What follows belongs to an exercise in optimizing a design on an open flow for small area, a short achievable clock period and few clock cycles per item; a production flow would make more cautious choices. RTL that was checked went through simulation tests only; none was proved equivalent to the original. Some runs may be left out. An edit can pass the tests and still lose a function that they never use. No functional check of the RTL was part of runs 2 to 7.

$ cat flow/run.sh
#!/bin/bash
# synth_recipe.tcl (not shown) runs the flow's synth.tcl, then flattens the netlist and writes it again
# the make line also repeats each setting of config.mk as NAME=value (left out here)
make -C /OpenROAD-flow-scripts/flow DESIGN_CONFIG=/design/flow/config.mk WORK_HOME=/design/flow/orfs CLKGATE_MAP_FILE= SYNTH_SCRIPT=/design/flow/synth_recipe.tcl finish
$ cat flow/config.mk
export PLATFORM = sky130hd
export DESIGN_NAME = RGB2YUV
export DESIGN_NICKNAME = RGB2YUV
export VERILOG_FILES = /design/flow/design.v
export SDC_FILE = /design/flow/constraint.sdc
export NUM_CORES = 4
export LEC_CHECK = 0
export CAP_MARGIN = 20
export CORE_MARGIN = 2
export CORE_UTILIZATION = 40
export SLEW_MARGIN = 20
$ cat flow/constraint.sdc
create_clock -name core_clock -period 10.0 [get_ports {clk}]
set_input_delay 2.0000 -clock core_clock [delete_from_list [all_inputs] [get_ports {clk}]]
set_output_delay 2.0000 -clock core_clock [all_outputs]
set_load 0.01 [all_outputs]
$ cat flow/design.v
module Add(A, B, Add);
	input signed [9-1:0] A, B;
	output [9-1:0] Add;
	assign Add = A + B;
endmodule
module MUX2 (
	input [9-1:0] A, B,
	input S,
	output reg [9-1:0] Y
);
	always @(*) begin
		case (S)
			1'b0: Y = A;
			1'b1: Y = B;
			default : Y = A;
		endcase
	end
endmodule
module MUX3 (
	input [9-1:0] A, B, C,
	input [1:0] S,
	output reg [9-1:0] Y
);
	always @(*) begin
		case (S)
			2'b00: Y = A;
			2'b01: Y = B;
			2'b10: Y = C;
			default : Y = A;
		endcase
	end
endmodule
module MUX4 (
	input [9-1:0] A, B, C, D,
	input [1:0] S,
	output reg [9-1:0] Y
);
	always @(*) begin
		case (S)
			2'b00: Y = A;
			2'b01: Y = B;
			2'b10: Y = C;
			2'b11: Y = D;
		endcase
	end
endmodule
module Mul(A, B, Mul);
	input signed [9-1:0] A, B; 
	output [9-1:0] Mul;
	wire s;
	wire [7:0] N;
	assign {s, Mul, N} = A * B;
endmodule
module ROM (clk, addr, data);
	input clk;
	input [2:0] addr;
	output reg [8:0] data;
	always @(*) 
	begin
		case(addr)
		3'b000: data <= 9'b001001100;
		3'b001: data <= 9'b010010110;
		3'b010: data <= 9'b111010101;
		3'b011: data <= 9'b110101100;
		3'b100: data <= 9'b010000000;
		3'b101: data <= 9'b110010101;
		3'b110: data <= 9'b111101100;
		3'b111: data <= 9'b000011101;
		endcase
	end
endmodule
module Register (
	input [9-1:0] D,
	input reset, clk, load,
	output reg [9-1:0] Q
);
	always @(posedge clk or negedge reset) begin
		if(!reset)
			Q <= 9'b0;
		else if(load)
			Q <= D;
	end
endmodule
`timescale 1ns/1ps
module Controller ( start, rst_n, clk, done, control);
	input start, rst_n, clk;
	output reg done;
	output reg [21:0] control;
	reg [3:0] Current_State, Next_State;
	always @(posedge clk or negedge rst_n) begin
		if(!rst_n) Current_State <= 4'b0000;
		else Current_State <= Next_State;
	end
	always @(Current_State or start) 
	begin
		case (Current_State)
			4'b0000:
			begin
				control = 22'b1_1_1_0_0_0_000_00_00_00_0_00_0_0_0_0;
				done = 1'b0;
				if(~start) Next_State = 4'b0000;
				else Next_State = 4'b0001;
			end
			4'b0001:
			begin
				control = 22'b0_0_0_1_0_0_000_10_00_00_0_00_0_0_0_0; 
				done = 1'b0;
				Next_State = 4'b0010;
			end
			4'b0010:
			begin
				control = 22'b0_0_0_0_1_0_001_01_00_00_0_00_0_0_0_0;
				done = 1'b0;
				Next_State = 4'b0011;
			end
			4'b0011:
			begin
				control = 22'b0_0_0_1_1_0_010_10_10_11_0_00_0_1_0_0;
				done = 1'b0;
				Next_State = 4'b0100;
			end
			4'b0100:
			begin
				control = 22'b0_0_0_0_0_1_011_01_00_00_0_00_0_0_0_0;
				done = 1'b0;
				Next_State = 4'b0101;
			end
			4'b0101:
			begin
				control = 22'b0_0_0_0_1_1_100_00_01_00_0_00_0_0_0_1;
				done = 1'b0;
				Next_State = 4'b0110;
			end
			4'b0110:
			begin
				control = 22'b1_0_0_0_1_0_100_10_00_11_1_00_0_0_0_0;
				done = 1'b0;
				Next_State = 4'b0111;
			end
			4'b0111:
			begin
				control = 22'b1_1_0_0_0_0_101_01_11_00_1_01_0_0_0_0;
				done = 1'b0;
				Next_State = 4'b1000;
			end
			4'b1000:
			begin
				control = 22'b0_1_0_0_1_0_110_00_01_10_0_01_0_0_1_0;
				done = 1'b0;
				Next_State = 4'b1001;
			end
			4'b1001:
			begin
				control = 22'b0_1_1_0_0_0_111_00_00_10_0_01_1_0_0_0;
				done = 1'b0;
				Next_State = 4'b1010;
			end
			4'b1010:
			begin
				control = 22'b0_1_0_0_0_0_000_00_10_10_0_10_0_0_0_0;
				done = 1'b0;
				Next_State = 4'b1011;
			end
			4'b1011:
			begin
				control = 22'b0_0_1_0_0_0_000_00_01_01_0_00_1_0_0_0; 
				done = 1'b1;
				Next_State = 4'b0000;
			end
			default:
				begin
					control= 22'b0_0_1_0_0_0_000_00_01_01_0_00_1_0_0_0;
					done = 1'b1;
					Next_State = 4'b0000;
				end
		endcase
	end
endmodule
`timescale 1ns/1ps
module Datapath ( inportR, inportG, inportB, control, clk, rst_n, outportY, outportU, outportV, done );
	input [9-1:0] inportR, inportG, inportB;
	input [21:0] control;
	input clk, rst_n, done;
	output [9-1:0] outportY, outportU, outportV;
	wire [9-1:0] M1_OUT, M2_OUT, M3_OUT, M4_OUT, M5_OUT, M6_OUT, M7_OUT;
	wire [9-1:0] M8_OUT, M9_OUT, Fadd, Fmul, R1, R2, R3, R4, R5, R6, data;
	Register r1( .D(M4_OUT), .reset(rst_n), .clk(clk), .load(control[21:21]), .Q(R1) );
	Register r2( .D(M5_OUT), .reset(rst_n), .clk(clk), .load(control[20:20]), .Q(R2) );
	Register r3( .D(M6_OUT), .reset(rst_n), .clk(clk), .load(control[19:19]), .Q(R3) );
	Register r4( .D(M7_OUT), .reset(rst_n), .clk(clk), .load(control[18:18]), .Q(R4) );
	Register r5( .D(M8_OUT), .reset(rst_n), .clk(clk), .load(control[17:17]), .Q(R5) );
	Register r6( .D(M9_OUT), .reset(rst_n), .clk(clk), .load(control[16:16]), .Q(R6) );
	MUX3 M1 ( .A(R3), .B(R2), .C(R1), .S(control[12:11]), .Y(M1_OUT) );
	MUX4 M2 ( .A(9'b010000000), .B(R5), .C(R4), .D(R1), .S(control[10:9]), .Y(M2_OUT) );
	MUX4 M3 ( .A(R6), .B(R3), .C(R2), .D(R5), .S(control[8:7]), .Y(M3_OUT) );
	MUX2 M4 ( .A(inportR), .B(Fadd), .S(control[6:6]), .Y(M4_OUT) );
	MUX3 M5 ( .A(inportG), .B(Fmul), .C(Fadd), .S(control[5:4]), .Y(M5_OUT) );
	MUX2 M6 ( .A(inportB), .B(Fadd), .S(control[3:3]), .Y(M6_OUT) );
	MUX2 M7 ( .A(Fmul), .B(Fadd), .S(control[2:2]), .Y(M7_OUT) );
	MUX2 M8 ( .A(Fmul), .B(Fadd), .S(control[1:1]), .Y(M8_OUT) );
	MUX2 M9 ( .A(Fmul), .B(Fadd), .S(control[0:0]), .Y(M9_OUT) );
	Mul FU1 ( .A(M1_OUT), .B(data), .Mul(Fmul) );
	Add FU2 ( .A(M2_OUT), .B(M3_OUT), .Add(Fadd) );
	ROM FU3 ( .clk(clk), .addr(control[15:13]), .data(data) );
	Register r7(R2, rst_n, clk, done, outportY);
	Register r9(R1, rst_n, clk, done, outportU);
	Register r8(Fadd, rst_n, clk, done, outportV);
endmodule
`timescale 1ns/1ps
module RGB2YUV (start, clk, rst_n, inportR, inportG, inportB, done, outportY, outportU, outportV);
	input start, clk, rst_n;
	input [9-1:0] inportR, inportG, inportB;
	output done;
	output [9-1:0] outportY, outportU, outportV;
	wire [21:0] control;
	Controller Controller( .start(start), .rst_n(rst_n), .clk(clk), .done(done), .control(control) );
	Datapath Datapath( .inportR(inportR), .inportG(inportG), .inportB(inportB), .control(control), .clk(clk), 
	.rst_n(rst_n), .outportY(outportY), .outportU(outportU), .outportV(outportV) ,.done(done) );
endmodule
**Run 1: pin placement**

Pins as bars across the die edge, other pins in grey.
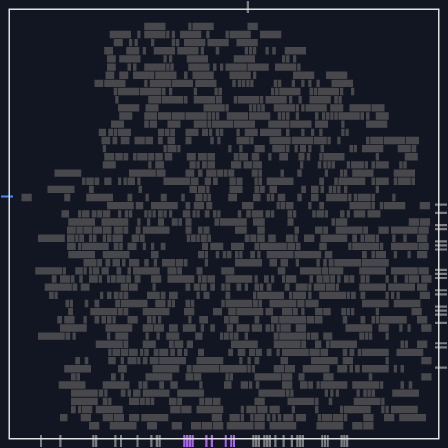
[blue] start | pins: 1 | direction: input | edge: left
[purple] inportR | pins: 9 | direction: input | edge: bottom
all pins by edge: 37 bottom, 19 right, 1 top, 1 left

**Run 1: signal metal coverage by tile**

The bar under the picture is 50 um long. The die is cut into 29 by 29 equal tiles; black is low, pale yellow is high, scaled to the fullest tile. Values are wire area over tile area, all layers added.
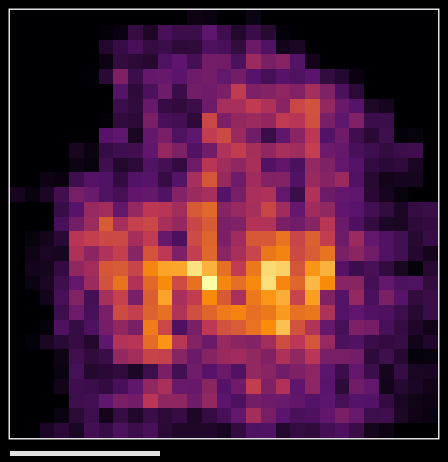
nearly empty tiles: 22%
fullest tile: 0.78
mean over tiles: 0.19
DR WL/cell: 19.5 um
via count: 6683

==> results_dict.tcl, run 1 <==
set metrics [dict create \
    ioPinCount 58 \
    rsz0062_at_grt "no" \
    grt.overflow.total 0 \
    period_share 0.820 \
    final_cell_mix "nand2_1, inv_1, dfrtp_1" \
    drtPass1Iterations 7 \
    worst_r2r_path_depth 25 \
    status "finished clean" \
    hold_buffers 0 \
    drtAntennaViolNets 0 \
    die_area_sq_um 20400 \
    synthCells 919 \
    h-tree-depth 3 \
    grt_pass1_vias 6579 \
    grt_use_total 0.246 \
    cpLargestDelayFamily "adder cells" \
    timing.setup.tns_ps 0 \
    grt_max_degree 59 \
    dp_hpwl_um 18400 \
    syn_area_sq_um 7710 \
    met2_usage 0.372 \
    dp_slack_ps 2000 \
    min-delay-path-class "flip-flop to flip-flop" \
    synth_top_area_cell "dfrtp_1" \
    fp.dieH_um 143 \
    synthAdderAreaFrac 0.242 \
    coreArea_sq_um 18800 \
    grt_pass1_wl_um 37900 \
    port_buffers 57 \
    cts_resized 0 \
    whs_ps 471 \
    n_antenna_cell 0 \
    via_per_inst 5.47 \
    crit_type "flip-flop to flip-flop" \
    antenna_found_initial 0 \
    fin_ws_ps 1800 \
    synth-seq-area-share 0.276 \
    synth_top_cell_area_share 0.276 \
    cts.path.max_buffers 2 \
    clk_pin_slew_ps 70 \
    synth-simple-area-share 0.169 \
    worst_ep_arrival_time_ps 8470 \
]
**Run 1: routing congestion map**

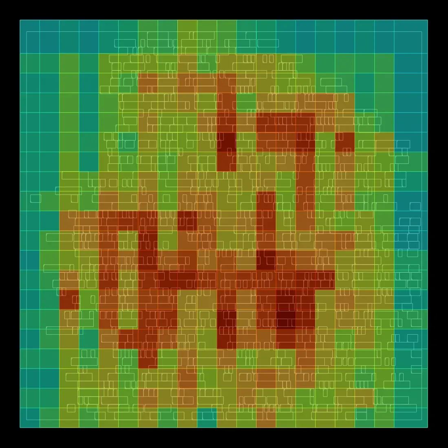
GR Layer Usage met3: 0.0376
GRT met1 Usage: 0.369
gr busiest metal: met2
Finished Core Util: 0.468

==> run 1: stage by stage <==
stage | instance area, sq um | utilization
CTS | 8810 | 0.468
global placement | 8530 | 0.453
detailed placement | 8530 | 0.453
finish | 8810 | 0.468
floorplan | 7710 | -
global route | 8810 | 0.468
==> run 1: cells by family (layout without fill, tap and decap cells) <==
kind of cell	count (synthesis)	in the layout
compound gates	217	217
xor+xnor	30	30
fa+ha+maj	109	109
buf+inv	146	189
flops	85	85
mux	22	22
simple gates	310	310
==> run 1: state kept, by name, summed over array words and instances (netlist names), 9 cells and up <==
| register | flops |
|---|---|
| Datapath.r4.Q | 9 |
| Datapath.r8.Q | 9 |
| Datapath.r3.Q | 9 |
| Datapath.r6.Q | 9 |
| Datapath.r7.Q | 9 |
| Datapath.r2.Q | 9 |
| Datapath.r5.Q | 9 |
| Datapath.r9.Q | 9 |
| Datapath.r1.Q | 9 |
==> run 1: routing by layer <==
metal  vias up  part of all wire
li1       3117                 -
met1      3261              0.46
met2       266              0.45
met3        39             0.068
met4         0             0.021
met5         -                 0
==> run 1: final timing paths <==
kind	startpoint	slack [ps]	end
worst max-delay path	Controller.Current_State[0]$_DFF_PN0_	1800	Datapath.r2.Q[5]$_DFFE_PN0P_
worst min-delay path	Datapath.r7.Q[7]$_DFFE_PN0P_	470	Datapath.r7.Q[7]$_DFFE_PN0P_
worst max register to register	Controller.Current_State[0]$_DFF_PN0_	1800	Datapath.r2.Q[5]$_DFFE_PN0P_
worst min register to register	Datapath.r7.Q[7]$_DFFE_PN0P_	470	Datapath.r7.Q[7]$_DFFE_PN0P_
max in group asynchronous	rst_n	7340	Datapath.r7.Q[7]$_DFFE_PN0P_
min in group asynchronous	rst_n	1580	Datapath.r5.Q[4]$_DFFE_PN0P_
==> run 1: synth_stat cells, types with 2 or more instances <==
| library cell | count |
|---|---|
| o21ai_1 | 2 |
| clkbuf_1 | 34 |
| o22ai_1 | 3 |
| or2_2 | 3 |
| a221oi_1 | 6 |
| o211ai_1 | 7 |
| a211oi_2 | 2 |
| o211a_1 | 2 |
| o21ai_0 | 82 |
| a22oi_1 | 29 |
| inv_1 | 103 |
| nor2b_1 | 11 |
| nand2_1 | 173 |
| nor4_1 | 4 |
| xor2_1 | 7 |
| nor2_1 | 82 |
| dfrtp_1 | 85 |
| mux2_2 | 8 |
| nor3_1 | 5 |
| mux2i_1 | 14 |
| nand3_1 | 6 |
| nand2b_1 | 11 |
| a21o_1 | 6 |
| a221o_1 | 3 |
| and2_1 | 5 |
| and3_1 | 3 |
| a31oi_1 | 3 |
| a211oi_1 | 3 |
| o21a_1 | 9 |
| o21bai_1 | 3 |
| a21oi_1 | 42 |
| xnor2_1 | 23 |
| ha_1 | 42 |
| buf_1 | 5 |
| a222oi_1 | 7 |
| fa_1 | 67 |
==> run 1: area by class of cell <==
cell class	count	area [sq um]
Clock buffer	10	239
Clock inverter	6	47.5
Fill cell	1905	10000
Multi-Input combinational cell	688	5030
Tap cell	260	325
Timing Repair Buffer	68	651
Inverter	105	394
Sequential cell	85	2130
==> run 1: worst reg2reg max path, delay by kind of cell, from the launching register on <==
family / cells / cell delay (ps)
buf+inv: 6 / 740
flops: 1 / 670
simple gates: 3 / 530
compound gates: 8 / 2820
fa+ha+maj: 7 / 3280
mux: 1 / 80
**Run 1: the metal 1 layer**

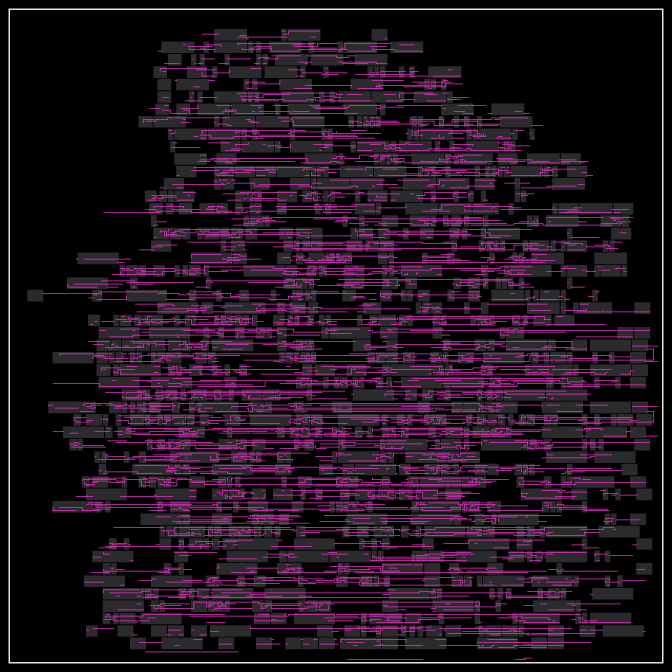

==> run 1 -> run 2 <==
==> flow/design.v (replaced) <==
`timescale 1ns/1ps
module RGB2YUV (start, clk, rst_n, inportR, inportG, inportB, done, outportY, outportU, outportV);
	input start, clk, rst_n;
	input [8:0] inportR, inportG, inportB;
	output done;
	output reg [8:0] outportY, outportU, outportV;
	function [8:0] m;
		input [8:0] x;
		input [8:0] c;
		reg signed [17:0] p;
		begin
			p = $signed({{9{x[8]}}, x}) * $signed({{9{c[8]}}, c});
			m = p[16:8];
		end
	endfunction
	wire [8:0] y = m(inportR, 9'd76) + m(inportG, 9'd150) + m(inportB, 9'd29);
	wire [8:0] u = 9'd128 + m(inportB, 9'd128) + m(inportR, 9'h1D5) + m(inportG, 9'h1AC);
	wire [8:0] v = m(inportR, 9'd128) + m(inportG, 9'h195) + 9'd128 + m(inportB, 9'h1EC);
	assign done = start;
	always @(posedge clk or negedge rst_n) begin
		if (!rst_n) begin
			outportY <= 9'd0;
			outportU <= 9'd0;
			outportV <= 9'd0;
		end else if (start) begin
			outportY <= y;
			outportU <= u;
			outportV <= v;
		end
	end
endmodule
**Run 2: the metal 1 layer**

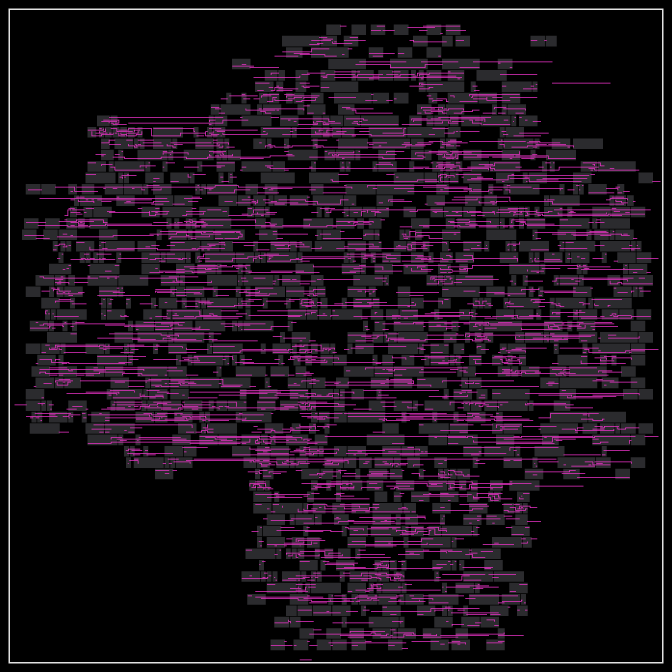
main direction: horizontal
share of all routed wire: 49%
wire length on this layer: 9250 um
nets with wire on the layer: 1319

**Run 2: pin placement**

Pins as bars across the die edge, other pins in grey.
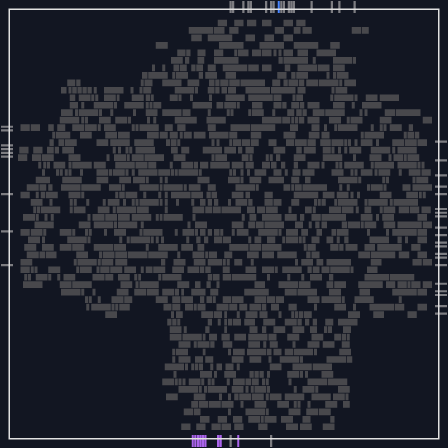
Port Buf Inserts: 57
die height: 156 um
Die Wd: 156 um

**Run 2: routing congestion map**

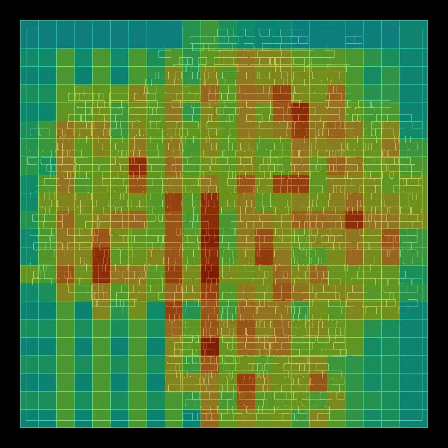
All-Layer GR Usage: 0.166
GR Layer Usage met3: 0.00583
DR WL/cell: 14.3 um
Finished Core Util: 0.451

==> results_dict.tcl, run 2 <==
set metrics [dict create \
    cts.path.max_buffers 2 \
    n_antenna_cell 0 \
    grt-busiest-layer "met2" \
    whs_ps 512 \
    synth_top_area_cell "ha_1" \
    synth_top_cell_area_share 0.325 \
    antenna_found_initial 0 \
    grtUsageMet1 0.227 \
    grt_pass1_wl_um 32200 \
    clk_pin_slew_ps 70 \
    met2_usage 0.295 \
    hold_buffers 0 \
    status "finished clean" \
    final_cell_mix "inv_1, ha_1, fa_1" \
    h-tree-depth 1 \
    crit_type "primary input to flip-flop" \
    synth-seq-area-share 0.0734 \
    placed_cell_area_sq_um 10100 \
    drtAntennaViolNets 0 \
    rsz0062_at_grt "no" \
    final_area_sq_um 10200 \
    grt_pass1_vias 6589 \
    ioPinCount 58 \
    syn_area_sq_um 9200 \
    drtPass1Iterations 4 \
    synth_common_cells "inv_1, ha_1, fa_1" \
    via_per_inst 4.75 \
    grt_max_degree 36 \
    syn_avg_cell_area_sq_um 9.36 \
    dp_hpwl_um 17000 \
    dp_slack_ps 1390 \
    timing.setup.tns_ps 0 \
    min-delay-path-class "flip-flop to flip-flop" \
    cts_resized 0 \
    synthCells 983 \
    coreArea_sq_um 22600 \
    worst_ep_arrival_time_ps 8460 \
]
==> run 2: cell types whose count changed in the layout (fill, tap and decap cells not counted), sizes merged, moves of 29 or more <==
| cell | delta |
|---|---|
| o21ai | -68 |
| nor2 | -39 |
| fa | +39 |
| xnor2 | +41 |
| nand2 | -159 |
| ha | +197 |
| inv | +162 |
| dfrtp | -58 |
| a22oi | -29 |
==> run 2: worst paths after layout <==
kind                                          from                 endpoint  slack (ps)  cells after the start
setup reg to reg           outportU[8]$_DFFE_PN0P_  outportU[8]$_DFFE_PN0P_        8970                      3
max in group asynchronous                    rst_n  outportV[1]$_DFFE_PN0P_        7600                      2
min in group asynchronous                    rst_n  outportV[6]$_DFFE_PN0P_        2120                      2
hold / removal             outportY[5]$_DFFE_PN0P_  outportY[5]$_DFFE_PN0P_         510                      1
hold reg to reg            outportY[5]$_DFFE_PN0P_  outportY[5]$_DFFE_PN0P_         510                      1
setup / recovery                        inportG[5]  outportV[8]$_DFFE_PN0P_        1700                     27
==> run 2: cells by family after synthesis <==
group / Yosys count / share of synthesized area
fa+ha+maj: 345 / 0.556
buf+inv: 274 / 0.112
simple gates: 123 / 0.0668
compound gates: 97 / 0.0726
xor+xnor: 90 / 0.0872
mux: 27 / 0.0324
flops: 27 / 0.0734
==> run 2: per-layer routing <==
layer	routed length, um	up-vias
met5	0	-
met4	331	0
met3	364	11
met2	9010	56
met1	9250	2988
li1	-	3241
==> run 2: worst reg2reg max path: cells and delay by family (launching register included) <==
family / cells / cell delay, ps
AOI/OAI and AO/OA: 2 / 330
DFF: 1 / 420
and+or+nand+nor: 1 / 140
==> run 2: final cells by class <==
| class | count | area [sq um] | area share |
|---|---|---|---|
| clock buffer | 4 | 78.8 | 0.00772 |
| multi-input combinational | 682 | 7490 | 0.734 |
| sequential | 27 | 676 | 0.0662 |
| tap | 285 | 357 | 0.0349 |
| timing repair buffer | 61 | 601 | 0.0588 |
| inverter | 267 | 1000 | 0.0982 |
**Run 2: clock distribution**

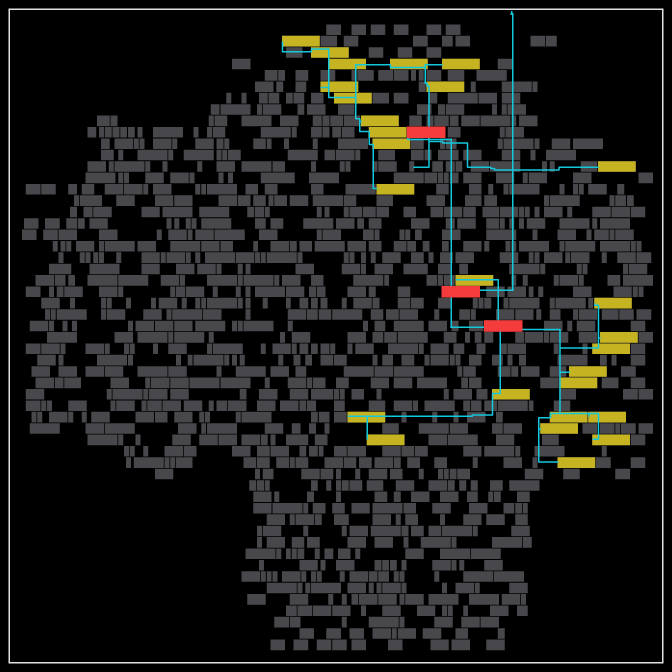

--- run 3 (changed files replaced; the others as in run 2) ---
==> flow/design.v <==
`timescale 1ns/1ps
module RGB2YUV (start, clk, rst_n, inportR, inportG, inportB, done, outportY, outportU, outportV);
	input start, clk, rst_n;
	input [8:0] inportR, inportG, inportB;
	output done;
	output reg [8:0] outportY, outportU, outportV;
	wire [10:0] g51;
	assign g51 = {inportG[7], inportG[6], inportG[5], inportG[4], inportG[3], inportG[2], inportG[1], inportG[0]} + {inportG[7], inportG[6], inportG[5], inportG[4], inportG[3], inportG[2], inportG[1], inportG[0], 2'd0};
	wire [12:0] g212;
	assign g212 = {g51[10], g51[9], g51[8], g51[7], g51[6], g51[5], g51[4], g51[3], g51[2], g51[1], g51[0]} + {inportG[7], inportG[6], inportG[5], inportG[4], inportG[3], inportG[2], inportG[1], inportG[0], 4'd0};
	wire [10:0] b53;
	assign b53 = {inportB[7], inportB[6], inportB[5], inportB[4], inportB[3], inportB[2], inportB[1], inportB[0]} + {inportB[7], inportB[6], inportB[5], inportB[4], inportB[3], inportB[2], inportB[1], inportB[0], 2'd0};
	wire [8:0] y, u, v;
	wire s4;
	wire c5;
	assign s4 = ~inportR[4] ^ inportR[2];
	assign c5 = ~inportR[4] & inportR[2];
	wire s6;
	wire c7;
	assign s6 = ~inportR[5] ^ inportR[3] ^ inportR[1];
	assign c7 = (~inportR[5] & inportR[3]) | (~inportR[5] & inportR[1]) | (inportR[3] & inportR[1]);
	wire k8;
	assign k8 = ~inportR[0] & 1'b1;
	wire k9;
	assign k9 = ~inportR[1] & k8;
	wire k10;
	assign k10 = (~inportR[2] & inportR[0]) | ((~inportR[2] | inportR[0]) & k9);
	wire k11;
	assign k11 = (~inportR[3] & inportR[1]) | ((~inportR[3] | inportR[1]) & k10);
	wire k12;
	assign k12 = (inportR[0] & s4) | ((inportR[0] | s4) & k11);
	wire k13;
	assign k13 = (s6 & c5) | ((s6 | c5) & k12);
	wire s14;
	wire c15;
	assign s14 = inportG[0] ^ g212[7];
	assign c15 = inportG[0] & g212[7];
	wire k16;
	assign k16 = g212[0] & inportG[0];
	wire k17;
	assign k17 = (g212[1] & inportG[1]) | ((g212[1] | inportG[1]) & k16);
	wire k18;
	assign k18 = (g212[2] & inportG[2]) | ((g212[2] | inportG[2]) & k17);
	wire k19;
	assign k19 = (g212[3] & inportG[3]) | ((g212[3] | inportG[3]) & k18);
	wire k20;
	assign k20 = (g212[4] & inportG[4]) | ((g212[4] | inportG[4]) & k19);
	wire k21;
	assign k21 = (g212[5] & inportG[5]) | ((g212[5] | inportG[5]) & k20);
	wire k22;
	assign k22 = (g212[6] & inportG[6]) | ((g212[6] | inportG[6]) & k21);
	wire k23;
	assign k23 = (inportG[7] & s14) | ((inportG[7] | s14) & k22);
	wire s24;
	wire c25;
	assign s24 = b53[4] ^ inportB[1];
	assign c25 = b53[4] & inportB[1];
	wire s26;
	wire c27;
	assign s26 = b53[5] ^ inportB[2] ^ inportB[1];
	assign c27 = (b53[5] & inportB[2]) | (b53[5] & inportB[1]) | (inportB[2] & inportB[1]);
	wire s28;
	wire c29;
	assign s28 = b53[6] ^ inportB[3] ^ inportB[2];
	assign c29 = (b53[6] & inportB[3]) | (b53[6] & inportB[2]) | (inportB[3] & inportB[2]);
	wire s30;
	wire c31;
	assign s30 = b53[7] ^ inportB[4] ^ inportB[3];
	assign c31 = (b53[7] & inportB[4]) | (b53[7] & inportB[3]) | (inportB[4] & inportB[3]);
	wire k32;
	assign k32 = b53[3] & inportB[0];
	wire k33;
	assign k33 = (inportB[0] & s24) | ((inportB[0] | s24) & k32);
	wire k34;
	assign k34 = (s26 & c25) | ((s26 | c25) & k33);
	wire k35;
	assign k35 = (s28 & c27) | ((s28 | c27) & k34);
	wire k36;
	assign k36 = (s30 & c29) | ((s30 | c29) & k35);
	wire [8:0] sg37;
	function [8:0] f_sg37;
		input [2:0] s;
		case (s)
			3'd0: f_sg37 = 9'd508;
			3'd1: f_sg37 = 9'd432;
			3'd2: f_sg37 = 9'd358;
			3'd3: f_sg37 = 9'd282;
			3'd4: f_sg37 = 9'd479;
			3'd5: f_sg37 = 9'd403;
			3'd6: f_sg37 = 9'd329;
			3'd7: f_sg37 = 9'd253;
			default: f_sg37 = 9'd0;
		endcase
	endfunction
	assign sg37 = f_sg37({inportB[8], inportG[8], inportR[8]});
	wire s38;
	wire c39;
	assign s38 = ~inportR[6] ^ inportR[4] ^ inportR[2];
	assign c39 = (~inportR[6] & inportR[4]) | (~inportR[6] & inportR[2]) | (inportR[4] & inportR[2]);
	wire s40;
	wire c41;
	assign s40 = c7 ^ k13 ^ inportG[1];
	assign c41 = (c7 & k13) | (c7 & inportG[1]) | (k13 & inportG[1]);
	wire s42;
	wire c43;
	assign s42 = g212[8] ^ c15 ^ k23;
	assign c43 = (g212[8] & c15) | (g212[8] & k23) | (c15 & k23);
	wire s44;
	wire c45;
	assign s44 = ~inportR[7] ^ inportR[5] ^ inportR[3];
	assign c45 = (~inportR[7] & inportR[5]) | (~inportR[7] & inportR[3]) | (inportR[5] & inportR[3]);
	wire s46;
	wire c47;
	assign s46 = inportG[2] ^ g212[9];
	assign c47 = inportG[2] & g212[9];
	wire s48;
	wire c49;
	assign s48 = inportR[6] ^ inportR[4];
	assign c49 = inportR[6] & inportR[4];
	wire s50;
	wire c51;
	assign s50 = b53[8] ^ inportB[5] ^ inportB[4];
	assign c51 = (b53[8] & inportB[5]) | (b53[8] & inportB[4]) | (inportB[5] & inportB[4]);
	wire s52;
	wire c53;
	assign s52 = c31 ^ k36;
	assign c53 = c31 & k36;
	wire s54;
	wire c55;
	assign s54 = b53[9] ^ inportB[6] ^ inportB[5];
	assign c55 = (b53[9] & inportB[6]) | (b53[9] & inportB[5]) | (inportB[6] & inportB[5]);
	wire s56;
	wire c57;
	assign s56 = sg37[1] ^ c39 ^ s44;
	assign c57 = (sg37[1] & c39) | (sg37[1] & s44) | (c39 & s44);
	wire s58;
	wire c59;
	assign s58 = s46 ^ c41;
	assign c59 = s46 & c41;
	wire s60;
	wire c61;
	assign s60 = inportG[3] ^ g212[10] ^ b53[10];
	assign c61 = (inportG[3] & g212[10]) | (inportG[3] & b53[10]) | (g212[10] & b53[10]);
	wire s62;
	wire c63;
	assign s62 = inportB[7] ^ inportB[6] ^ sg37[2];
	assign c63 = (inportB[7] & inportB[6]) | (inportB[7] & sg37[2]) | (inportB[6] & sg37[2]);
	wire s64;
	wire c65;
	assign s64 = s48 ^ c45 ^ c47;
	assign c65 = (s48 & c45) | (s48 & c47) | (c45 & c47);
	wire s66;
	wire c67;
	assign s66 = inportR[7] ^ inportR[5] ^ inportG[4];
	assign c67 = (inportR[7] & inportR[5]) | (inportR[7] & inportG[4]) | (inportR[5] & inportG[4]);
	wire s68;
	wire c69;
	assign s68 = g212[11] ^ inportB[7] ^ sg37[3];
	assign c69 = (g212[11] & inportB[7]) | (g212[11] & sg37[3]) | (inportB[7] & sg37[3]);
	wire s70;
	wire c71;
	assign s70 = sg37[0] ^ s38 ^ s40;
	assign c71 = (sg37[0] & s38) | (sg37[0] & s40) | (s38 & s40);
	wire s72;
	wire c73;
	assign s72 = c43 ^ s54 ^ s56;
	assign c73 = (c43 & s54) | (c43 & s56) | (s54 & s56);
	wire s74;
	wire c75;
	assign s74 = s58 ^ c51;
	assign c75 = s58 & c51;
	wire s76;
	wire c77;
	assign s76 = s60 ^ s62 ^ s64;
	assign c77 = (s60 & s62) | (s60 & s64) | (s62 & s64);
	wire s78;
	wire c79;
	assign s78 = c55 ^ c57 ^ c59;
	assign c79 = (c55 & c57) | (c55 & c59) | (c57 & c59);
	wire s80;
	wire c81;
	assign s80 = c49 ^ s66 ^ s68;
	assign c81 = (c49 & s66) | (c49 & s68) | (s66 & s68);
	wire s82;
	wire c83;
	assign s82 = c61 ^ c63 ^ c65;
	assign c83 = (c61 & c63) | (c61 & c65) | (c63 & c65);
	wire s84;
	wire c85;
	assign s84 = inportR[6] ^ inportG[5] ^ g212[12];
	assign c85 = (inportR[6] & inportG[5]) | (inportR[6] & g212[12]) | (inportG[5] & g212[12]);
	wire s86;
	wire c87;
	assign s86 = sg37[4] ^ c67 ^ c69;
	assign c87 = (sg37[4] & c67) | (sg37[4] & c69) | (c67 & c69);
	wire s88;
	wire c89;
	assign s88 = inportR[7] ^ inportG[6];
	assign c89 = inportR[7] & inportG[6];
	wire s90;
	wire c91;
	assign s90 = s42 ^ s50;
	assign c91 = s42 & s50;
	wire s92;
	wire c93;
	assign s92 = c53 ^ s72 ^ s74;
	assign c93 = (c53 & s72) | (c53 & s74) | (s72 & s74);
	wire s94;
	wire c95;
	assign s94 = s76 ^ s78 ^ c73;
	assign c95 = (s76 & s78) | (s76 & c73) | (s78 & c73);
	wire s96;
	wire c97;
	assign s96 = s80 ^ s82 ^ c77;
	assign c97 = (s80 & s82) | (s80 & c77) | (s82 & c77);
	wire s98;
	wire c99;
	assign s98 = s84 ^ s86 ^ c81;
	assign c99 = (s84 & s86) | (s84 & c81) | (s86 & c81);
	wire s100;
	wire c101;
	assign s100 = sg37[5] ^ s88 ^ c85;
	assign c101 = (sg37[5] & s88) | (sg37[5] & c85) | (s88 & c85);
	wire s102;
	wire c103;
	assign s102 = inportG[7] ^ sg37[6];
	assign c103 = inportG[7] & sg37[6];
	wire s104;
	wire c105;
	assign s104 = s52 ^ s70;
	assign c105 = s52 & s70;
	wire s106;
	wire c107;
	assign s106 = c71 ^ s92 ^ c91;
	assign c107 = (c71 & s92) | (c71 & c91) | (s92 & c91);
	wire s108;
	wire c109;
	assign s108 = c75 ^ s94 ^ c93;
	assign c109 = (c75 & s94) | (c75 & c93) | (s94 & c93);
	wire s110;
	wire c111;
	assign s110 = c79 ^ s96 ^ c95;
	assign c111 = (c79 & s96) | (c79 & c95) | (s96 & c95);
	wire s112;
	wire c113;
	assign s112 = c83 ^ s98 ^ c97;
	assign c113 = (c83 & s98) | (c83 & c97) | (s98 & c97);
	wire s114;
	wire c115;
	assign s114 = c87 ^ s100 ^ c99;
	assign c115 = (c87 & s100) | (c87 & c99) | (s100 & c99);
	wire s116;
	wire c117;
	assign s116 = c89 ^ s102 ^ c101;
	assign c117 = (c89 & s102) | (c89 & c101) | (s102 & c101);
	wire s118;
	wire c119;
	assign s118 = sg37[7] ^ c103;
	assign c119 = sg37[7] & c103;
	assign y = {sg37[8], s118, s116, s114, s112, s110, s108, s106, s90} + {c119, c117, c115, c113, c111, c109, c107, c105, s104};
	wire s120;
	wire c121;
	assign s120 = inportR[6] ^ inportR[4];
	assign c121 = inportR[6] & inportR[4];
	wire s122;
	wire c123;
	assign s122 = inportR[7] ^ inportR[5];
	assign c123 = inportR[7] & inportR[5];
	wire s124;
	wire c125;
	assign s124 = inportR[2] ^ ~inportR[0];
	assign c125 = inportR[2] & ~inportR[0];
	wire s126;
	wire c127;
	assign s126 = inportR[3] ^ ~inportR[1] ^ s122;
	assign c127 = (inportR[3] & ~inportR[1]) | (inportR[3] & s122) | (~inportR[1] & s122);
	wire s128;
	wire c129;
	assign s128 = inportR[4] ^ inportR[2];
	assign c129 = inportR[4] & inportR[2];
	wire s130;
	wire c131;
	assign s130 = inportR[5] ^ inportR[3] ^ inportR[1];
	assign c131 = (inportR[5] & inportR[3]) | (inportR[5] & inportR[1]) | (inportR[3] & inportR[1]);
	wire s132;
	wire c133;
	assign s132 = 1'b1 ^ s120 ^ s124;
	assign c133 = (1'b1 & s120) | (1'b1 & s124) | (s120 & s124);
	wire s134;
	wire c135;
	assign s134 = c121 ^ s126 ^ c125;
	assign c135 = (c121 & s126) | (c121 & c125) | (s126 & c125);
	wire k136;
	assign k136 = inportR[2] & inportR[0];
	wire k137;
	assign k137 = (inportR[3] & inportR[1]) | ((inportR[3] | inportR[1]) & k136);
	wire k138;
	assign k138 = (inportR[0] & s128) | ((inportR[0] | s128) & k137);
	wire k139;
	assign k139 = (s130 & c129) | ((s130 | c129) & k138);
	wire k140;
	assign k140 = (s132 & c131) | ((s132 | c131) & k139);
	wire k141;
	assign k141 = (s134 & c133) | ((s134 | c133) & k140);
	wire k142;
	assign k142 = ~g212[0] & 1'b1;
	wire k143;
	assign k143 = ~g212[1] & k142;
	wire k144;
	assign k144 = ~g212[2] & k143;
	wire k145;
	assign k145 = ~g212[3] & k144;
	wire k146;
	assign k146 = ~g212[4] & k145;
	wire k147;
	assign k147 = ~g212[5] & k146;
	wire [8:0] sg148;
	function [8:0] f_sg148;
		input [2:0] s;
		case (s)
			3'd0: f_sg148 = 9'd448;
			3'd1: f_sg148 = 9'd320;
			3'd2: f_sg148 = 9'd491;
			3'd3: f_sg148 = 9'd363;
			3'd4: f_sg148 = 9'd20;
			3'd5: f_sg148 = 9'd404;
			3'd6: f_sg148 = 9'd63;
			3'd7: f_sg148 = 9'd447;
			default: f_sg148 = 9'd0;
		endcase
	endfunction
	assign sg148 = f_sg148({inportG[8], inportR[8], inportB[8]});
	wire s149;
	wire c150;
	assign s149 = inportB[1] ^ inportR[6] ^ inportR[4];
	assign c150 = (inportB[1] & inportR[6]) | (inportB[1] & inportR[4]) | (inportR[6] & inportR[4]);
	wire s151;
	wire c152;
	assign s151 = ~inportR[2] ^ c123 ^ c127;
	assign c152 = (~inportR[2] & c123) | (~inportR[2] & c127) | (c123 & c127);
	wire s153;
	wire c154;
	assign s153 = c135 ^ k141;
	assign c154 = c135 & k141;
	wire s155;
	wire c156;
	assign s155 = inportB[2] ^ inportR[7] ^ inportR[5];
	assign c156 = (inportB[2] & inportR[7]) | (inportB[2] & inportR[5]) | (inportR[7] & inportR[5]);
	wire s157;
	wire c158;
	assign s157 = ~inportR[3] ^ ~g212[7];
	assign c158 = ~inportR[3] & ~g212[7];
	wire s159;
	wire c160;
	assign s159 = inportB[3] ^ inportR[6];
	assign c160 = inportB[3] & inportR[6];
	wire s161;
	wire c162;
	assign s161 = ~g212[6] ^ k147 ^ sg148[0];
	assign c162 = (~g212[6] & k147) | (~g212[6] & sg148[0]) | (k147 & sg148[0]);
	wire s163;
	wire c164;
	assign s163 = sg148[1] ^ c150 ^ s155;
	assign c164 = (sg148[1] & c150) | (sg148[1] & s155) | (c150 & s155);
	wire s165;
	wire c166;
	assign s165 = s157 ^ c152;
	assign c166 = s157 & c152;
	wire s167;
	wire c168;
	assign s167 = ~inportR[4] ^ ~g212[8] ^ sg148[2];
	assign c168 = (~inportR[4] & ~g212[8]) | (~inportR[4] & sg148[2]) | (~g212[8] & sg148[2]);
	wire s169;
	wire c170;
	assign s169 = s159 ^ c156 ^ c158;
	assign c170 = (s159 & c156) | (s159 & c158) | (c156 & c158);
	wire s171;
	wire c172;
	assign s171 = inportB[4] ^ inportR[7] ^ ~inportR[5];
	assign c172 = (inportB[4] & inportR[7]) | (inportB[4] & ~inportR[5]) | (inportR[7] & ~inportR[5]);
	wire s173;
	wire c174;
	assign s173 = ~g212[9] ^ sg148[3] ^ c160;
	assign c174 = (~g212[9] & sg148[3]) | (~g212[9] & c160) | (sg148[3] & c160);
	wire s175;
	wire c176;
	assign s175 = inportB[5] ^ ~inportR[6] ^ ~g212[10];
	assign c176 = (inportB[5] & ~inportR[6]) | (inportB[5] & ~g212[10]) | (~inportR[6] & ~g212[10]);
	wire s177;
	wire c178;
	assign s177 = inportB[6] ^ ~inportR[7];
	assign c178 = inportB[6] & ~inportR[7];
	wire s179;
	wire c180;
	assign s179 = s149 ^ s151;
	assign c180 = s149 & s151;
	wire s181;
	wire c182;
	assign s181 = c154 ^ s163 ^ s165;
	assign c182 = (c154 & s163) | (c154 & s165) | (s163 & s165);
	wire s183;
	wire c184;
	assign s183 = s167 ^ s169 ^ c164;
	assign c184 = (s167 & s169) | (s167 & c164) | (s169 & c164);
	wire s185;
	wire c186;
	assign s185 = s171 ^ s173 ^ c168;
	assign c186 = (s171 & s173) | (s171 & c168) | (s173 & c168);
	wire s187;
	wire c188;
	assign s187 = sg148[4] ^ s175 ^ c172;
	assign c188 = (sg148[4] & s175) | (sg148[4] & c172) | (s175 & c172);
	wire s189;
	wire c190;
	assign s189 = ~g212[11] ^ sg148[5] ^ s177;
	assign c190 = (~g212[11] & sg148[5]) | (~g212[11] & s177) | (sg148[5] & s177);
	wire s191;
	wire c192;
	assign s191 = inportB[7] ^ ~g212[12] ^ sg148[6];
	assign c192 = (inportB[7] & ~g212[12]) | (inportB[7] & sg148[6]) | (~g212[12] & sg148[6]);
	wire s193;
	wire c194;
	assign s193 = s153 ^ s161;
	assign c194 = s153 & s161;
	wire s195;
	wire c196;
	assign s195 = c162 ^ s181 ^ c180;
	assign c196 = (c162 & s181) | (c162 & c180) | (s181 & c180);
	wire s197;
	wire c198;
	assign s197 = c166 ^ s183 ^ c182;
	assign c198 = (c166 & s183) | (c166 & c182) | (s183 & c182);
	wire s199;
	wire c200;
	assign s199 = c170 ^ s185 ^ c184;
	assign c200 = (c170 & s185) | (c170 & c184) | (s185 & c184);
	wire s201;
	wire c202;
	assign s201 = c174 ^ s187 ^ c186;
	assign c202 = (c174 & s187) | (c174 & c186) | (s187 & c186);
	wire s203;
	wire c204;
	assign s203 = c176 ^ s189 ^ c188;
	assign c204 = (c176 & s189) | (c176 & c188) | (s189 & c188);
	wire s205;
	wire c206;
	assign s205 = c178 ^ s191 ^ c190;
	assign c206 = (c178 & s191) | (c178 & c190) | (s191 & c190);
	wire s207;
	wire c208;
	assign s207 = sg148[7] ^ c192;
	assign c208 = sg148[7] & c192;
	assign u = {sg148[8], s207, s205, s203, s201, s199, s197, s195, s179} + {c208, c206, c204, c202, c200, c198, c196, c194, s193};
	wire s209;
	wire c210;
	assign s209 = g212[7] ^ ~inportG[0];
	assign c210 = g212[7] & ~inportG[0];
	wire k211;
	assign k211 = 1'b1 & s209;
	wire k212;
	assign k212 = ~b53[0] & 1'b1;
	wire k213;
	assign k213 = ~b53[1] & k212;
	wire k214;
	assign k214 = ~b53[2] & k213;
	wire k215;
	assign k215 = ~b53[3] & k214;
	wire k216;
	assign k216 = ~b53[4] & k215;
	wire k217;
	assign k217 = ~b53[5] & k216;
	wire [8:0] sg218;
	function [8:0] f_sg218;
		input [2:0] s;
		case (s)
			3'd0: f_sg218 = 9'd480;
			3'd1: f_sg218 = 9'd352;
			3'd2: f_sg218 = 9'd75;
			3'd3: f_sg218 = 9'd459;
			3'd4: f_sg218 = 9'd500;
			3'd5: f_sg218 = 9'd372;
			3'd6: f_sg218 = 9'd95;
			3'd7: f_sg218 = 9'd479;
			default: f_sg218 = 9'd0;
		endcase
	endfunction
	assign sg218 = f_sg218({inportB[8], inportG[8], inportR[8]});
	wire s219;
	wire c220;
	assign s219 = inportR[1] ^ g212[8] ^ ~inportG[1];
	assign c220 = (inportR[1] & g212[8]) | (inportR[1] & ~inportG[1]) | (g212[8] & ~inportG[1]);
	wire s221;
	wire c222;
	assign s221 = c210 ^ k211 ^ ~b53[6];
	assign c222 = (c210 & k211) | (c210 & ~b53[6]) | (k211 & ~b53[6]);
	wire s223;
	wire c224;
	assign s223 = inportR[2] ^ g212[9] ^ ~inportG[2];
	assign c224 = (inportR[2] & g212[9]) | (inportR[2] & ~inportG[2]) | (g212[9] & ~inportG[2]);
	wire s225;
	wire c226;
	assign s225 = ~b53[7] ^ sg218[1];
	assign c226 = ~b53[7] & sg218[1];
	wire s227;
	wire c228;
	assign s227 = inportR[3] ^ g212[10] ^ ~inportG[3];
	assign c228 = (inportR[3] & g212[10]) | (inportR[3] & ~inportG[3]) | (g212[10] & ~inportG[3]);
	wire s229;
	wire c230;
	assign s229 = ~b53[8] ^ sg218[2];
	assign c230 = ~b53[8] & sg218[2];
	wire s231;
	wire c232;
	assign s231 = inportR[4] ^ g212[11] ^ ~inportG[4];
	assign c232 = (inportR[4] & g212[11]) | (inportR[4] & ~inportG[4]) | (g212[11] & ~inportG[4]);
	wire s233;
	wire c234;
	assign s233 = ~b53[9] ^ sg218[3];
	assign c234 = ~b53[9] & sg218[3];
	wire s235;
	wire c236;
	assign s235 = inportR[5] ^ g212[12] ^ ~inportG[5];
	assign c236 = (inportR[5] & g212[12]) | (inportR[5] & ~inportG[5]) | (g212[12] & ~inportG[5]);
	wire s237;
	wire c238;
	assign s237 = ~b53[10] ^ sg218[4];
	assign c238 = ~b53[10] & sg218[4];
	wire s239;
	wire c240;
	assign s239 = inportR[6] ^ ~inportG[6];
	assign c240 = inportR[6] & ~inportG[6];
	wire s241;
	wire c242;
	assign s241 = k217 ^ sg218[0];
	assign c242 = k217 & sg218[0];
	wire s243;
	wire c244;
	assign s243 = c220 ^ s223 ^ s225;
	assign c244 = (c220 & s223) | (c220 & s225) | (s223 & s225);
	wire s245;
	wire c246;
	assign s245 = s227 ^ s229 ^ c224;
	assign c246 = (s227 & s229) | (s227 & c224) | (s229 & c224);
	wire s247;
	wire c248;
	assign s247 = s231 ^ s233 ^ c228;
	assign c248 = (s231 & s233) | (s231 & c228) | (s233 & c228);
	wire s249;
	wire c250;
	assign s249 = s235 ^ s237 ^ c232;
	assign c250 = (s235 & s237) | (s235 & c232) | (s237 & c232);
	wire s251;
	wire c252;
	assign s251 = sg218[5] ^ s239 ^ c236;
	assign c252 = (sg218[5] & s239) | (sg218[5] & c236) | (s239 & c236);
	wire s253;
	wire c254;
	assign s253 = inportR[7] ^ ~inportG[7] ^ sg218[6];
	assign c254 = (inportR[7] & ~inportG[7]) | (inportR[7] & sg218[6]) | (~inportG[7] & sg218[6]);
	wire s255;
	wire c256;
	assign s255 = s219 ^ s221;
	assign c256 = s219 & s221;
	wire s257;
	wire c258;
	assign s257 = c222 ^ s243 ^ c242;
	assign c258 = (c222 & s243) | (c222 & c242) | (s243 & c242);
	wire s259;
	wire c260;
	assign s259 = c226 ^ s245 ^ c244;
	assign c260 = (c226 & s245) | (c226 & c244) | (s245 & c244);
	wire s261;
	wire c262;
	assign s261 = c230 ^ s247 ^ c246;
	assign c262 = (c230 & s247) | (c230 & c246) | (s247 & c246);
	wire s263;
	wire c264;
	assign s263 = c234 ^ s249 ^ c248;
	assign c264 = (c234 & s249) | (c234 & c248) | (s249 & c248);
	wire s265;
	wire c266;
	assign s265 = c238 ^ s251 ^ c250;
	assign c266 = (c238 & s251) | (c238 & c250) | (s251 & c250);
	wire s267;
	wire c268;
	assign s267 = c240 ^ s253 ^ c252;
	assign c268 = (c240 & s253) | (c240 & c252) | (s253 & c252);
	wire s269;
	wire c270;
	assign s269 = sg218[7] ^ c254;
	assign c270 = sg218[7] & c254;
	assign v = {sg218[8], s269, s267, s265, s263, s261, s259, s257, s241} + {c270, c268, c266, c264, c262, c260, c258, c256, s255};
	assign done = start;
	always @(posedge clk or negedge rst_n) begin
		if (!rst_n) begin
			outportY <= 9'd0;
			outportU <= 9'd0;
			outportV <= 9'd0;
		end else if (start) begin
			outportY <= y;
			outportU <= u;
			outportV <= v;
		end
	end
endmodule
**Run 3: clock distribution**

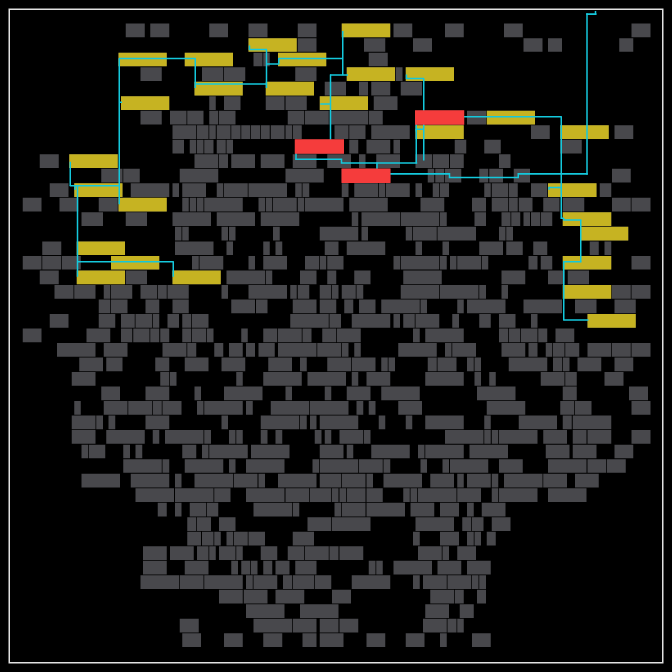
[yellow] flip-flops | count: 27
[red] clock-net drivers | count: 3
[cyan] clock wires | length: 377 um
routed clock nets: 4

**Run 3: routing congestion map**

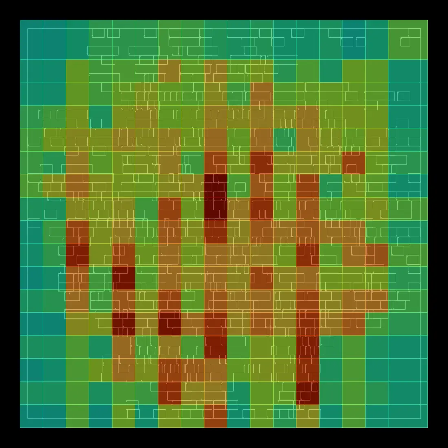
GRT met1 Usage: 0.240
GR Layer Usage met3: 0.0229
All-Layer GR Usage: 0.186
Finished Core Util: 0.469
global routing usage on met2: 0.329

==> results_dict.tcl, run 3 <==
set metrics [dict create \
    hold-path-cell-count 1 \
    syn_area_sq_um 5580 \
    synth_top_area_cell "fa_1" \
    cts.path.max_buffers 2 \
    worst_r2r_path_depth 3 \
    num_vias 3930 \
    period_share 0.850 \
    fp.dieH_um 122 \
    dp_slack_ps 1220 \
    r2r_end "outportU[7]$_DFFE_PN0P_" \
    drtAntennaViolNets 0 \
    cpLargestDelayFamily "adder cells" \
    fin_ws_ps 1500 \
    grt_pass1_vias 4338 \
    synthCells 551 \
    die_area_sq_um 14900 \
    min-delay-path-class "flip-flop to flip-flop" \
    cts_resized 0 \
    antenna_found_initial 0 \
    yosysMostFrequentCell "inv_1" \
    grt_max_degree 41 \
    drtPass1Iterations 6 \
    synth_common_cells "inv_1, ha_1, fa_1" \
    muxShareOfSynthArea 0.0486 \
    status "finished clean" \
    fp.dieW_um 122 \
    n_antenna_cell 0 \
    clk_pin_slew_ps 70 \
    synth_compound_area_frac 0.0948 \
    synth-simple-area-share 0.0551 \
    reg_top3 "outportU: 9 flops, outportV: 9 flops, outportY: 9 flops" \
    ioPinCount 58 \
    worst_ep_arrival_time_ps 8660 \
    startpoint "inportG[3]" \
    synth_top_family_by_area "adder cells" \
    port_buffers 57 \
    final_cell_mix "inv_1, ha_1, fa_1" \
    min_to "outportU[0]$_DFFE_PN0P_" \
    dp_hpwl_um 10800 \
    grt.overflow.total 0 \
    rsz0062_at_grt "no" \
    yosys.area_share.xor_xnor 0.0518 \
    grt_pass1_wl_um 21500 \
    hold_buffers 0 \
]
**Run 3: signal metal coverage by tile**

The bar under the picture is 20 um long. The die is cut into 24 by 24 equal tiles; black is low, pale yellow is high, scaled to the fullest tile. Values are wire area over tile area, all layers added.
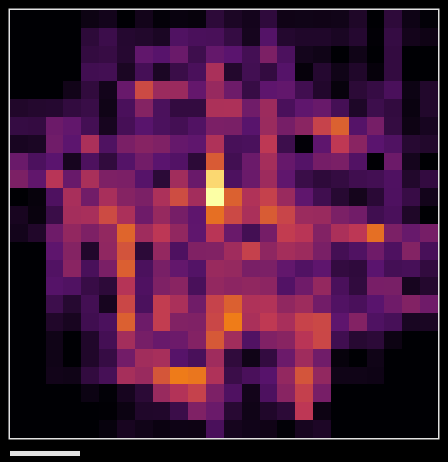
DR WL/cell: 15.8 um
Post-Route WL: 12500 um

==> run 3: routing by layer <==
layer  part of all wire  wire length [um]  vias to the layer above  GRT usage
li1                   -                 -                     1896          -
met1               0.44              5510                     1934      0.240
met2               0.49              6170                       78      0.329
met3              0.037               459                       22     0.0229
met4              0.029               357                        0     0.0496
met5                  0                 0                        -          0
==> run 3: area by class of cell <==
class	count	area (sq um)	area share
clock inverters	1	8.76	0.00136
multi-input cells	386	4390	0.679
flip-flops and latches	27	676	0.105
well taps	180	225	0.0349
repair buffers	60	593	0.0918
clock buffers	3	75.1	0.0116
inverters	132	495	0.0767
==> run 3: logic make-up (layout without fill, tap and decap cells) <==
group | Yosys count | in the layout
xor+xnor | 33 | 33
buf+inv | 138 | 196
simple gates | 59 | 59
compound gates | 82 | 82
flops | 27 | 27
mux | 24 | 24
fa+ha+maj | 188 | 188
==> run 3: how the worst max path moves through the flow <==
stage / end / slack [ps] / cells after the start
CTS: outportY[8]$_DFFE_PN0P_ / 1490 / 21
finish: outportY[8]$_DFFE_PN0P_ / 1500 / 21
floorplan: outportY[8]$_DFFE_PN0P_ / 2190 / 19
global route: outportY[8]$_DFFE_PN0P_ / 1240 / 21
detailed placement: outportY[8]$_DFFE_PN0P_ / 1220 / 21
global placement: outportY[8]$_DFFE_PN0P_ / 1310 / 21
==> run 3: per-stage QoR <==
| stage | area, sq um | util | std cells | hold WS (ps) |
|---|---|---|---|---|
| after CTS | 6460 | 0.469 | 789 | 511 |
| final | 6460 | 0.469 | 789 | 508 |
| after floorplan | 5580 | - | 551 | 551 |
| after detailed placement | 6380 | 0.463 | 785 | 496 |
| after global routing | 6460 | 0.469 | 789 | 530 |
| after global placement | 6380 | 0.463 | 785 | 490 |
==> run 3: worst reg2reg max path: stages, from the launching register on <==
cell and delay, ps:
dfrtp_1 380, nor2b_1 130, a311oi_1 260, o211ai_1 120
**Run 3: pin placement**

Pins as bars across the die edge, other pins in grey.
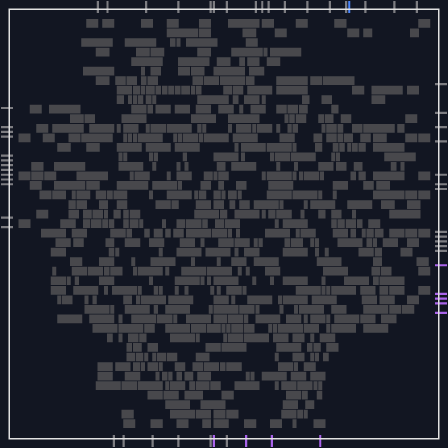

--- run 4 (changed files replaced; the others as in run 3) ---
==> flow/design.v <==
`timescale 1ns/1ps
module RGB2YUV (start, clk, rst_n, inportR, inportG, inportB, done, outportY, outportU, outportV);
	input start, clk, rst_n;
	input [8:0] inportR, inportG, inportB;
	output done;
	output reg [8:0] outportY, outportU, outportV;
	wire [8:0] y, u, v;
	wire s1;
	wire c2;
	assign s1 = ~inportR[4] ^ inportR[2];
	assign c2 = ~inportR[4] & inportR[2];
	wire s3;
	wire c4;
	assign s3 = ~inportR[5] ^ inportR[3] ^ inportR[1];
	assign c4 = (~inportR[5] & inportR[3]) | (~inportR[5] & inportR[1]) | (inportR[3] & inportR[1]);
	wire k5;
	assign k5 = ~inportR[0] & 1'b1;
	wire k6;
	assign k6 = ~inportR[1] & k5;
	wire k7;
	assign k7 = (~inportR[2] & inportR[0]) | ((~inportR[2] | inportR[0]) & k6);
	wire k8;
	assign k8 = (~inportR[3] & inportR[1]) | ((~inportR[3] | inportR[1]) & k7);
	wire k9;
	assign k9 = (inportR[0] & s1) | ((inportR[0] | s1) & k8);
	wire k10;
	assign k10 = (s3 & c2) | ((s3 | c2) & k9);
	wire s11;
	wire c12;
	assign s11 = ~inportG[6] ^ ~inportG[4];
	assign c12 = ~inportG[6] & ~inportG[4];
	wire s13;
	wire c14;
	assign s13 = ~inportG[2] ^ ~inportG[0];
	assign c14 = ~inportG[2] & ~inportG[0];
	wire s15;
	wire c16;
	assign s15 = ~inportG[3] ^ ~inportG[1];
	assign c16 = ~inportG[3] & ~inportG[1];
	wire s17;
	wire c18;
	assign s17 = ~inportG[4] ^ ~inportG[2] ^ inportG[0];
	assign c18 = (~inportG[4] & ~inportG[2]) | (~inportG[4] & inportG[0]) | (~inportG[2] & inportG[0]);
	wire s19;
	wire c20;
	assign s19 = ~inportG[5] ^ ~inportG[3] ^ inportG[1];
	assign c20 = (~inportG[5] & ~inportG[3]) | (~inportG[5] & inportG[1]) | (~inportG[3] & inportG[1]);
	wire s21;
	wire c22;
	assign s21 = inportG[2] ^ inportG[0] ^ s11;
	assign c22 = (inportG[2] & inportG[0]) | (inportG[2] & s11) | (inportG[0] & s11);
	wire k23;
	assign k23 = ~inportG[0] & 1'b1;
	wire k24;
	assign k24 = ~inportG[1] & k23;
	wire k25;
	assign k25 = (1'b1 & s13) | ((1'b1 | s13) & k24);
	wire k26;
	assign k26 = (s15 & c14) | ((s15 | c14) & k25);
	wire k27;
	assign k27 = (s17 & c16) | ((s17 | c16) & k26);
	wire k28;
	assign k28 = (s19 & c18) | ((s19 | c18) & k27);
	wire k29;
	assign k29 = (s21 & c20) | ((s21 | c20) & k28);
	wire s30;
	wire c31;
	assign s30 = inportB[2] ^ ~inportB[0];
	assign c31 = inportB[2] & ~inportB[0];
	wire s32;
	wire c33;
	assign s32 = inportB[3] ^ ~inportB[1];
	assign c33 = inportB[3] & ~inportB[1];
	wire s34;
	wire c35;
	assign s34 = inportB[4] ^ ~inportB[2];
	assign c35 = inportB[4] & ~inportB[2];
	wire s36;
	wire c37;
	assign s36 = inportB[5] ^ ~inportB[3] ^ inportB[0];
	assign c37 = (inportB[5] & ~inportB[3]) | (inportB[5] & inportB[0]) | (~inportB[3] & inportB[0]);
	wire s38;
	wire c39;
	assign s38 = inportB[6] ^ ~inportB[4] ^ inportB[1];
	assign c39 = (inportB[6] & ~inportB[4]) | (inportB[6] & inportB[1]) | (~inportB[4] & inportB[1]);
	wire s40;
	wire c41;
	assign s40 = inportB[7] ^ ~inportB[5] ^ inportB[2];
	assign c41 = (inportB[7] & ~inportB[5]) | (inportB[7] & inportB[2]) | (~inportB[5] & inportB[2]);
	wire k42;
	assign k42 = 1'b1 & s30;
	wire k43;
	assign k43 = (s32 & c31) | ((s32 | c31) & k42);
	wire k44;
	assign k44 = (s34 & c33) | ((s34 | c33) & k43);
	wire k45;
	assign k45 = (s36 & c35) | ((s36 | c35) & k44);
	wire k46;
	assign k46 = (s38 & c37) | ((s38 | c37) & k45);
	wire k47;
	assign k47 = (s40 & c39) | ((s40 | c39) & k46);
	wire [8:0] sg48;
	function [8:0] f_sg48;
		input [2:0] s;
		case (s)
			3'd0: f_sg48 = 9'd494;
			3'd1: f_sg48 = 9'd418;
			3'd2: f_sg48 = 9'd344;
			3'd3: f_sg48 = 9'd268;
			3'd4: f_sg48 = 9'd465;
			3'd5: f_sg48 = 9'd389;
			3'd6: f_sg48 = 9'd315;
			3'd7: f_sg48 = 9'd239;
			default: f_sg48 = 9'd0;
		endcase
	endfunction
	assign sg48 = f_sg48({inportB[8], inportG[8], inportR[8]});
	wire s49;
	wire c50;
	assign s49 = ~inportR[6] ^ inportR[4] ^ inportR[2];
	assign c50 = (~inportR[6] & inportR[4]) | (~inportR[6] & inportR[2]) | (inportR[4] & inportR[2]);
	wire s51;
	wire c52;
	assign s51 = c4 ^ k10 ^ ~inportG[7];
	assign c52 = (c4 & k10) | (c4 & ~inportG[7]) | (k10 & ~inportG[7]);
	wire s53;
	wire c54;
	assign s53 = ~inportG[5] ^ inportG[3] ^ inportG[1];
	assign c54 = (~inportG[5] & inportG[3]) | (~inportG[5] & inportG[1]) | (inportG[3] & inportG[1]);
	wire s55;
	wire c56;
	assign s55 = c12 ^ c22 ^ k29;
	assign c56 = (c12 & c22) | (c12 & k29) | (c22 & k29);
	wire s57;
	wire c58;
	assign s57 = ~inportR[7] ^ inportR[5] ^ inportR[3];
	assign c58 = (~inportR[7] & inportR[5]) | (~inportR[7] & inportR[3]) | (inportR[5] & inportR[3]);
	wire s59;
	wire c60;
	assign s59 = ~inportG[6] ^ inportG[4] ^ inportG[2];
	assign c60 = (~inportG[6] & inportG[4]) | (~inportG[6] & inportG[2]) | (inportG[4] & inportG[2]);
	wire s61;
	wire c62;
	assign s61 = ~inportB[6] ^ inportB[3] ^ c41;
	assign c62 = (~inportB[6] & inportB[3]) | (~inportB[6] & c41) | (inportB[3] & c41);
	wire s63;
	wire c64;
	assign s63 = k47 ^ sg48[0];
	assign c64 = k47 & sg48[0];
	wire s65;
	wire c66;
	assign s65 = ~inportB[7] ^ inportB[4] ^ sg48[1];
	assign c66 = (~inportB[7] & inportB[4]) | (~inportB[7] & sg48[1]) | (inportB[4] & sg48[1]);
	wire s67;
	wire c68;
	assign s67 = c50 ^ c52 ^ s57;
	assign c68 = (c50 & c52) | (c50 & s57) | (c52 & s57);
	wire s69;
	wire c70;
	assign s69 = s59 ^ c54;
	assign c70 = s59 & c54;
	wire s71;
	wire c72;
	assign s71 = inportR[6] ^ inportR[4] ^ ~inportG[7];
	assign c72 = (inportR[6] & inportR[4]) | (inportR[6] & ~inportG[7]) | (inportR[4] & ~inportG[7]);
	wire s73;
	wire c74;
	assign s73 = inportG[5] ^ inportG[3] ^ inportB[5];
	assign c74 = (inportG[5] & inportG[3]) | (inportG[5] & inportB[5]) | (inportG[3] & inportB[5]);
	wire s75;
	wire c76;
	assign s75 = sg48[2] ^ c58 ^ c60;
	assign c76 = (sg48[2] & c58) | (sg48[2] & c60) | (c58 & c60);
	wire s77;
	wire c78;
	assign s77 = inportR[7] ^ inportR[5] ^ inportG[6];
	assign c78 = (inportR[7] & inportR[5]) | (inportR[7] & inportG[6]) | (inportR[5] & inportG[6]);
	wire s79;
	wire c80;
	assign s79 = inportG[4] ^ inportB[6];
	assign c80 = inportG[4] & inportB[6];
	wire s81;
	wire c82;
	assign s81 = inportR[6] ^ inportG[7];
	assign c82 = inportR[6] & inportG[7];
	wire s83;
	wire c84;
	assign s83 = s49 ^ s51 ^ s53;
	assign c84 = (s49 & s51) | (s49 & s53) | (s51 & s53);
	wire s85;
	wire c86;
	assign s85 = c56 ^ s65 ^ s67;
	assign c86 = (c56 & s65) | (c56 & s67) | (s65 & s67);
	wire s87;
	wire c88;
	assign s87 = s69 ^ c62;
	assign c88 = s69 & c62;
	wire s89;
	wire c90;
	assign s89 = s71 ^ s73 ^ s75;
	assign c90 = (s71 & s73) | (s71 & s75) | (s73 & s75);
	wire s91;
	wire c92;
	assign s91 = c66 ^ c68 ^ c70;
	assign c92 = (c66 & c68) | (c66 & c70) | (c68 & c70);
	wire s93;
	wire c94;
	assign s93 = sg48[3] ^ s77 ^ s79;
	assign c94 = (sg48[3] & s77) | (sg48[3] & s79) | (s77 & s79);
	wire s95;
	wire c96;
	assign s95 = c72 ^ c74 ^ c76;
	assign c96 = (c72 & c74) | (c72 & c76) | (c74 & c76);
	wire s97;
	wire c98;
	assign s97 = inportG[5] ^ inportB[7] ^ sg48[4];
	assign c98 = (inportG[5] & inportB[7]) | (inportG[5] & sg48[4]) | (inportB[7] & sg48[4]);
	wire s99;
	wire c100;
	assign s99 = s81 ^ c78 ^ c80;
	assign c100 = (s81 & c78) | (s81 & c80) | (c78 & c80);
	wire s101;
	wire c102;
	assign s101 = inportR[7] ^ inportG[6] ^ sg48[5];
	assign c102 = (inportR[7] & inportG[6]) | (inportR[7] & sg48[5]) | (inportG[6] & sg48[5]);
	wire s103;
	wire c104;
	assign s103 = s55 ^ s61;
	assign c104 = s55 & s61;
	wire s105;
	wire c106;
	assign s105 = c64 ^ s85 ^ s87;
	assign c106 = (c64 & s85) | (c64 & s87) | (s85 & s87);
	wire s107;
	wire c108;
	assign s107 = s89 ^ s91 ^ c86;
	assign c108 = (s89 & s91) | (s89 & c86) | (s91 & c86);
	wire s109;
	wire c110;
	assign s109 = s93 ^ s95 ^ c90;
	assign c110 = (s93 & s95) | (s93 & c90) | (s95 & c90);
	wire s111;
	wire c112;
	assign s111 = s97 ^ s99 ^ c94;
	assign c112 = (s97 & s99) | (s97 & c94) | (s99 & c94);
	wire s113;
	wire c114;
	assign s113 = c82 ^ s101 ^ c98;
	assign c114 = (c82 & s101) | (c82 & c98) | (s101 & c98);
	wire s115;
	wire c116;
	assign s115 = inportG[7] ^ sg48[6];
	assign c116 = inportG[7] & sg48[6];
	wire s117;
	wire c118;
	assign s117 = s63 ^ s83;
	assign c118 = s63 & s83;
	wire s119;
	wire c120;
	assign s119 = c84 ^ s105 ^ c104;
	assign c120 = (c84 & s105) | (c84 & c104) | (s105 & c104);
	wire s121;
	wire c122;
	assign s121 = c88 ^ s107 ^ c106;
	assign c122 = (c88 & s107) | (c88 & c106) | (s107 & c106);
	wire s123;
	wire c124;
	assign s123 = c92 ^ s109 ^ c108;
	assign c124 = (c92 & s109) | (c92 & c108) | (s109 & c108);
	wire s125;
	wire c126;
	assign s125 = c96 ^ s111 ^ c110;
	assign c126 = (c96 & s111) | (c96 & c110) | (s111 & c110);
	wire s127;
	wire c128;
	assign s127 = c100 ^ s113 ^ c112;
	assign c128 = (c100 & s113) | (c100 & c112) | (s113 & c112);
	wire s129;
	wire c130;
	assign s129 = c102 ^ s115 ^ c114;
	assign c130 = (c102 & s115) | (c102 & c114) | (s115 & c114);
	wire s131;
	wire c132;
	assign s131 = sg48[7] ^ c116;
	assign c132 = sg48[7] & c116;
	wire s133;
	wire c134;
	assign s133 = s103 ^ s117;
	assign c134 = s103 & s117;
	wire s135;
	wire c136;
	assign s135 = s119 ^ c118 ^ c134;
	assign c136 = (s119 & c118) | (s119 & c134) | (c118 & c134);
	wire s137;
	wire c138;
	assign s137 = s121 ^ c120 ^ c136;
	assign c138 = (s121 & c120) | (s121 & c136) | (c120 & c136);
	wire s139;
	wire c140;
	assign s139 = s123 ^ c122 ^ c138;
	assign c140 = (s123 & c122) | (s123 & c138) | (c122 & c138);
	wire s141;
	wire c142;
	assign s141 = s125 ^ c124 ^ c140;
	assign c142 = (s125 & c124) | (s125 & c140) | (c124 & c140);
	wire s143;
	wire c144;
	assign s143 = s127 ^ c126 ^ c142;
	assign c144 = (s127 & c126) | (s127 & c142) | (c126 & c142);
	wire s145;
	wire c146;
	assign s145 = s129 ^ c128 ^ c144;
	assign c146 = (s129 & c128) | (s129 & c144) | (c128 & c144);
	wire s147;
	wire c148;
	assign s147 = s131 ^ c130 ^ c146;
	assign c148 = (s131 & c130) | (s131 & c146) | (c130 & c146);
	wire s149;
	wire c150;
	assign s149 = sg48[8] ^ c132 ^ c148;
	assign c150 = (sg48[8] & c132) | (sg48[8] & c148) | (c132 & c148);
	assign y = {s149, s147, s145, s143, s141, s139, s137, s135, s133};
	wire s151;
	wire c152;
	assign s151 = inportR[6] ^ inportR[4];
	assign c152 = inportR[6] & inportR[4];
	wire s153;
	wire c154;
	assign s153 = inportR[7] ^ inportR[5];
	assign c154 = inportR[7] & inportR[5];
	wire s155;
	wire c156;
	assign s155 = inportR[2] ^ ~inportR[0];
	assign c156 = inportR[2] & ~inportR[0];
	wire s157;
	wire c158;
	assign s157 = inportR[3] ^ ~inportR[1] ^ s153;
	assign c158 = (inportR[3] & ~inportR[1]) | (inportR[3] & s153) | (~inportR[1] & s153);
	wire s159;
	wire c160;
	assign s159 = inportR[4] ^ inportR[2];
	assign c160 = inportR[4] & inportR[2];
	wire s161;
	wire c162;
	assign s161 = inportR[5] ^ inportR[3] ^ inportR[1];
	assign c162 = (inportR[5] & inportR[3]) | (inportR[5] & inportR[1]) | (inportR[3] & inportR[1]);
	wire s163;
	wire c164;
	assign s163 = 1'b1 ^ s151 ^ s155;
	assign c164 = (1'b1 & s151) | (1'b1 & s155) | (s151 & s155);
	wire s165;
	wire c166;
	assign s165 = c152 ^ s157 ^ c156;
	assign c166 = (c152 & s157) | (c152 & c156) | (s157 & c156);
	wire k167;
	assign k167 = inportR[2] & inportR[0];
	wire k168;
	assign k168 = (inportR[3] & inportR[1]) | ((inportR[3] | inportR[1]) & k167);
	wire k169;
	assign k169 = (inportR[0] & s159) | ((inportR[0] | s159) & k168);
	wire k170;
	assign k170 = (s161 & c160) | ((s161 | c160) & k169);
	wire k171;
	assign k171 = (s163 & c162) | ((s163 | c162) & k170);
	wire k172;
	assign k172 = (s165 & c164) | ((s165 | c164) & k171);
	wire s173;
	wire c174;
	assign s173 = ~inportG[4] ^ ~inportG[2];
	assign c174 = ~inportG[4] & ~inportG[2];
	wire s175;
	wire c176;
	assign s175 = ~inportG[5] ^ ~inportG[3];
	assign c176 = ~inportG[5] & ~inportG[3];
	wire s177;
	wire c178;
	assign s177 = ~inportG[2] ^ ~inportG[0];
	assign c178 = ~inportG[2] & ~inportG[0];
	wire s179;
	wire c180;
	assign s179 = ~inportG[3] ^ ~inportG[1];
	assign c180 = ~inportG[3] & ~inportG[1];
	wire s181;
	wire c182;
	assign s181 = ~inportG[0] ^ 1'b1 ^ s173;
	assign c182 = (~inportG[0] & 1'b1) | (~inportG[0] & s173) | (1'b1 & s173);
	wire s183;
	wire c184;
	assign s183 = ~inportG[1] ^ s175 ^ c174;
	assign c184 = (~inportG[1] & s175) | (~inportG[1] & c174) | (s175 & c174);
	wire k185;
	assign k185 = ~inportG[0] & 1'b1;
	wire k186;
	assign k186 = ~inportG[1] & k185;
	wire k187;
	assign k187 = (1'b1 & s177) | ((1'b1 | s177) & k186);
	wire k188;
	assign k188 = (s179 & c178) | ((s179 | c178) & k187);
	wire k189;
	assign k189 = (s181 & c180) | ((s181 | c180) & k188);
	wire k190;
	assign k190 = (s183 & c182) | ((s183 | c182) & k189);
	wire [8:0] sg191;
	function [8:0] f_sg191;
		input [2:0] s;
		case (s)
			3'd0: f_sg191 = 9'd492;
			3'd1: f_sg191 = 9'd364;
			3'd2: f_sg191 = 9'd23;
			3'd3: f_sg191 = 9'd407;
			3'd4: f_sg191 = 9'd64;
			3'd5: f_sg191 = 9'd448;
			3'd6: f_sg191 = 9'd107;
			3'd7: f_sg191 = 9'd491;
			default: f_sg191 = 9'd0;
		endcase
	endfunction
	assign sg191 = f_sg191({inportG[8], inportR[8], inportB[8]});
	wire s192;
	wire c193;
	assign s192 = inportB[1] ^ inportR[6] ^ inportR[4];
	assign c193 = (inportB[1] & inportR[6]) | (inportB[1] & inportR[4]) | (inportR[6] & inportR[4]);
	wire s194;
	wire c195;
	assign s194 = ~inportR[2] ^ c154 ^ c158;
	assign c195 = (~inportR[2] & c154) | (~inportR[2] & c158) | (c154 & c158);
	wire s196;
	wire c197;
	assign s196 = c166 ^ k172 ^ ~inportG[6];
	assign c197 = (c166 & k172) | (c166 & ~inportG[6]) | (k172 & ~inportG[6]);
	wire s198;
	wire c199;
	assign s198 = inportB[2] ^ inportR[7] ^ inportR[5];
	assign c199 = (inportB[2] & inportR[7]) | (inportB[2] & inportR[5]) | (inportR[7] & inportR[5]);
	wire s200;
	wire c201;
	assign s200 = ~inportG[4] ^ ~inportG[2] ^ c176;
	assign c201 = (~inportG[4] & ~inportG[2]) | (~inportG[4] & c176) | (~inportG[2] & c176);
	wire s202;
	wire c203;
	assign s202 = c184 ^ k190;
	assign c203 = c184 & k190;
	wire s204;
	wire c205;
	assign s204 = ~inportR[3] ^ ~inportG[7] ^ ~inportG[5];
	assign c205 = (~inportR[3] & ~inportG[7]) | (~inportR[3] & ~inportG[5]) | (~inportG[7] & ~inportG[5]);
	wire s206;
	wire c207;
	assign s206 = ~inportG[3] ^ sg191[1] ^ c193;
	assign c207 = (~inportG[3] & sg191[1]) | (~inportG[3] & c193) | (sg191[1] & c193);
	wire s208;
	wire c209;
	assign s208 = s198 ^ c195;
	assign c209 = s198 & c195;
	wire s210;
	wire c211;
	assign s210 = inportB[3] ^ inportR[6] ^ ~inportR[4];
	assign c211 = (inportB[3] & inportR[6]) | (inportB[3] & ~inportR[4]) | (inportR[6] & ~inportR[4]);
	wire s212;
	wire c213;
	assign s212 = ~inportG[6] ^ ~inportG[4] ^ sg191[2];
	assign c213 = (~inportG[6] & ~inportG[4]) | (~inportG[6] & sg191[2]) | (~inportG[4] & sg191[2]);
	wire s214;
	wire c215;
	assign s214 = inportB[4] ^ inportR[7] ^ ~inportR[5];
	assign c215 = (inportB[4] & inportR[7]) | (inportB[4] & ~inportR[5]) | (inportR[7] & ~inportR[5]);
	wire s216;
	wire c217;
	assign s216 = sg191[0] ^ s192 ^ s194;
	assign c217 = (sg191[0] & s192) | (sg191[0] & s194) | (s192 & s194);
	wire s218;
	wire c219;
	assign s218 = c197 ^ s204 ^ s206;
	assign c219 = (c197 & s204) | (c197 & s206) | (s204 & s206);
	wire s220;
	wire c221;
	assign s220 = s208 ^ c201;
	assign c221 = s208 & c201;
	wire s222;
	wire c223;
	assign s222 = c199 ^ s210 ^ s212;
	assign c223 = (c199 & s210) | (c199 & s212) | (s210 & s212);
	wire s224;
	wire c225;
	assign s224 = c205 ^ c207 ^ c209;
	assign c225 = (c205 & c207) | (c205 & c209) | (c207 & c209);
	wire s226;
	wire c227;
	assign s226 = ~inportG[7] ^ ~inportG[5] ^ sg191[3];
	assign c227 = (~inportG[7] & ~inportG[5]) | (~inportG[7] & sg191[3]) | (~inportG[5] & sg191[3]);
	wire s228;
	wire c229;
	assign s228 = s214 ^ c211 ^ c213;
	assign c229 = (s214 & c211) | (s214 & c213) | (c211 & c213);
	wire s230;
	wire c231;
	assign s230 = inportB[5] ^ ~inportR[6] ^ ~inportG[6];
	assign c231 = (inportB[5] & ~inportR[6]) | (inportB[5] & ~inportG[6]) | (~inportR[6] & ~inportG[6]);
	wire s232;
	wire c233;
	assign s232 = sg191[4] ^ c215;
	assign c233 = sg191[4] & c215;
	wire s234;
	wire c235;
	assign s234 = inportB[6] ^ ~inportR[7] ^ ~inportG[7];
	assign c235 = (inportB[6] & ~inportR[7]) | (inportB[6] & ~inportG[7]) | (~inportR[7] & ~inportG[7]);
	wire s236;
	wire c237;
	assign s236 = s196 ^ s200;
	assign c237 = s196 & s200;
	wire s238;
	wire c239;
	assign s238 = c203 ^ s218 ^ s220;
	assign c239 = (c203 & s218) | (c203 & s220) | (s218 & s220);
	wire s240;
	wire c241;
	assign s240 = s222 ^ s224 ^ c219;
	assign c241 = (s222 & s224) | (s222 & c219) | (s224 & c219);
	wire s242;
	wire c243;
	assign s242 = s226 ^ s228 ^ c223;
	assign c243 = (s226 & s228) | (s226 & c223) | (s228 & c223);
	wire s244;
	wire c245;
	assign s244 = s230 ^ s232 ^ c227;
	assign c245 = (s230 & s232) | (s230 & c227) | (s232 & c227);
	wire s246;
	wire c247;
	assign s246 = sg191[5] ^ s234 ^ c231;
	assign c247 = (sg191[5] & s234) | (sg191[5] & c231) | (s234 & c231);
	wire s248;
	wire c249;
	assign s248 = inportB[7] ^ sg191[6];
	assign c249 = inportB[7] & sg191[6];
	wire s250;
	wire c251;
	assign s250 = s202 ^ s216;
	assign c251 = s202 & s216;
	wire s252;
	wire c253;
	assign s252 = c217 ^ s238 ^ c237;
	assign c253 = (c217 & s238) | (c217 & c237) | (s238 & c237);
	wire s254;
	wire c255;
	assign s254 = c221 ^ s240 ^ c239;
	assign c255 = (c221 & s240) | (c221 & c239) | (s240 & c239);
	wire s256;
	wire c257;
	assign s256 = c225 ^ s242 ^ c241;
	assign c257 = (c225 & s242) | (c225 & c241) | (s242 & c241);
	wire s258;
	wire c259;
	assign s258 = c229 ^ s244 ^ c243;
	assign c259 = (c229 & s244) | (c229 & c243) | (s244 & c243);
	wire s260;
	wire c261;
	assign s260 = c233 ^ s246 ^ c245;
	assign c261 = (c233 & s246) | (c233 & c245) | (s246 & c245);
	wire s262;
	wire c263;
	assign s262 = c235 ^ s248 ^ c247;
	assign c263 = (c235 & s248) | (c235 & c247) | (s248 & c247);
	wire s264;
	wire c265;
	assign s264 = sg191[7] ^ c249;
	assign c265 = sg191[7] & c249;
	wire s266;
	wire c267;
	assign s266 = s236 ^ s250;
	assign c267 = s236 & s250;
	wire s268;
	wire c269;
	assign s268 = s252 ^ c251 ^ c267;
	assign c269 = (s252 & c251) | (s252 & c267) | (c251 & c267);
	wire s270;
	wire c271;
	assign s270 = s254 ^ c253 ^ c269;
	assign c271 = (s254 & c253) | (s254 & c269) | (c253 & c269);
	wire s272;
	wire c273;
	assign s272 = s256 ^ c255 ^ c271;
	assign c273 = (s256 & c255) | (s256 & c271) | (c255 & c271);
	wire s274;
	wire c275;
	assign s274 = s258 ^ c257 ^ c273;
	assign c275 = (s258 & c257) | (s258 & c273) | (c257 & c273);
	wire s276;
	wire c277;
	assign s276 = s260 ^ c259 ^ c275;
	assign c277 = (s260 & c259) | (s260 & c275) | (c259 & c275);
	wire s278;
	wire c279;
	assign s278 = s262 ^ c261 ^ c277;
	assign c279 = (s262 & c261) | (s262 & c277) | (c261 & c277);
	wire s280;
	wire c281;
	assign s280 = s264 ^ c263 ^ c279;
	assign c281 = (s264 & c263) | (s264 & c279) | (c263 & c279);
	wire s282;
	wire c283;
	assign s282 = sg191[8] ^ c265 ^ c281;
	assign c283 = (sg191[8] & c265) | (sg191[8] & c281) | (c265 & c281);
	assign u = {s282, s280, s278, s276, s274, s272, s270, s268, s266};
	wire s284;
	wire c285;
	assign s284 = inportG[7] ^ inportG[5];
	assign c285 = inportG[7] & inportG[5];
	wire s286;
	wire c287;
	assign s286 = inportG[3] ^ ~inportG[0];
	assign c287 = inportG[3] & ~inportG[0];
	wire s288;
	wire c289;
	assign s288 = inportG[4] ^ inportG[2];
	assign c289 = inportG[4] & inportG[2];
	wire s290;
	wire c291;
	assign s290 = inportG[5] ^ inportG[3] ^ inportG[1];
	assign c291 = (inportG[5] & inportG[3]) | (inportG[5] & inportG[1]) | (inportG[3] & inportG[1]);
	wire s292;
	wire c293;
	assign s292 = inportG[6] ^ inportG[4] ^ inportG[2];
	assign c293 = (inportG[6] & inportG[4]) | (inportG[6] & inportG[2]) | (inportG[4] & inportG[2]);
	wire s294;
	wire c295;
	assign s294 = 1'b1 ^ s284 ^ s286;
	assign c295 = (1'b1 & s284) | (1'b1 & s286) | (s284 & s286);
	wire k296;
	assign k296 = inportG[2] & inportG[0];
	wire k297;
	assign k297 = (inportG[3] & inportG[1]) | ((inportG[3] | inportG[1]) & k296);
	wire k298;
	assign k298 = (inportG[0] & s288) | ((inportG[0] | s288) & k297);
	wire k299;
	assign k299 = (s290 & c289) | ((s290 | c289) & k298);
	wire k300;
	assign k300 = (s292 & c291) | ((s292 | c291) & k299);
	wire k301;
	assign k301 = (s294 & c293) | ((s294 | c293) & k300);
	wire s302;
	wire c303;
	assign s302 = ~inportB[2] ^ ~inportB[0];
	assign c303 = ~inportB[2] & ~inportB[0];
	wire s304;
	wire c305;
	assign s304 = ~inportB[3] ^ ~inportB[1];
	assign c305 = ~inportB[3] & ~inportB[1];
	wire s306;
	wire c307;
	assign s306 = ~inportB[4] ^ ~inportB[2];
	assign c307 = ~inportB[4] & ~inportB[2];
	wire s308;
	wire c309;
	assign s308 = ~inportB[5] ^ ~inportB[3];
	assign c309 = ~inportB[5] & ~inportB[3];
	wire k310;
	assign k310 = ~inportB[0] & 1'b1;
	wire k311;
	assign k311 = ~inportB[1] & k310;
	wire k312;
	assign k312 = (1'b1 & s302) | ((1'b1 | s302) & k311);
	wire k313;
	assign k313 = (s304 & c303) | ((s304 | c303) & k312);
	wire k314;
	assign k314 = (s306 & c305) | ((s306 | c305) & k313);
	wire k315;
	assign k315 = (s308 & c307) | ((s308 | c307) & k314);
	wire [8:0] sg316;
	function [8:0] f_sg316;
		input [2:0] s;
		case (s)
			3'd0: f_sg316 = 9'd492;
			3'd1: f_sg316 = 9'd364;
			3'd2: f_sg316 = 9'd87;
			3'd3: f_sg316 = 9'd471;
			3'd4: f_sg316 = 9'd0;
			3'd5: f_sg316 = 9'd384;
			3'd6: f_sg316 = 9'd107;
			3'd7: f_sg316 = 9'd491;
			default: f_sg316 = 9'd0;
		endcase
	endfunction
	assign sg316 = f_sg316({inportB[8], inportG[8], inportR[8]});
	wire s317;
	wire c318;
	assign s317 = inportR[1] ^ inportG[6] ^ inportG[4];
	assign c318 = (inportR[1] & inportG[6]) | (inportR[1] & inportG[4]) | (inportG[6] & inportG[4]);
	wire s319;
	wire c320;
	assign s319 = ~inportG[1] ^ c285 ^ c287;
	assign c320 = (~inportG[1] & c285) | (~inportG[1] & c287) | (c285 & c287);
	wire s321;
	wire c322;
	assign s321 = c295 ^ k301 ^ ~inportB[6];
	assign c322 = (c295 & k301) | (c295 & ~inportB[6]) | (k301 & ~inportB[6]);
	wire s323;
	wire c324;
	assign s323 = ~inportB[4] ^ c309;
	assign c324 = ~inportB[4] & c309;
	wire s325;
	wire c326;
	assign s325 = inportR[2] ^ inportG[7] ^ inportG[5];
	assign c326 = (inportR[2] & inportG[7]) | (inportR[2] & inportG[5]) | (inportG[7] & inportG[5]);
	wire s327;
	wire c328;
	assign s327 = ~inportG[2] ^ ~inportB[7] ^ ~inportB[5];
	assign c328 = (~inportG[2] & ~inportB[7]) | (~inportG[2] & ~inportB[5]) | (~inportB[7] & ~inportB[5]);
	wire s329;
	wire c330;
	assign s329 = sg316[1] ^ c318;
	assign c330 = sg316[1] & c318;
	wire s331;
	wire c332;
	assign s331 = inportR[3] ^ inportG[6] ^ ~inportG[3];
	assign c332 = (inportR[3] & inportG[6]) | (inportR[3] & ~inportG[3]) | (inportG[6] & ~inportG[3]);
	wire s333;
	wire c334;
	assign s333 = k315 ^ sg316[0] ^ s317;
	assign c334 = (k315 & sg316[0]) | (k315 & s317) | (sg316[0] & s317);
	wire s335;
	wire c336;
	assign s335 = c320 ^ s325 ^ s327;
	assign c336 = (c320 & s325) | (c320 & s327) | (s325 & s327);
	wire s337;
	wire c338;
	assign s337 = s329 ^ c322;
	assign c338 = s329 & c322;
	wire s339;
	wire c340;
	assign s339 = ~inportB[6] ^ sg316[2] ^ s331;
	assign c340 = (~inportB[6] & sg316[2]) | (~inportB[6] & s331) | (sg316[2] & s331);
	wire s341;
	wire c342;
	assign s341 = c326 ^ c328 ^ c330;
	assign c342 = (c326 & c328) | (c326 & c330) | (c328 & c330);
	wire s343;
	wire c344;
	assign s343 = inportR[4] ^ inportG[7] ^ ~inportG[4];
	assign c344 = (inportR[4] & inportG[7]) | (inportR[4] & ~inportG[4]) | (inportG[7] & ~inportG[4]);
	wire s345;
	wire c346;
	assign s345 = ~inportB[7] ^ sg316[3] ^ c332;
	assign c346 = (~inportB[7] & sg316[3]) | (~inportB[7] & c332) | (sg316[3] & c332);
	wire s347;
	wire c348;
	assign s347 = inportR[5] ^ ~inportG[5];
	assign c348 = inportR[5] & ~inportG[5];
	wire s349;
	wire c350;
	assign s349 = s319 ^ s321;
	assign c350 = s319 & s321;
	wire s351;
	wire c352;
	assign s351 = c324 ^ s335 ^ s337;
	assign c352 = (c324 & s335) | (c324 & s337) | (s335 & s337);
	wire s353;
	wire c354;
	assign s353 = s339 ^ s341 ^ c336;
	assign c354 = (s339 & s341) | (s339 & c336) | (s341 & c336);
	wire s355;
	wire c356;
	assign s355 = s343 ^ s345 ^ c340;
	assign c356 = (s343 & s345) | (s343 & c340) | (s345 & c340);
	wire s357;
	wire c358;
	assign s357 = sg316[4] ^ s347 ^ c344;
	assign c358 = (sg316[4] & s347) | (sg316[4] & c344) | (s347 & c344);
	wire s359;
	wire c360;
	assign s359 = inportR[6] ^ ~inportG[6] ^ sg316[5];
	assign c360 = (inportR[6] & ~inportG[6]) | (inportR[6] & sg316[5]) | (~inportG[6] & sg316[5]);
	wire s361;
	wire c362;
	assign s361 = inportR[7] ^ ~inportG[7];
	assign c362 = inportR[7] & ~inportG[7];
	wire s363;
	wire c364;
	assign s363 = s323 ^ s333;
	assign c364 = s323 & s333;
	wire s365;
	wire c366;
	assign s365 = c334 ^ s351 ^ c350;
	assign c366 = (c334 & s351) | (c334 & c350) | (s351 & c350);
	wire s367;
	wire c368;
	assign s367 = c338 ^ s353 ^ c352;
	assign c368 = (c338 & s353) | (c338 & c352) | (s353 & c352);
	wire s369;
	wire c370;
	assign s369 = c342 ^ s355 ^ c354;
	assign c370 = (c342 & s355) | (c342 & c354) | (s355 & c354);
	wire s371;
	wire c372;
	assign s371 = c346 ^ s357 ^ c356;
	assign c372 = (c346 & s357) | (c346 & c356) | (s357 & c356);
	wire s373;
	wire c374;
	assign s373 = c348 ^ s359 ^ c358;
	assign c374 = (c348 & s359) | (c348 & c358) | (s359 & c358);
	wire s375;
	wire c376;
	assign s375 = sg316[6] ^ s361 ^ c360;
	assign c376 = (sg316[6] & s361) | (sg316[6] & c360) | (s361 & c360);
	wire s377;
	wire c378;
	assign s377 = sg316[7] ^ c362;
	assign c378 = sg316[7] & c362;
	wire s379;
	wire c380;
	assign s379 = s349 ^ s363;
	assign c380 = s349 & s363;
	wire s381;
	wire c382;
	assign s381 = s365 ^ c364 ^ c380;
	assign c382 = (s365 & c364) | (s365 & c380) | (c364 & c380);
	wire s383;
	wire c384;
	assign s383 = s367 ^ c366 ^ c382;
	assign c384 = (s367 & c366) | (s367 & c382) | (c366 & c382);
	wire s385;
	wire c386;
	assign s385 = s369 ^ c368 ^ c384;
	assign c386 = (s369 & c368) | (s369 & c384) | (c368 & c384);
	wire s387;
	wire c388;
	assign s387 = s371 ^ c370 ^ c386;
	assign c388 = (s371 & c370) | (s371 & c386) | (c370 & c386);
	wire s389;
	wire c390;
	assign s389 = s373 ^ c372 ^ c388;
	assign c390 = (s373 & c372) | (s373 & c388) | (c372 & c388);
	wire s391;
	wire c392;
	assign s391 = s375 ^ c374 ^ c390;
	assign c392 = (s375 & c374) | (s375 & c390) | (c374 & c390);
	wire s393;
	wire c394;
	assign s393 = s377 ^ c376 ^ c392;
	assign c394 = (s377 & c376) | (s377 & c392) | (c376 & c392);
	wire s395;
	wire c396;
	assign s395 = sg316[8] ^ c378 ^ c394;
	assign c396 = (sg316[8] & c378) | (sg316[8] & c394) | (c378 & c394);
	assign v = {s395, s393, s391, s389, s387, s385, s383, s381, s379};
	assign done = start;
	always @(posedge clk or negedge rst_n) begin
		if (!rst_n) begin
			outportY <= 9'd0;
			outportU <= 9'd0;
			outportV <= 9'd0;
		end else if (start) begin
			outportY <= y;
			outportU <= u;
			outportV <= v;
		end
	end
endmodule
**Run 4: pin placement**

Pins as bars across the die edge, other pins in grey.
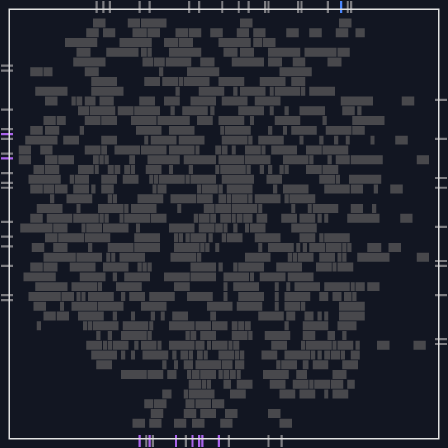
die height: 119 um
Die Wd: 119 um

**Run 4: signal metal coverage by tile**

The bar under the picture is 20 um long. The die is cut into 24 by 24 equal tiles; black is low, pale yellow is high, scaled to the fullest tile. Values are wire area over tile area, all layers added.
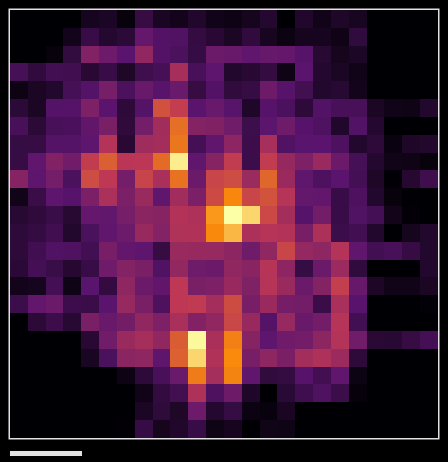
emptiest ninth of the die: upper right
mean over tiles: 0.12
densest ninth of the die: centre
All-Layer GR Usage: 0.178
DR WL/cell: 15.9 um

**Run 4: clock distribution**

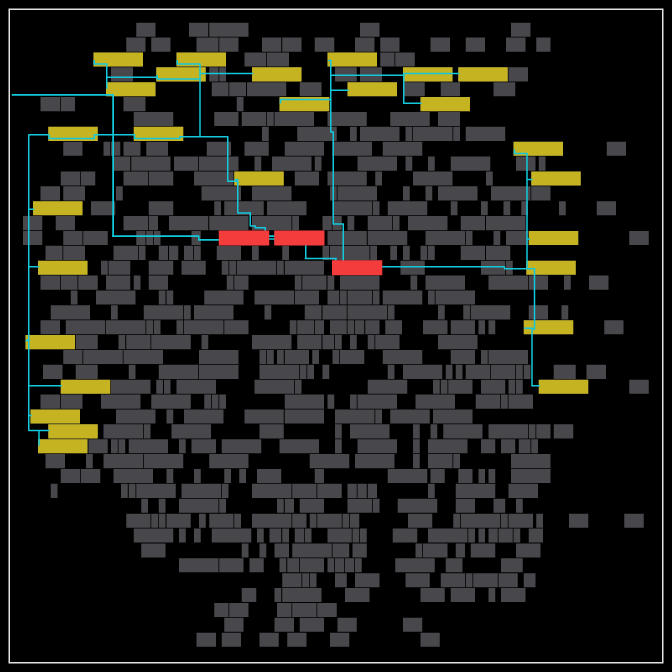
[red] clock-net drivers | count: 3
[cyan] clock wires | length: 463 um
[yellow] flip-flops | count: 27
routed clock nets: 4

==> results_dict.tcl, run 4 <==
set metrics [dict create \
    timing.setup.tns_ps 0 \
    place_inst 716 \
    reg_top3 "outportU: 9 flops, outportV: 9 flops, outportY: 9 flops" \
    coreArea_sq_um 13100 \
    min-delay-path-class "flip-flop to flip-flop" \
    rsz0062_at_grt "no" \
    via_per_inst 4.67 \
    status "finished clean" \
    cts_resized 0 \
    fin_ws_ps 836 \
    grtUsageMet1 0.223 \
    stdcell_count 720 \
    synthCells 475 \
    grt_use_met3 0.0182 \
    nFillCells 1214 \
    die_area_sq_um 14200 \
    drtPass1Iterations 4 \
    worst_ep_arrival_time_ps 9320 \
    yosysMostFrequentCell "inv_1" \
    grt_max_degree 31 \
    period_share 0.916 \
    final_cell_mix "inv_1, fa_1, ha_1" \
    clk_pin_slew_ps 70 \
    route.final.wire_length_um 11400 \
    ioPinCount 58 \
    num_vias 3359 \
    dp_slack_ps 509 \
    synth_top_area_cell "fa_1" \
    grt-busiest-layer "met2" \
    synth_top_cell_area_share 0.449 \
    cts.path.max_buffers 2 \
    h-tree-depth 1 \
    antenna_found_initial 0 \
]
==> run 4: per-stage QoR <==
stage	hold WS, ps	cell area, sq um
after floorplan	529	5310
after global placement	472	6170
after detailed placement	474	6170
after CTS	491	6250
after global routing	504	6250
final	486	6250
==> run 4: final cells by class <==
type                    instances  area, sq um  area share
multi-input cells             293         4040       0.646
flip-flops and latches         27          676       0.108
repair buffers                 70          668       0.107
inverters                     150          568      0.0909
well taps                     176          220      0.0352
clock buffers                   3         75.1      0.0120
clock inverters                 1         5.00    0.000801
==> run 4: worst paths after layout <==
path | slack (ps) | cells past startpoint | startpoint | end
worst min register to register | 490 | 1 | outportV[0]$_DFFE_PN0P_ | outportV[0]$_DFFE_PN0P_
worst min-delay path | 490 | 1 | outportV[0]$_DFFE_PN0P_ | outportV[0]$_DFFE_PN0P_
worst max register to register | 9190 | 1 | outportV[7]$_DFFE_PN0P_ | outportV[7]$_DFFE_PN0P_
worst max-delay path | 840 | 27 | inportR[5] | outportU[8]$_DFFE_PN0P_
max in group asynchronous | 7630 | 2 | rst_n | outportY[2]$_DFFE_PN0P_
min in group asynchronous | 2110 | 2 | rst_n | outportY[8]$_DFFE_PN0P_
==> run 4: logic make-up after synthesis <==
logic type	count (synthesis)	synth area share
compound gates	36	0.0438
xor+xnor	6	0.00990
fa+ha+maj	194	0.625
buf+inv	155	0.112
flops	27	0.127
mux	27	0.0556
simple gates	30	0.0264
==> run 4: worst max-delay path: cells and delay by family <==
| kind | cells | cell delay, ps |
|---|---|---|
| AO/OA/AOI/OAI | 3 | 450 |
| adder cells (fa/ha/maj) | 14 | 5330 |
| AND/OR/NAND/NOR | 1 | 80 |
| multiplexers | 1 | 260 |
| buffers and inverters | 6 | 910 |
| XOR/XNOR | 2 | 270 |
==> run 4: layer usage <==
metal / vias up / wire [um]
li1: 1551 / -
met1: 1711 / 4740
met2: 80 / 6140
met3: 17 / 330
met4: 0 / 230
met5: - / 0
**Run 4: the metal 1 layer**

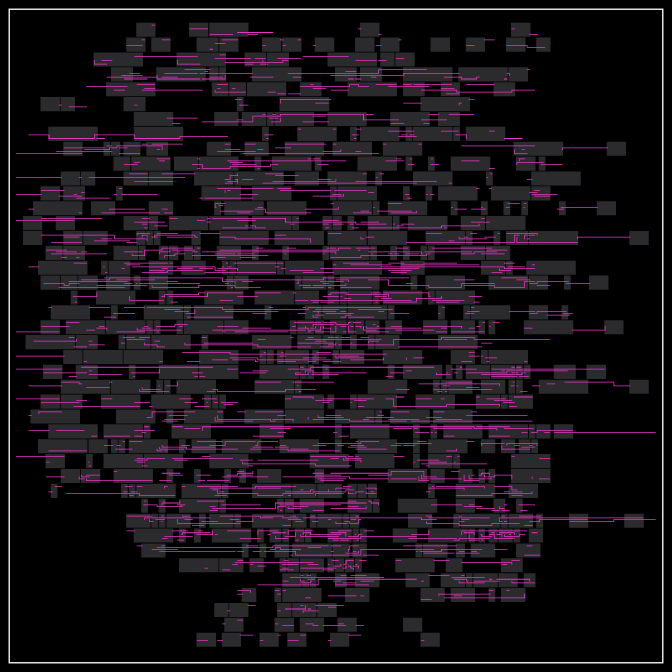

--- run 5: outline of the changes from run 4 ---
flow/design.v: 857 -> 964 lines; modules unchanged: 0
  RGB2YUV: edited, 856 -> 957 lines
  FA: new, 6 lines
==> module FA as of run 5 <==
module FA (a, b, c, s, co);
	input a, b, c;
	output s, co;
	assign s = a ^ b ^ c;
	assign co = (a & b) | (a & c) | (b & c);
endmodule
==> flow/flow/run.sh (new file) <==
#!/bin/bash
# The standard layout (standard.sh), except that the port buffers are
# sky130_fd_sc_hd__buf_1 cells rather than ORFS's default delay buffers, and timing
# repair aims for 5.5 ns of setup slack. Each run's output goes to its own log.
set -euo pipefail
export BUFFER_PORTS_ARGS="-buffer_cell sky130_fd_sc_hd__buf_1"
export SETUP_SLACK_MARGIN=5.5
bash standard.sh synth > synth.log 2>&1
bash standard.sh > layout.log 2>&1
==> flow/standard.sh (new file) <==
#!/bin/bash
# synth_recipe.tcl (not shown) runs the flow's synth.tcl, then flattens the netlist and writes it again
# the make line also repeats each setting of config.mk as NAME=value (left out here)
make -C /OpenROAD-flow-scripts/flow DESIGN_CONFIG=/design/flow/config.mk WORK_HOME=/design/flow/orfs CLKGATE_MAP_FILE= SYNTH_SCRIPT=/design/flow/synth_recipe.tcl "${@:-finish}"
--- a/flow/config.mk
+++ b/flow/config.mk
@@ -8,4 +8,6 @@
 export CAP_MARGIN = 20
 export CORE_MARGIN = 2
-export CORE_UTILIZATION = 40
+export CORE_UTILIZATION = 55
 export SLEW_MARGIN = 20
+export SYNTH_HIERARCHICAL = 1
+export SYNTH_MINIMUM_KEEP_SIZE = 0
removed: flow/run.sh
**Run 5: the metal 1 layer**

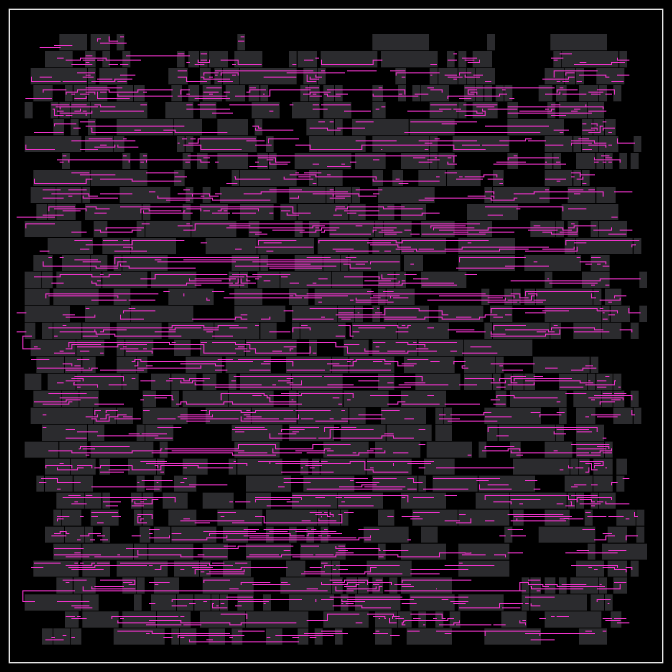
via count: 3817
GRT met1 Usage: 0.325
Post-Route WL: 12600 um

**Run 5: signal metal coverage by tile**

The bar under the picture is 20 um long. The die is cut into 21 by 21 equal tiles; black is low, pale yellow is high, scaled to the fullest tile. Values are wire area over tile area, all layers added.
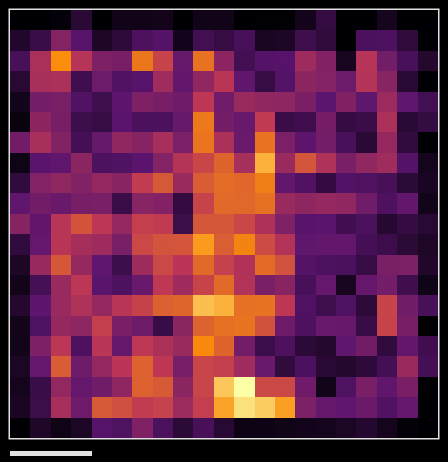
mean over tiles: 0.18
fullest tile: 0.57
tiles over half the peak: 18%
nearly empty tiles: 5.0%

==> results_dict.tcl, run 5 <==
set metrics [dict create \
    status "finished clean" \
    stdcell_count 725 \
    period_share 0.492 \
    drtPass1Iterations 4 \
    ioPinCount 58 \
    min_from "st_y[13]$_DFFE_PN0P_" \
    timing.setup.tns_ps 0 \
    syn_avg_cell_area_sq_um 10.9 \
    grt_pass1_wl_um 20900 \
    synth-seq-area-share 0.203 \
    grt_use_total 0.249 \
    min-delay-path-class "flip-flop to flip-flop" \
    h-tree-depth 2 \
    place_inst 695 \
    synth_top_family_by_area "adder cells" \
    final_area_sq_um 6650 \
    port_buffers 57 \
    syn_area_sq_um 5550 \
    placed_cell_area_sq_um 6010 \
    cp.buffers_inverters 2 \
    muxShareOfSynthArea 0.0298 \
    r2r_end "st_u[14]$_DFFE_PN0P_" \
    die_area_sq_um 10900 \
    dp_hpwl_um 10200 \
    min_to "st_y[13]$_DFFE_PN0P_" \
    synth_top_cell_area_share 0.354 \
    nFillCells 802 \
    final_cell_mix "fa_1, inv_1, ha_1" \
    drtAntennaViolNets 0 \
    synth_common_cells "fa_1, inv_1, ha_1" \
    crit_type "primary input to flip-flop" \
    synth_compound_area_frac 0.0940 \
    cpLargestDelayFamily "adder cells" \
    coreArea_sq_um 9770 \
    yosys.area_share.xor_xnor 0.0521 \
    grt_max_degree 79 \
    hold-path-cell-count 1 \
    yosysMostFrequentCell "fa_1" \
    via_per_inst 5.26 \
    postLayoutCoreUtil 0.680 \
    max_freq_ghz 0.203 \
    wl_per_cell_um 17.3 \
    n_antenna_cell 0 \
    synthAdderAreaFrac 0.498 \
    synth-simple-area-share 0.0604 \
    r2r_slack_ps 9060 \
    r2r_start "st_u[14]$_DFFE_PN0P_" \
    synthCells 511 \
    grt.overflow.total 0 \
]
**Run 5: pin placement**

Pins as bars across the die edge, other pins in grey.
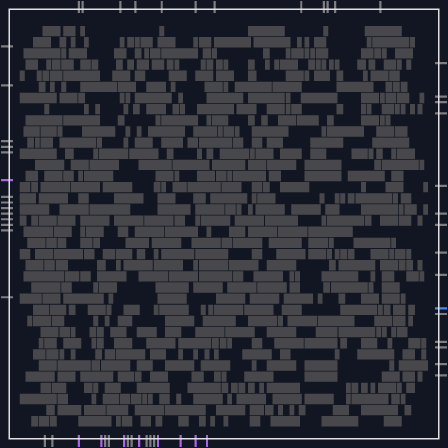
die height: 104 um
Die Wd: 104 um

## run 5: kinds of logic (layout without fill, tap and decap cells)
| group | count (synthesis) | after routing |
|---|---|---|
| buffers and inverters | 90 | 169 |
| adders and majority gates | 163 | 163 |
| AOI/OAI and AO/OA | 89 | 89 |
| other | 1 | 3 |
| xor gates and xnor gates | 33 | 33 |
| and+or+nand+nor | 75 | 75 |
| DFF | 45 | 45 |
| muxes | 15 | 15 |
## run 5: per-layer routing
layer	track usage	up-vias	part of all wire
met3	0.0627	13	0.054
met1	0.325	1935	0.43
met2	0.422	83	0.50
li1	-	1786	-
met5	0	-	0
met4	0.0521	0	0.015
## run 5: stage by stage
step | setup slack, ps | hold slack [ps]
after global routing | 5020 | 574
after global placement | 4180 | 516
after CTS | 5000 | 546
after detailed placement | 4130 | 526
final | 5080 | 542
after floorplan | 4960 | 497
## run 5: area by class of cell
cell class / count / area [sq um] / share of cell area
inverters: 80 / 319 / 0.0480
well taps: 133 / 166 / 0.0250
flip-flops and latches: 45 / 1130 / 0.169
clock inverters: 2 / 37.5 / 0.00565
repair buffers: 81 / 578 / 0.0870
multi-input cells: 378 / 4340 / 0.652
clock buffers: 6 / 82.6 / 0.0124
## run 5: per-module statistics from Yosys (local to each module, per instance)
module / times used / flip-flops and latches / cell area (sq um)
FA: 91 / 0 / 20.0
RGB2YUV: 1 / 45 / 3730
## run 5: worst max-delay path by stage
stage | startpoint | to | slack (ps) | cells past startpoint
finish | inportB[0] | st_y[0]$_DFFE_PN0P_ | 5080 | 11
global route | inportG[4] | st_u[4]$_DFFE_PN0P_ | 5020 | 14
CTS | inportG[0] | st_y[5]$_DFFE_PN0P_ | 5000 | 13
detailed placement | inportG[8] | st_y[5]$_DFFE_PN0P_ | 4130 | 10
global placement | inportG[8] | st_y[5]$_DFFE_PN0P_ | 4180 | 10
floorplan | inportG[4] | st_y[5]$_DFFE_PN0P_ | 4960 | 12
## run 5: what timing repair did
item | CTS | global route
pin swaps | 21 | 32
setup endpoints to repair | 34 | 26
resized for setup | 75 | 44
buffers inserted | 11 | 11
**Run 5: routing congestion map**

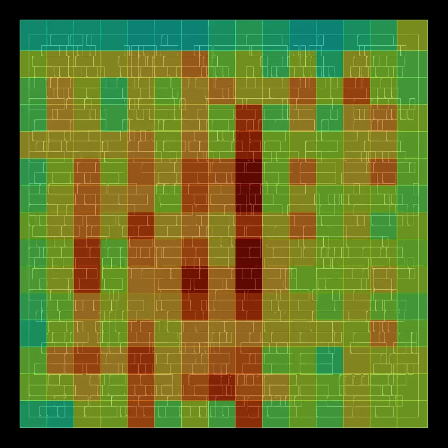

## Run 6: large edit since run 5, in outline
flow/design.v: 964 -> 1006 lines; modules unchanged: 1
  RGB2YUV: edited, 957 -> 999 lines
==> flow/run.sh (new file) <==
#!/bin/bash
# synth_recipe.tcl (not shown) runs the flow's synth.tcl, then flattens the netlist and writes it again
# the make line also repeats each setting of config.mk as NAME=value (left out here)
make -C /OpenROAD-flow-scripts/flow DESIGN_CONFIG=/design/flow/config.mk WORK_HOME=/design/flow/orfs CLKGATE_MAP_FILE= SYNTH_SCRIPT=/design/flow/synth_recipe.tcl finish
--- a/flow/config.mk
+++ b/flow/config.mk
@@ -8,5 +8,5 @@
 export CAP_MARGIN = 20
 export CORE_MARGIN = 2
-export CORE_UTILIZATION = 55
+export CORE_UTILIZATION = 40
 export SLEW_MARGIN = 20
 export SYNTH_HIERARCHICAL = 1
removed: flow/flow/run.sh
removed: flow/standard.sh
**Run 6: routing congestion map**

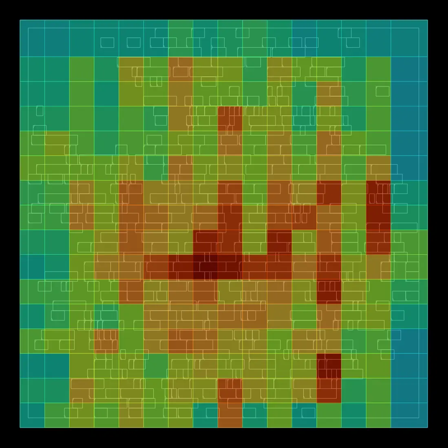
All-Layer GR Usage: 0.189
DR WL/cell: 17.8 um

**Run 6: the metal 1 layer**

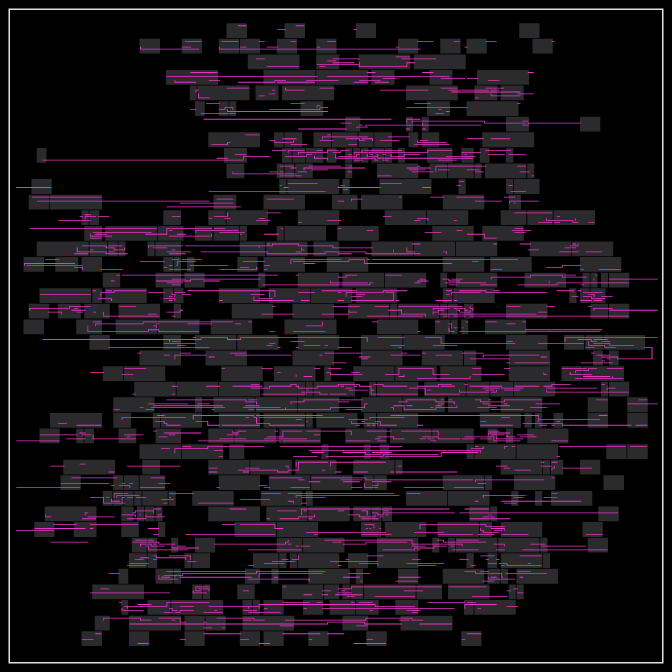
via count: 3037
Post-Route WL: 10400 um

**Run 6: pin placement**

Pins as bars across the die edge, other pins in grey.
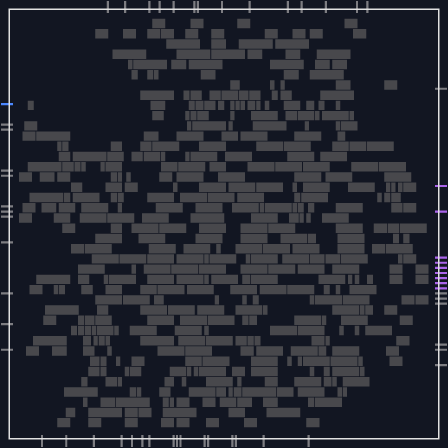
[purple] inportR | pins: 9 | direction: input | edge: right
[blue] start | pins: 1 | direction: input | edge: left
Die Wd: 114 um
die height: 114 um

==> results_dict.tcl, run 6 <==
set metrics [dict create \
    timing.setup.tns_ps 0 \
    synth_top_cell_area_share 0.561 \
    grt_pass1_wl_um 18700 \
    grt.overflow.total 0 \
    dp_slack_ps 2170 \
    endpoint "outportY[6]$_DFFE_PN0P_" \
    h-tree-depth 1 \
    status "finished clean" \
    hold_buffers 0 \
    die_area_sq_um 12900 \
    synth_top_area_cell "fa_1" \
    startpoint "inportG[2]" \
    period_share 0.749 \
    r2r_start "outportU[7]$_DFFE_PN0P_" \
    final_cell_mix "fa_1, clkdlybuf4s50_1, inv_1" \
    synth-seq-area-share 0.140 \
    synthCells 377 \
    cts_resized 0 \
    drtAntennaViolNets 0 \
    syn_avg_cell_area_sq_um 12.8 \
    n_antenna_cell 0 \
    syn_area_sq_um 4820 \
    dp_hpwl_um 9160 \
    synthAdderAreaFrac 0.630 \
    grt_max_degree 44 \
    rsz0062_at_grt "no" \
    worst_ep_arrival_time_ps 7650 \
    max_freq_ghz 0.134 \
]
run 6: per-layer routing:
layer  routed length (um)  share of wire  track usage  vias up
met3                  509          0.049       0.0356       21
li1                     -              -            -     1311
met1                 4310           0.41        0.254     1618
met5                    0              0            0        -
met4                  319          0.031       0.0724        0
met2                 5270           0.51        0.308       87
run 6: layout make-up:
class	count	area, sq um
Fill cell	1049	6220
Timing Repair Buffer	58	573
Clock buffer	3	75.1
Clock inverter	1	7.51
Inverter	47	176
Tap cell	147	184
Multi-Input combinational cell	302	3950
Sequential cell	27	676
run 6: worst min path at each step:
stage / to / cells after the start
floorplan: outportV[0]$_DFFE_PN0P_ / 1
global placement: outportY[1]$_DFFE_PN0P_ / 1
detailed placement: outportY[5]$_DFFE_PN0P_ / 1
CTS: outportV[3]$_DFFE_PN0P_ / 1
global route: outportU[1]$_DFFE_PN0P_ / 1
finish: outportY[1]$_DFFE_PN0P_ / 1
run 6: cell families after synthesis:
group / count (synthesis)
other: 1
AND/OR/NAND/NOR: 48
adder cells (fa/ha/maj): 162
flip-flops: 27
buffers and inverters: 54
XOR/XNOR: 17
AO/OA/AOI/OAI: 49
multiplexers: 19
run 6: Yosys stat by module, one instance, submodules excluded:
module   cell area (sq um)  cells  copies in the design
RGB2YUV               2160    244                     1
FA                    20.0      1                   133
run 6: stage by stage:
stage / cells / cell area (sq um) / hold slack [ps]
final: 585 / 5640 / 511
after global routing: 585 / 5640 / 542
after CTS: 585 / 5640 / 514
after detailed placement: 581 / 5560 / 495
after global placement: 581 / 5560 / 492
after floorplan: 383 / 4840 / 551
run 6: critical path: cells and delay by family:
kind	cells	cell delay, ps
and+or+nand+nor	3	300
adders and majority gates	11	4040
muxes	1	260
buffers and inverters	2	1030
**Run 6: clock distribution**

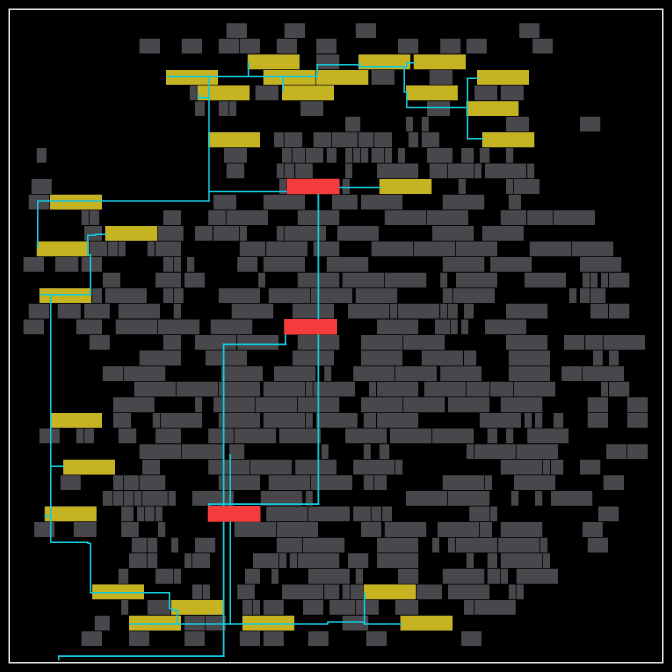

==> run 6 -> run 7 <==
--- a/flow/config.mk
+++ b/flow/config.mk
@@ -9,3 +9,3 @@
 export CORE_MARGIN = 2
-export CORE_UTILIZATION = 40
+export CORE_UTILIZATION = 70
 export SLEW_MARGIN = 20
**Run 7: clock distribution**

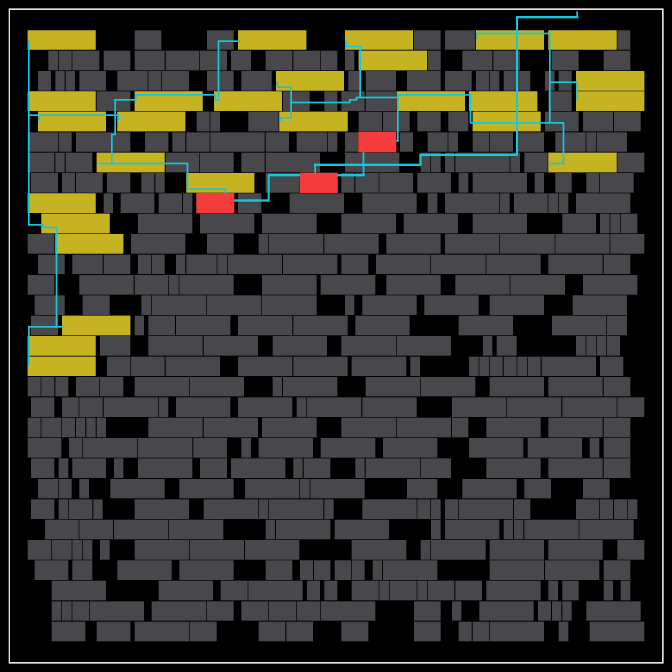
clock skew: 0 ps
Clk Latency, worst-skew pair: 270 ps

**Run 7: the metal 1 layer**

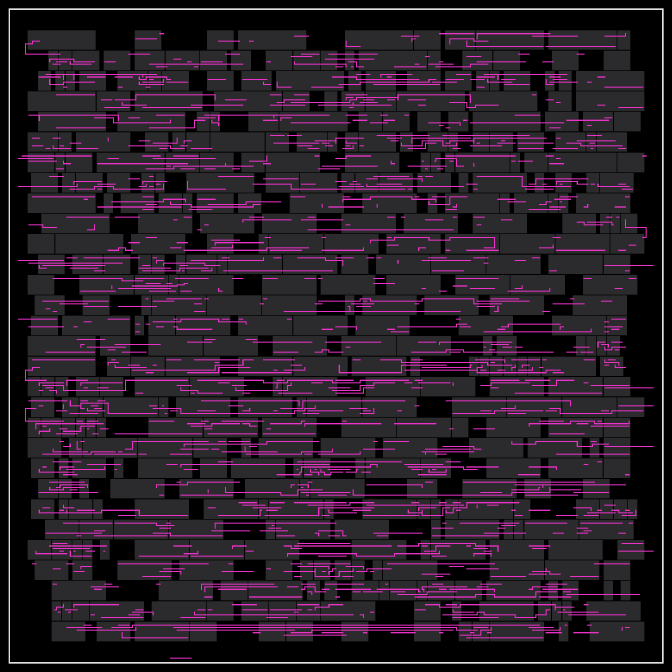
main direction: horizontal
longest straight run: 54.3 um

**Run 7: signal metal coverage by tile**

The bar under the picture is 20 um long. The die is cut into 17 by 17 equal tiles; black is low, pale yellow is high, scaled to the fullest tile. Values are wire area over tile area, all layers added.
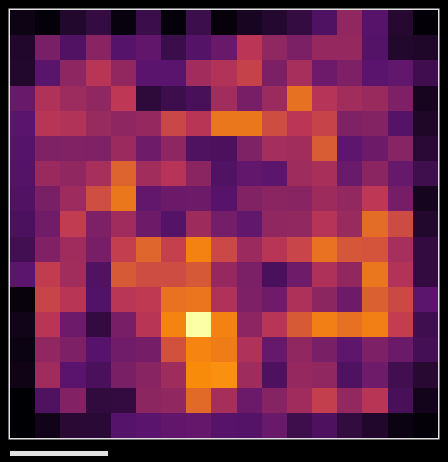
tiles over half the peak: 18%
densest ninth of the die: bottom centre
mean over tiles: 0.21
fullest tile: 0.61
nearly empty tiles: 2.4%
emptiest ninth of the die: lower left
via count: 3009
DR WL/cell: 19.9 um

==> results_dict.tcl, run 7 <==
set metrics [dict create \
    status "finished clean" \
    coreArea_sq_um 6720 \
    worst_ep_arrival_time_ps 7620 \
    reg_top3 "outportU: 9 flops, outportV: 9 flops, outportY: 9 flops" \
    drtAntennaViolNets 0 \
    grt_use_total 0.323 \
    fp.dieW_um 87.0 \
    grt_pass1_wl_um 17900 \
    r2r_start "outportU[7]$_DFFE_PN0P_" \
    min-delay-path-class "flip-flop to flip-flop" \
    dp_hpwl_um 9210 \
    cts_resized 0 \
    synth_common_cells "fa_1, inv_1, dfrtp_1" \
    nFillCells 399 \
    drtPass1Iterations 4 \
    ioPinCount 58 \
    synth_top_area_cell "fa_1" \
    synthCells 377 \
    h-tree-depth 1 \
    crit_type "primary input to flip-flop" \
    grt.overflow.total 0 \
    n_antenna_cell 0 \
    via_per_inst 5.81 \
    rsz0062_at_grt "no" \
    max_freq_ghz 0.134 \
    route.met2.wl_um 5760 \
    synth_top_cell_area_share 0.561 \
    syn_avg_cell_area_sq_um 12.8 \
    syn_area_sq_um 4820 \
    final_cell_mix "fa_1, clkdlybuf4s50_1, inv_1" \
    met1_length_um 3860 \
    hold-path-cell-count 1 \
    min_to "outportY[4]$_DFFE_PN0P_" \
    wl_met3_um 467 \
    yosysMostFrequentCell "fa_1" \
    grt_pass1_vias 3644 \
    port_buffers 57 \
    route.final.wire_length_um 10300 \
    die_area_sq_um 7560 \
]
==> run 7: critical path, cell delays in order <==
cell             delay [ps]
clkdlybuf4s50_1         720
inv_1                   300
fa_1                    450
fa_1                    460
fa_1                    540
fa_1                    430
fa_1                    410
fa_1                    390
fa_1                    390
fa_1                    400
fa_1                    380
ha_1                    230
ha_1                    270
mux2_2                  260
==> run 7: through the flow <==
stage          std cells  worst slack [ps]  instance area [sq um]   util  hold WS (ps)
2_1_floorplan        383              3270                   4840      -           551
3_3_place_gp         514              2300                   5480  0.816           491
3_5_place_dp         514              2210                   5480  0.815           496
4_1_cts              518              2500                   5520  0.822           521
5_1_grt              518              2350                   5520  0.822           539
6_report             518              2540                   5520  0.822           513
==> run 7: Yosys stat by module (local to each module, per instance) <==
module / area (sq um) / cells / flops+latches / times used
RGB2YUV: 2160 / 244 / 27 / 1
FA: 20.0 / 1 / 0 / 133
==> run 7: cell families after synthesis <==
group / share of synthesized area
muxes: 0.0439
xor gates and xnor gates: 0.0309
adders and majority gates: 0.630
buffers and inverters: 0.0441
and+or+nand+nor: 0.0462
DFF: 0.140
other: 0.000778
AOI/OAI and AO/OA: 0.0639
==> run 7: how the worst max path moves through the flow <==
stage / from / end / cells after the start
after CTS: inportG[6] / outportY[6]$_DFFE_PN0P_ / 14
after global routing: inportG[2] / outportY[6]$_DFFE_PN0P_ / 17
after floorplan: inportG[6] / outportY[6]$_DFFE_PN0P_ / 13
after global placement: inportG[6] / outportY[6]$_DFFE_PN0P_ / 14
after detailed placement: inportG[6] / outportY[6]$_DFFE_PN0P_ / 14
final: inportG[6] / outportY[6]$_DFFE_PN0P_ / 14
==> run 7: cell type report <==
class | count | area (sq um) | area share
clock inverters | 1 | 5.00 | 0.000906
well taps | 80 | 100 | 0.0181
inverters | 47 | 176 | 0.0319
multi-input cells | 302 | 3950 | 0.716
clock buffers | 3 | 41.3 | 0.00747
flip-flops and latches | 27 | 676 | 0.122
repair buffers | 58 | 573 | 0.104
==> run 7: layer usage <==
layer	GRT usage	up-vias
met4	0.0739	0
met3	0.0389	21
met1	0.413	1574
met2	0.591	94
met5	0	-
li1	-	1320

-- static timing again, ports no longer ideal --
The flow's constraints put no driver on any port. The routed layouts listed below were extracted and timed again, unchanged, in two steps. Step 1: set_driving_cell puts a clkbuf_16 on clk and a buf_2 on each other input, an assumption about the parent block. Step 2 adds t to the input delays and takes it off the output delays; t is the mean of the earliest and latest rising clock arrival at the registers after step 1. Input paths then give back, and output paths get back, about the clock's delay inside the block. Three values: ideal, step 1, step 2; two values: the first two.
run	t, ns	setup WS [ns]	latest minus earliest clock arrival (ns)
run 1	0.387	1.800 / 1.800 / 1.800	0.009 / 0.009
run 2	0.307	1.703 / 1.715 / 1.408	0.002 / 0.003
run 3	0.296	1.499 / 1.511 / 1.215	0.012 / 0.012
run 4	0.297	0.836 / 0.849 / 0.551	0.004 / 0.003
run 5	0.341	5.081 / 5.042 / 4.701	0.018 / 0.018
run 6	0.311	2.512 / 2.513 / 2.201	0.005 / 0.005
run 7	0.297	2.542 / 2.547 / 2.249	0.003 / 0.003
After both steps setup and hold are still met in every run listed. For run 5, which loses most, drivers alone change the setup slack by -0.039 ns; drivers and shift together by -0.380 ns.
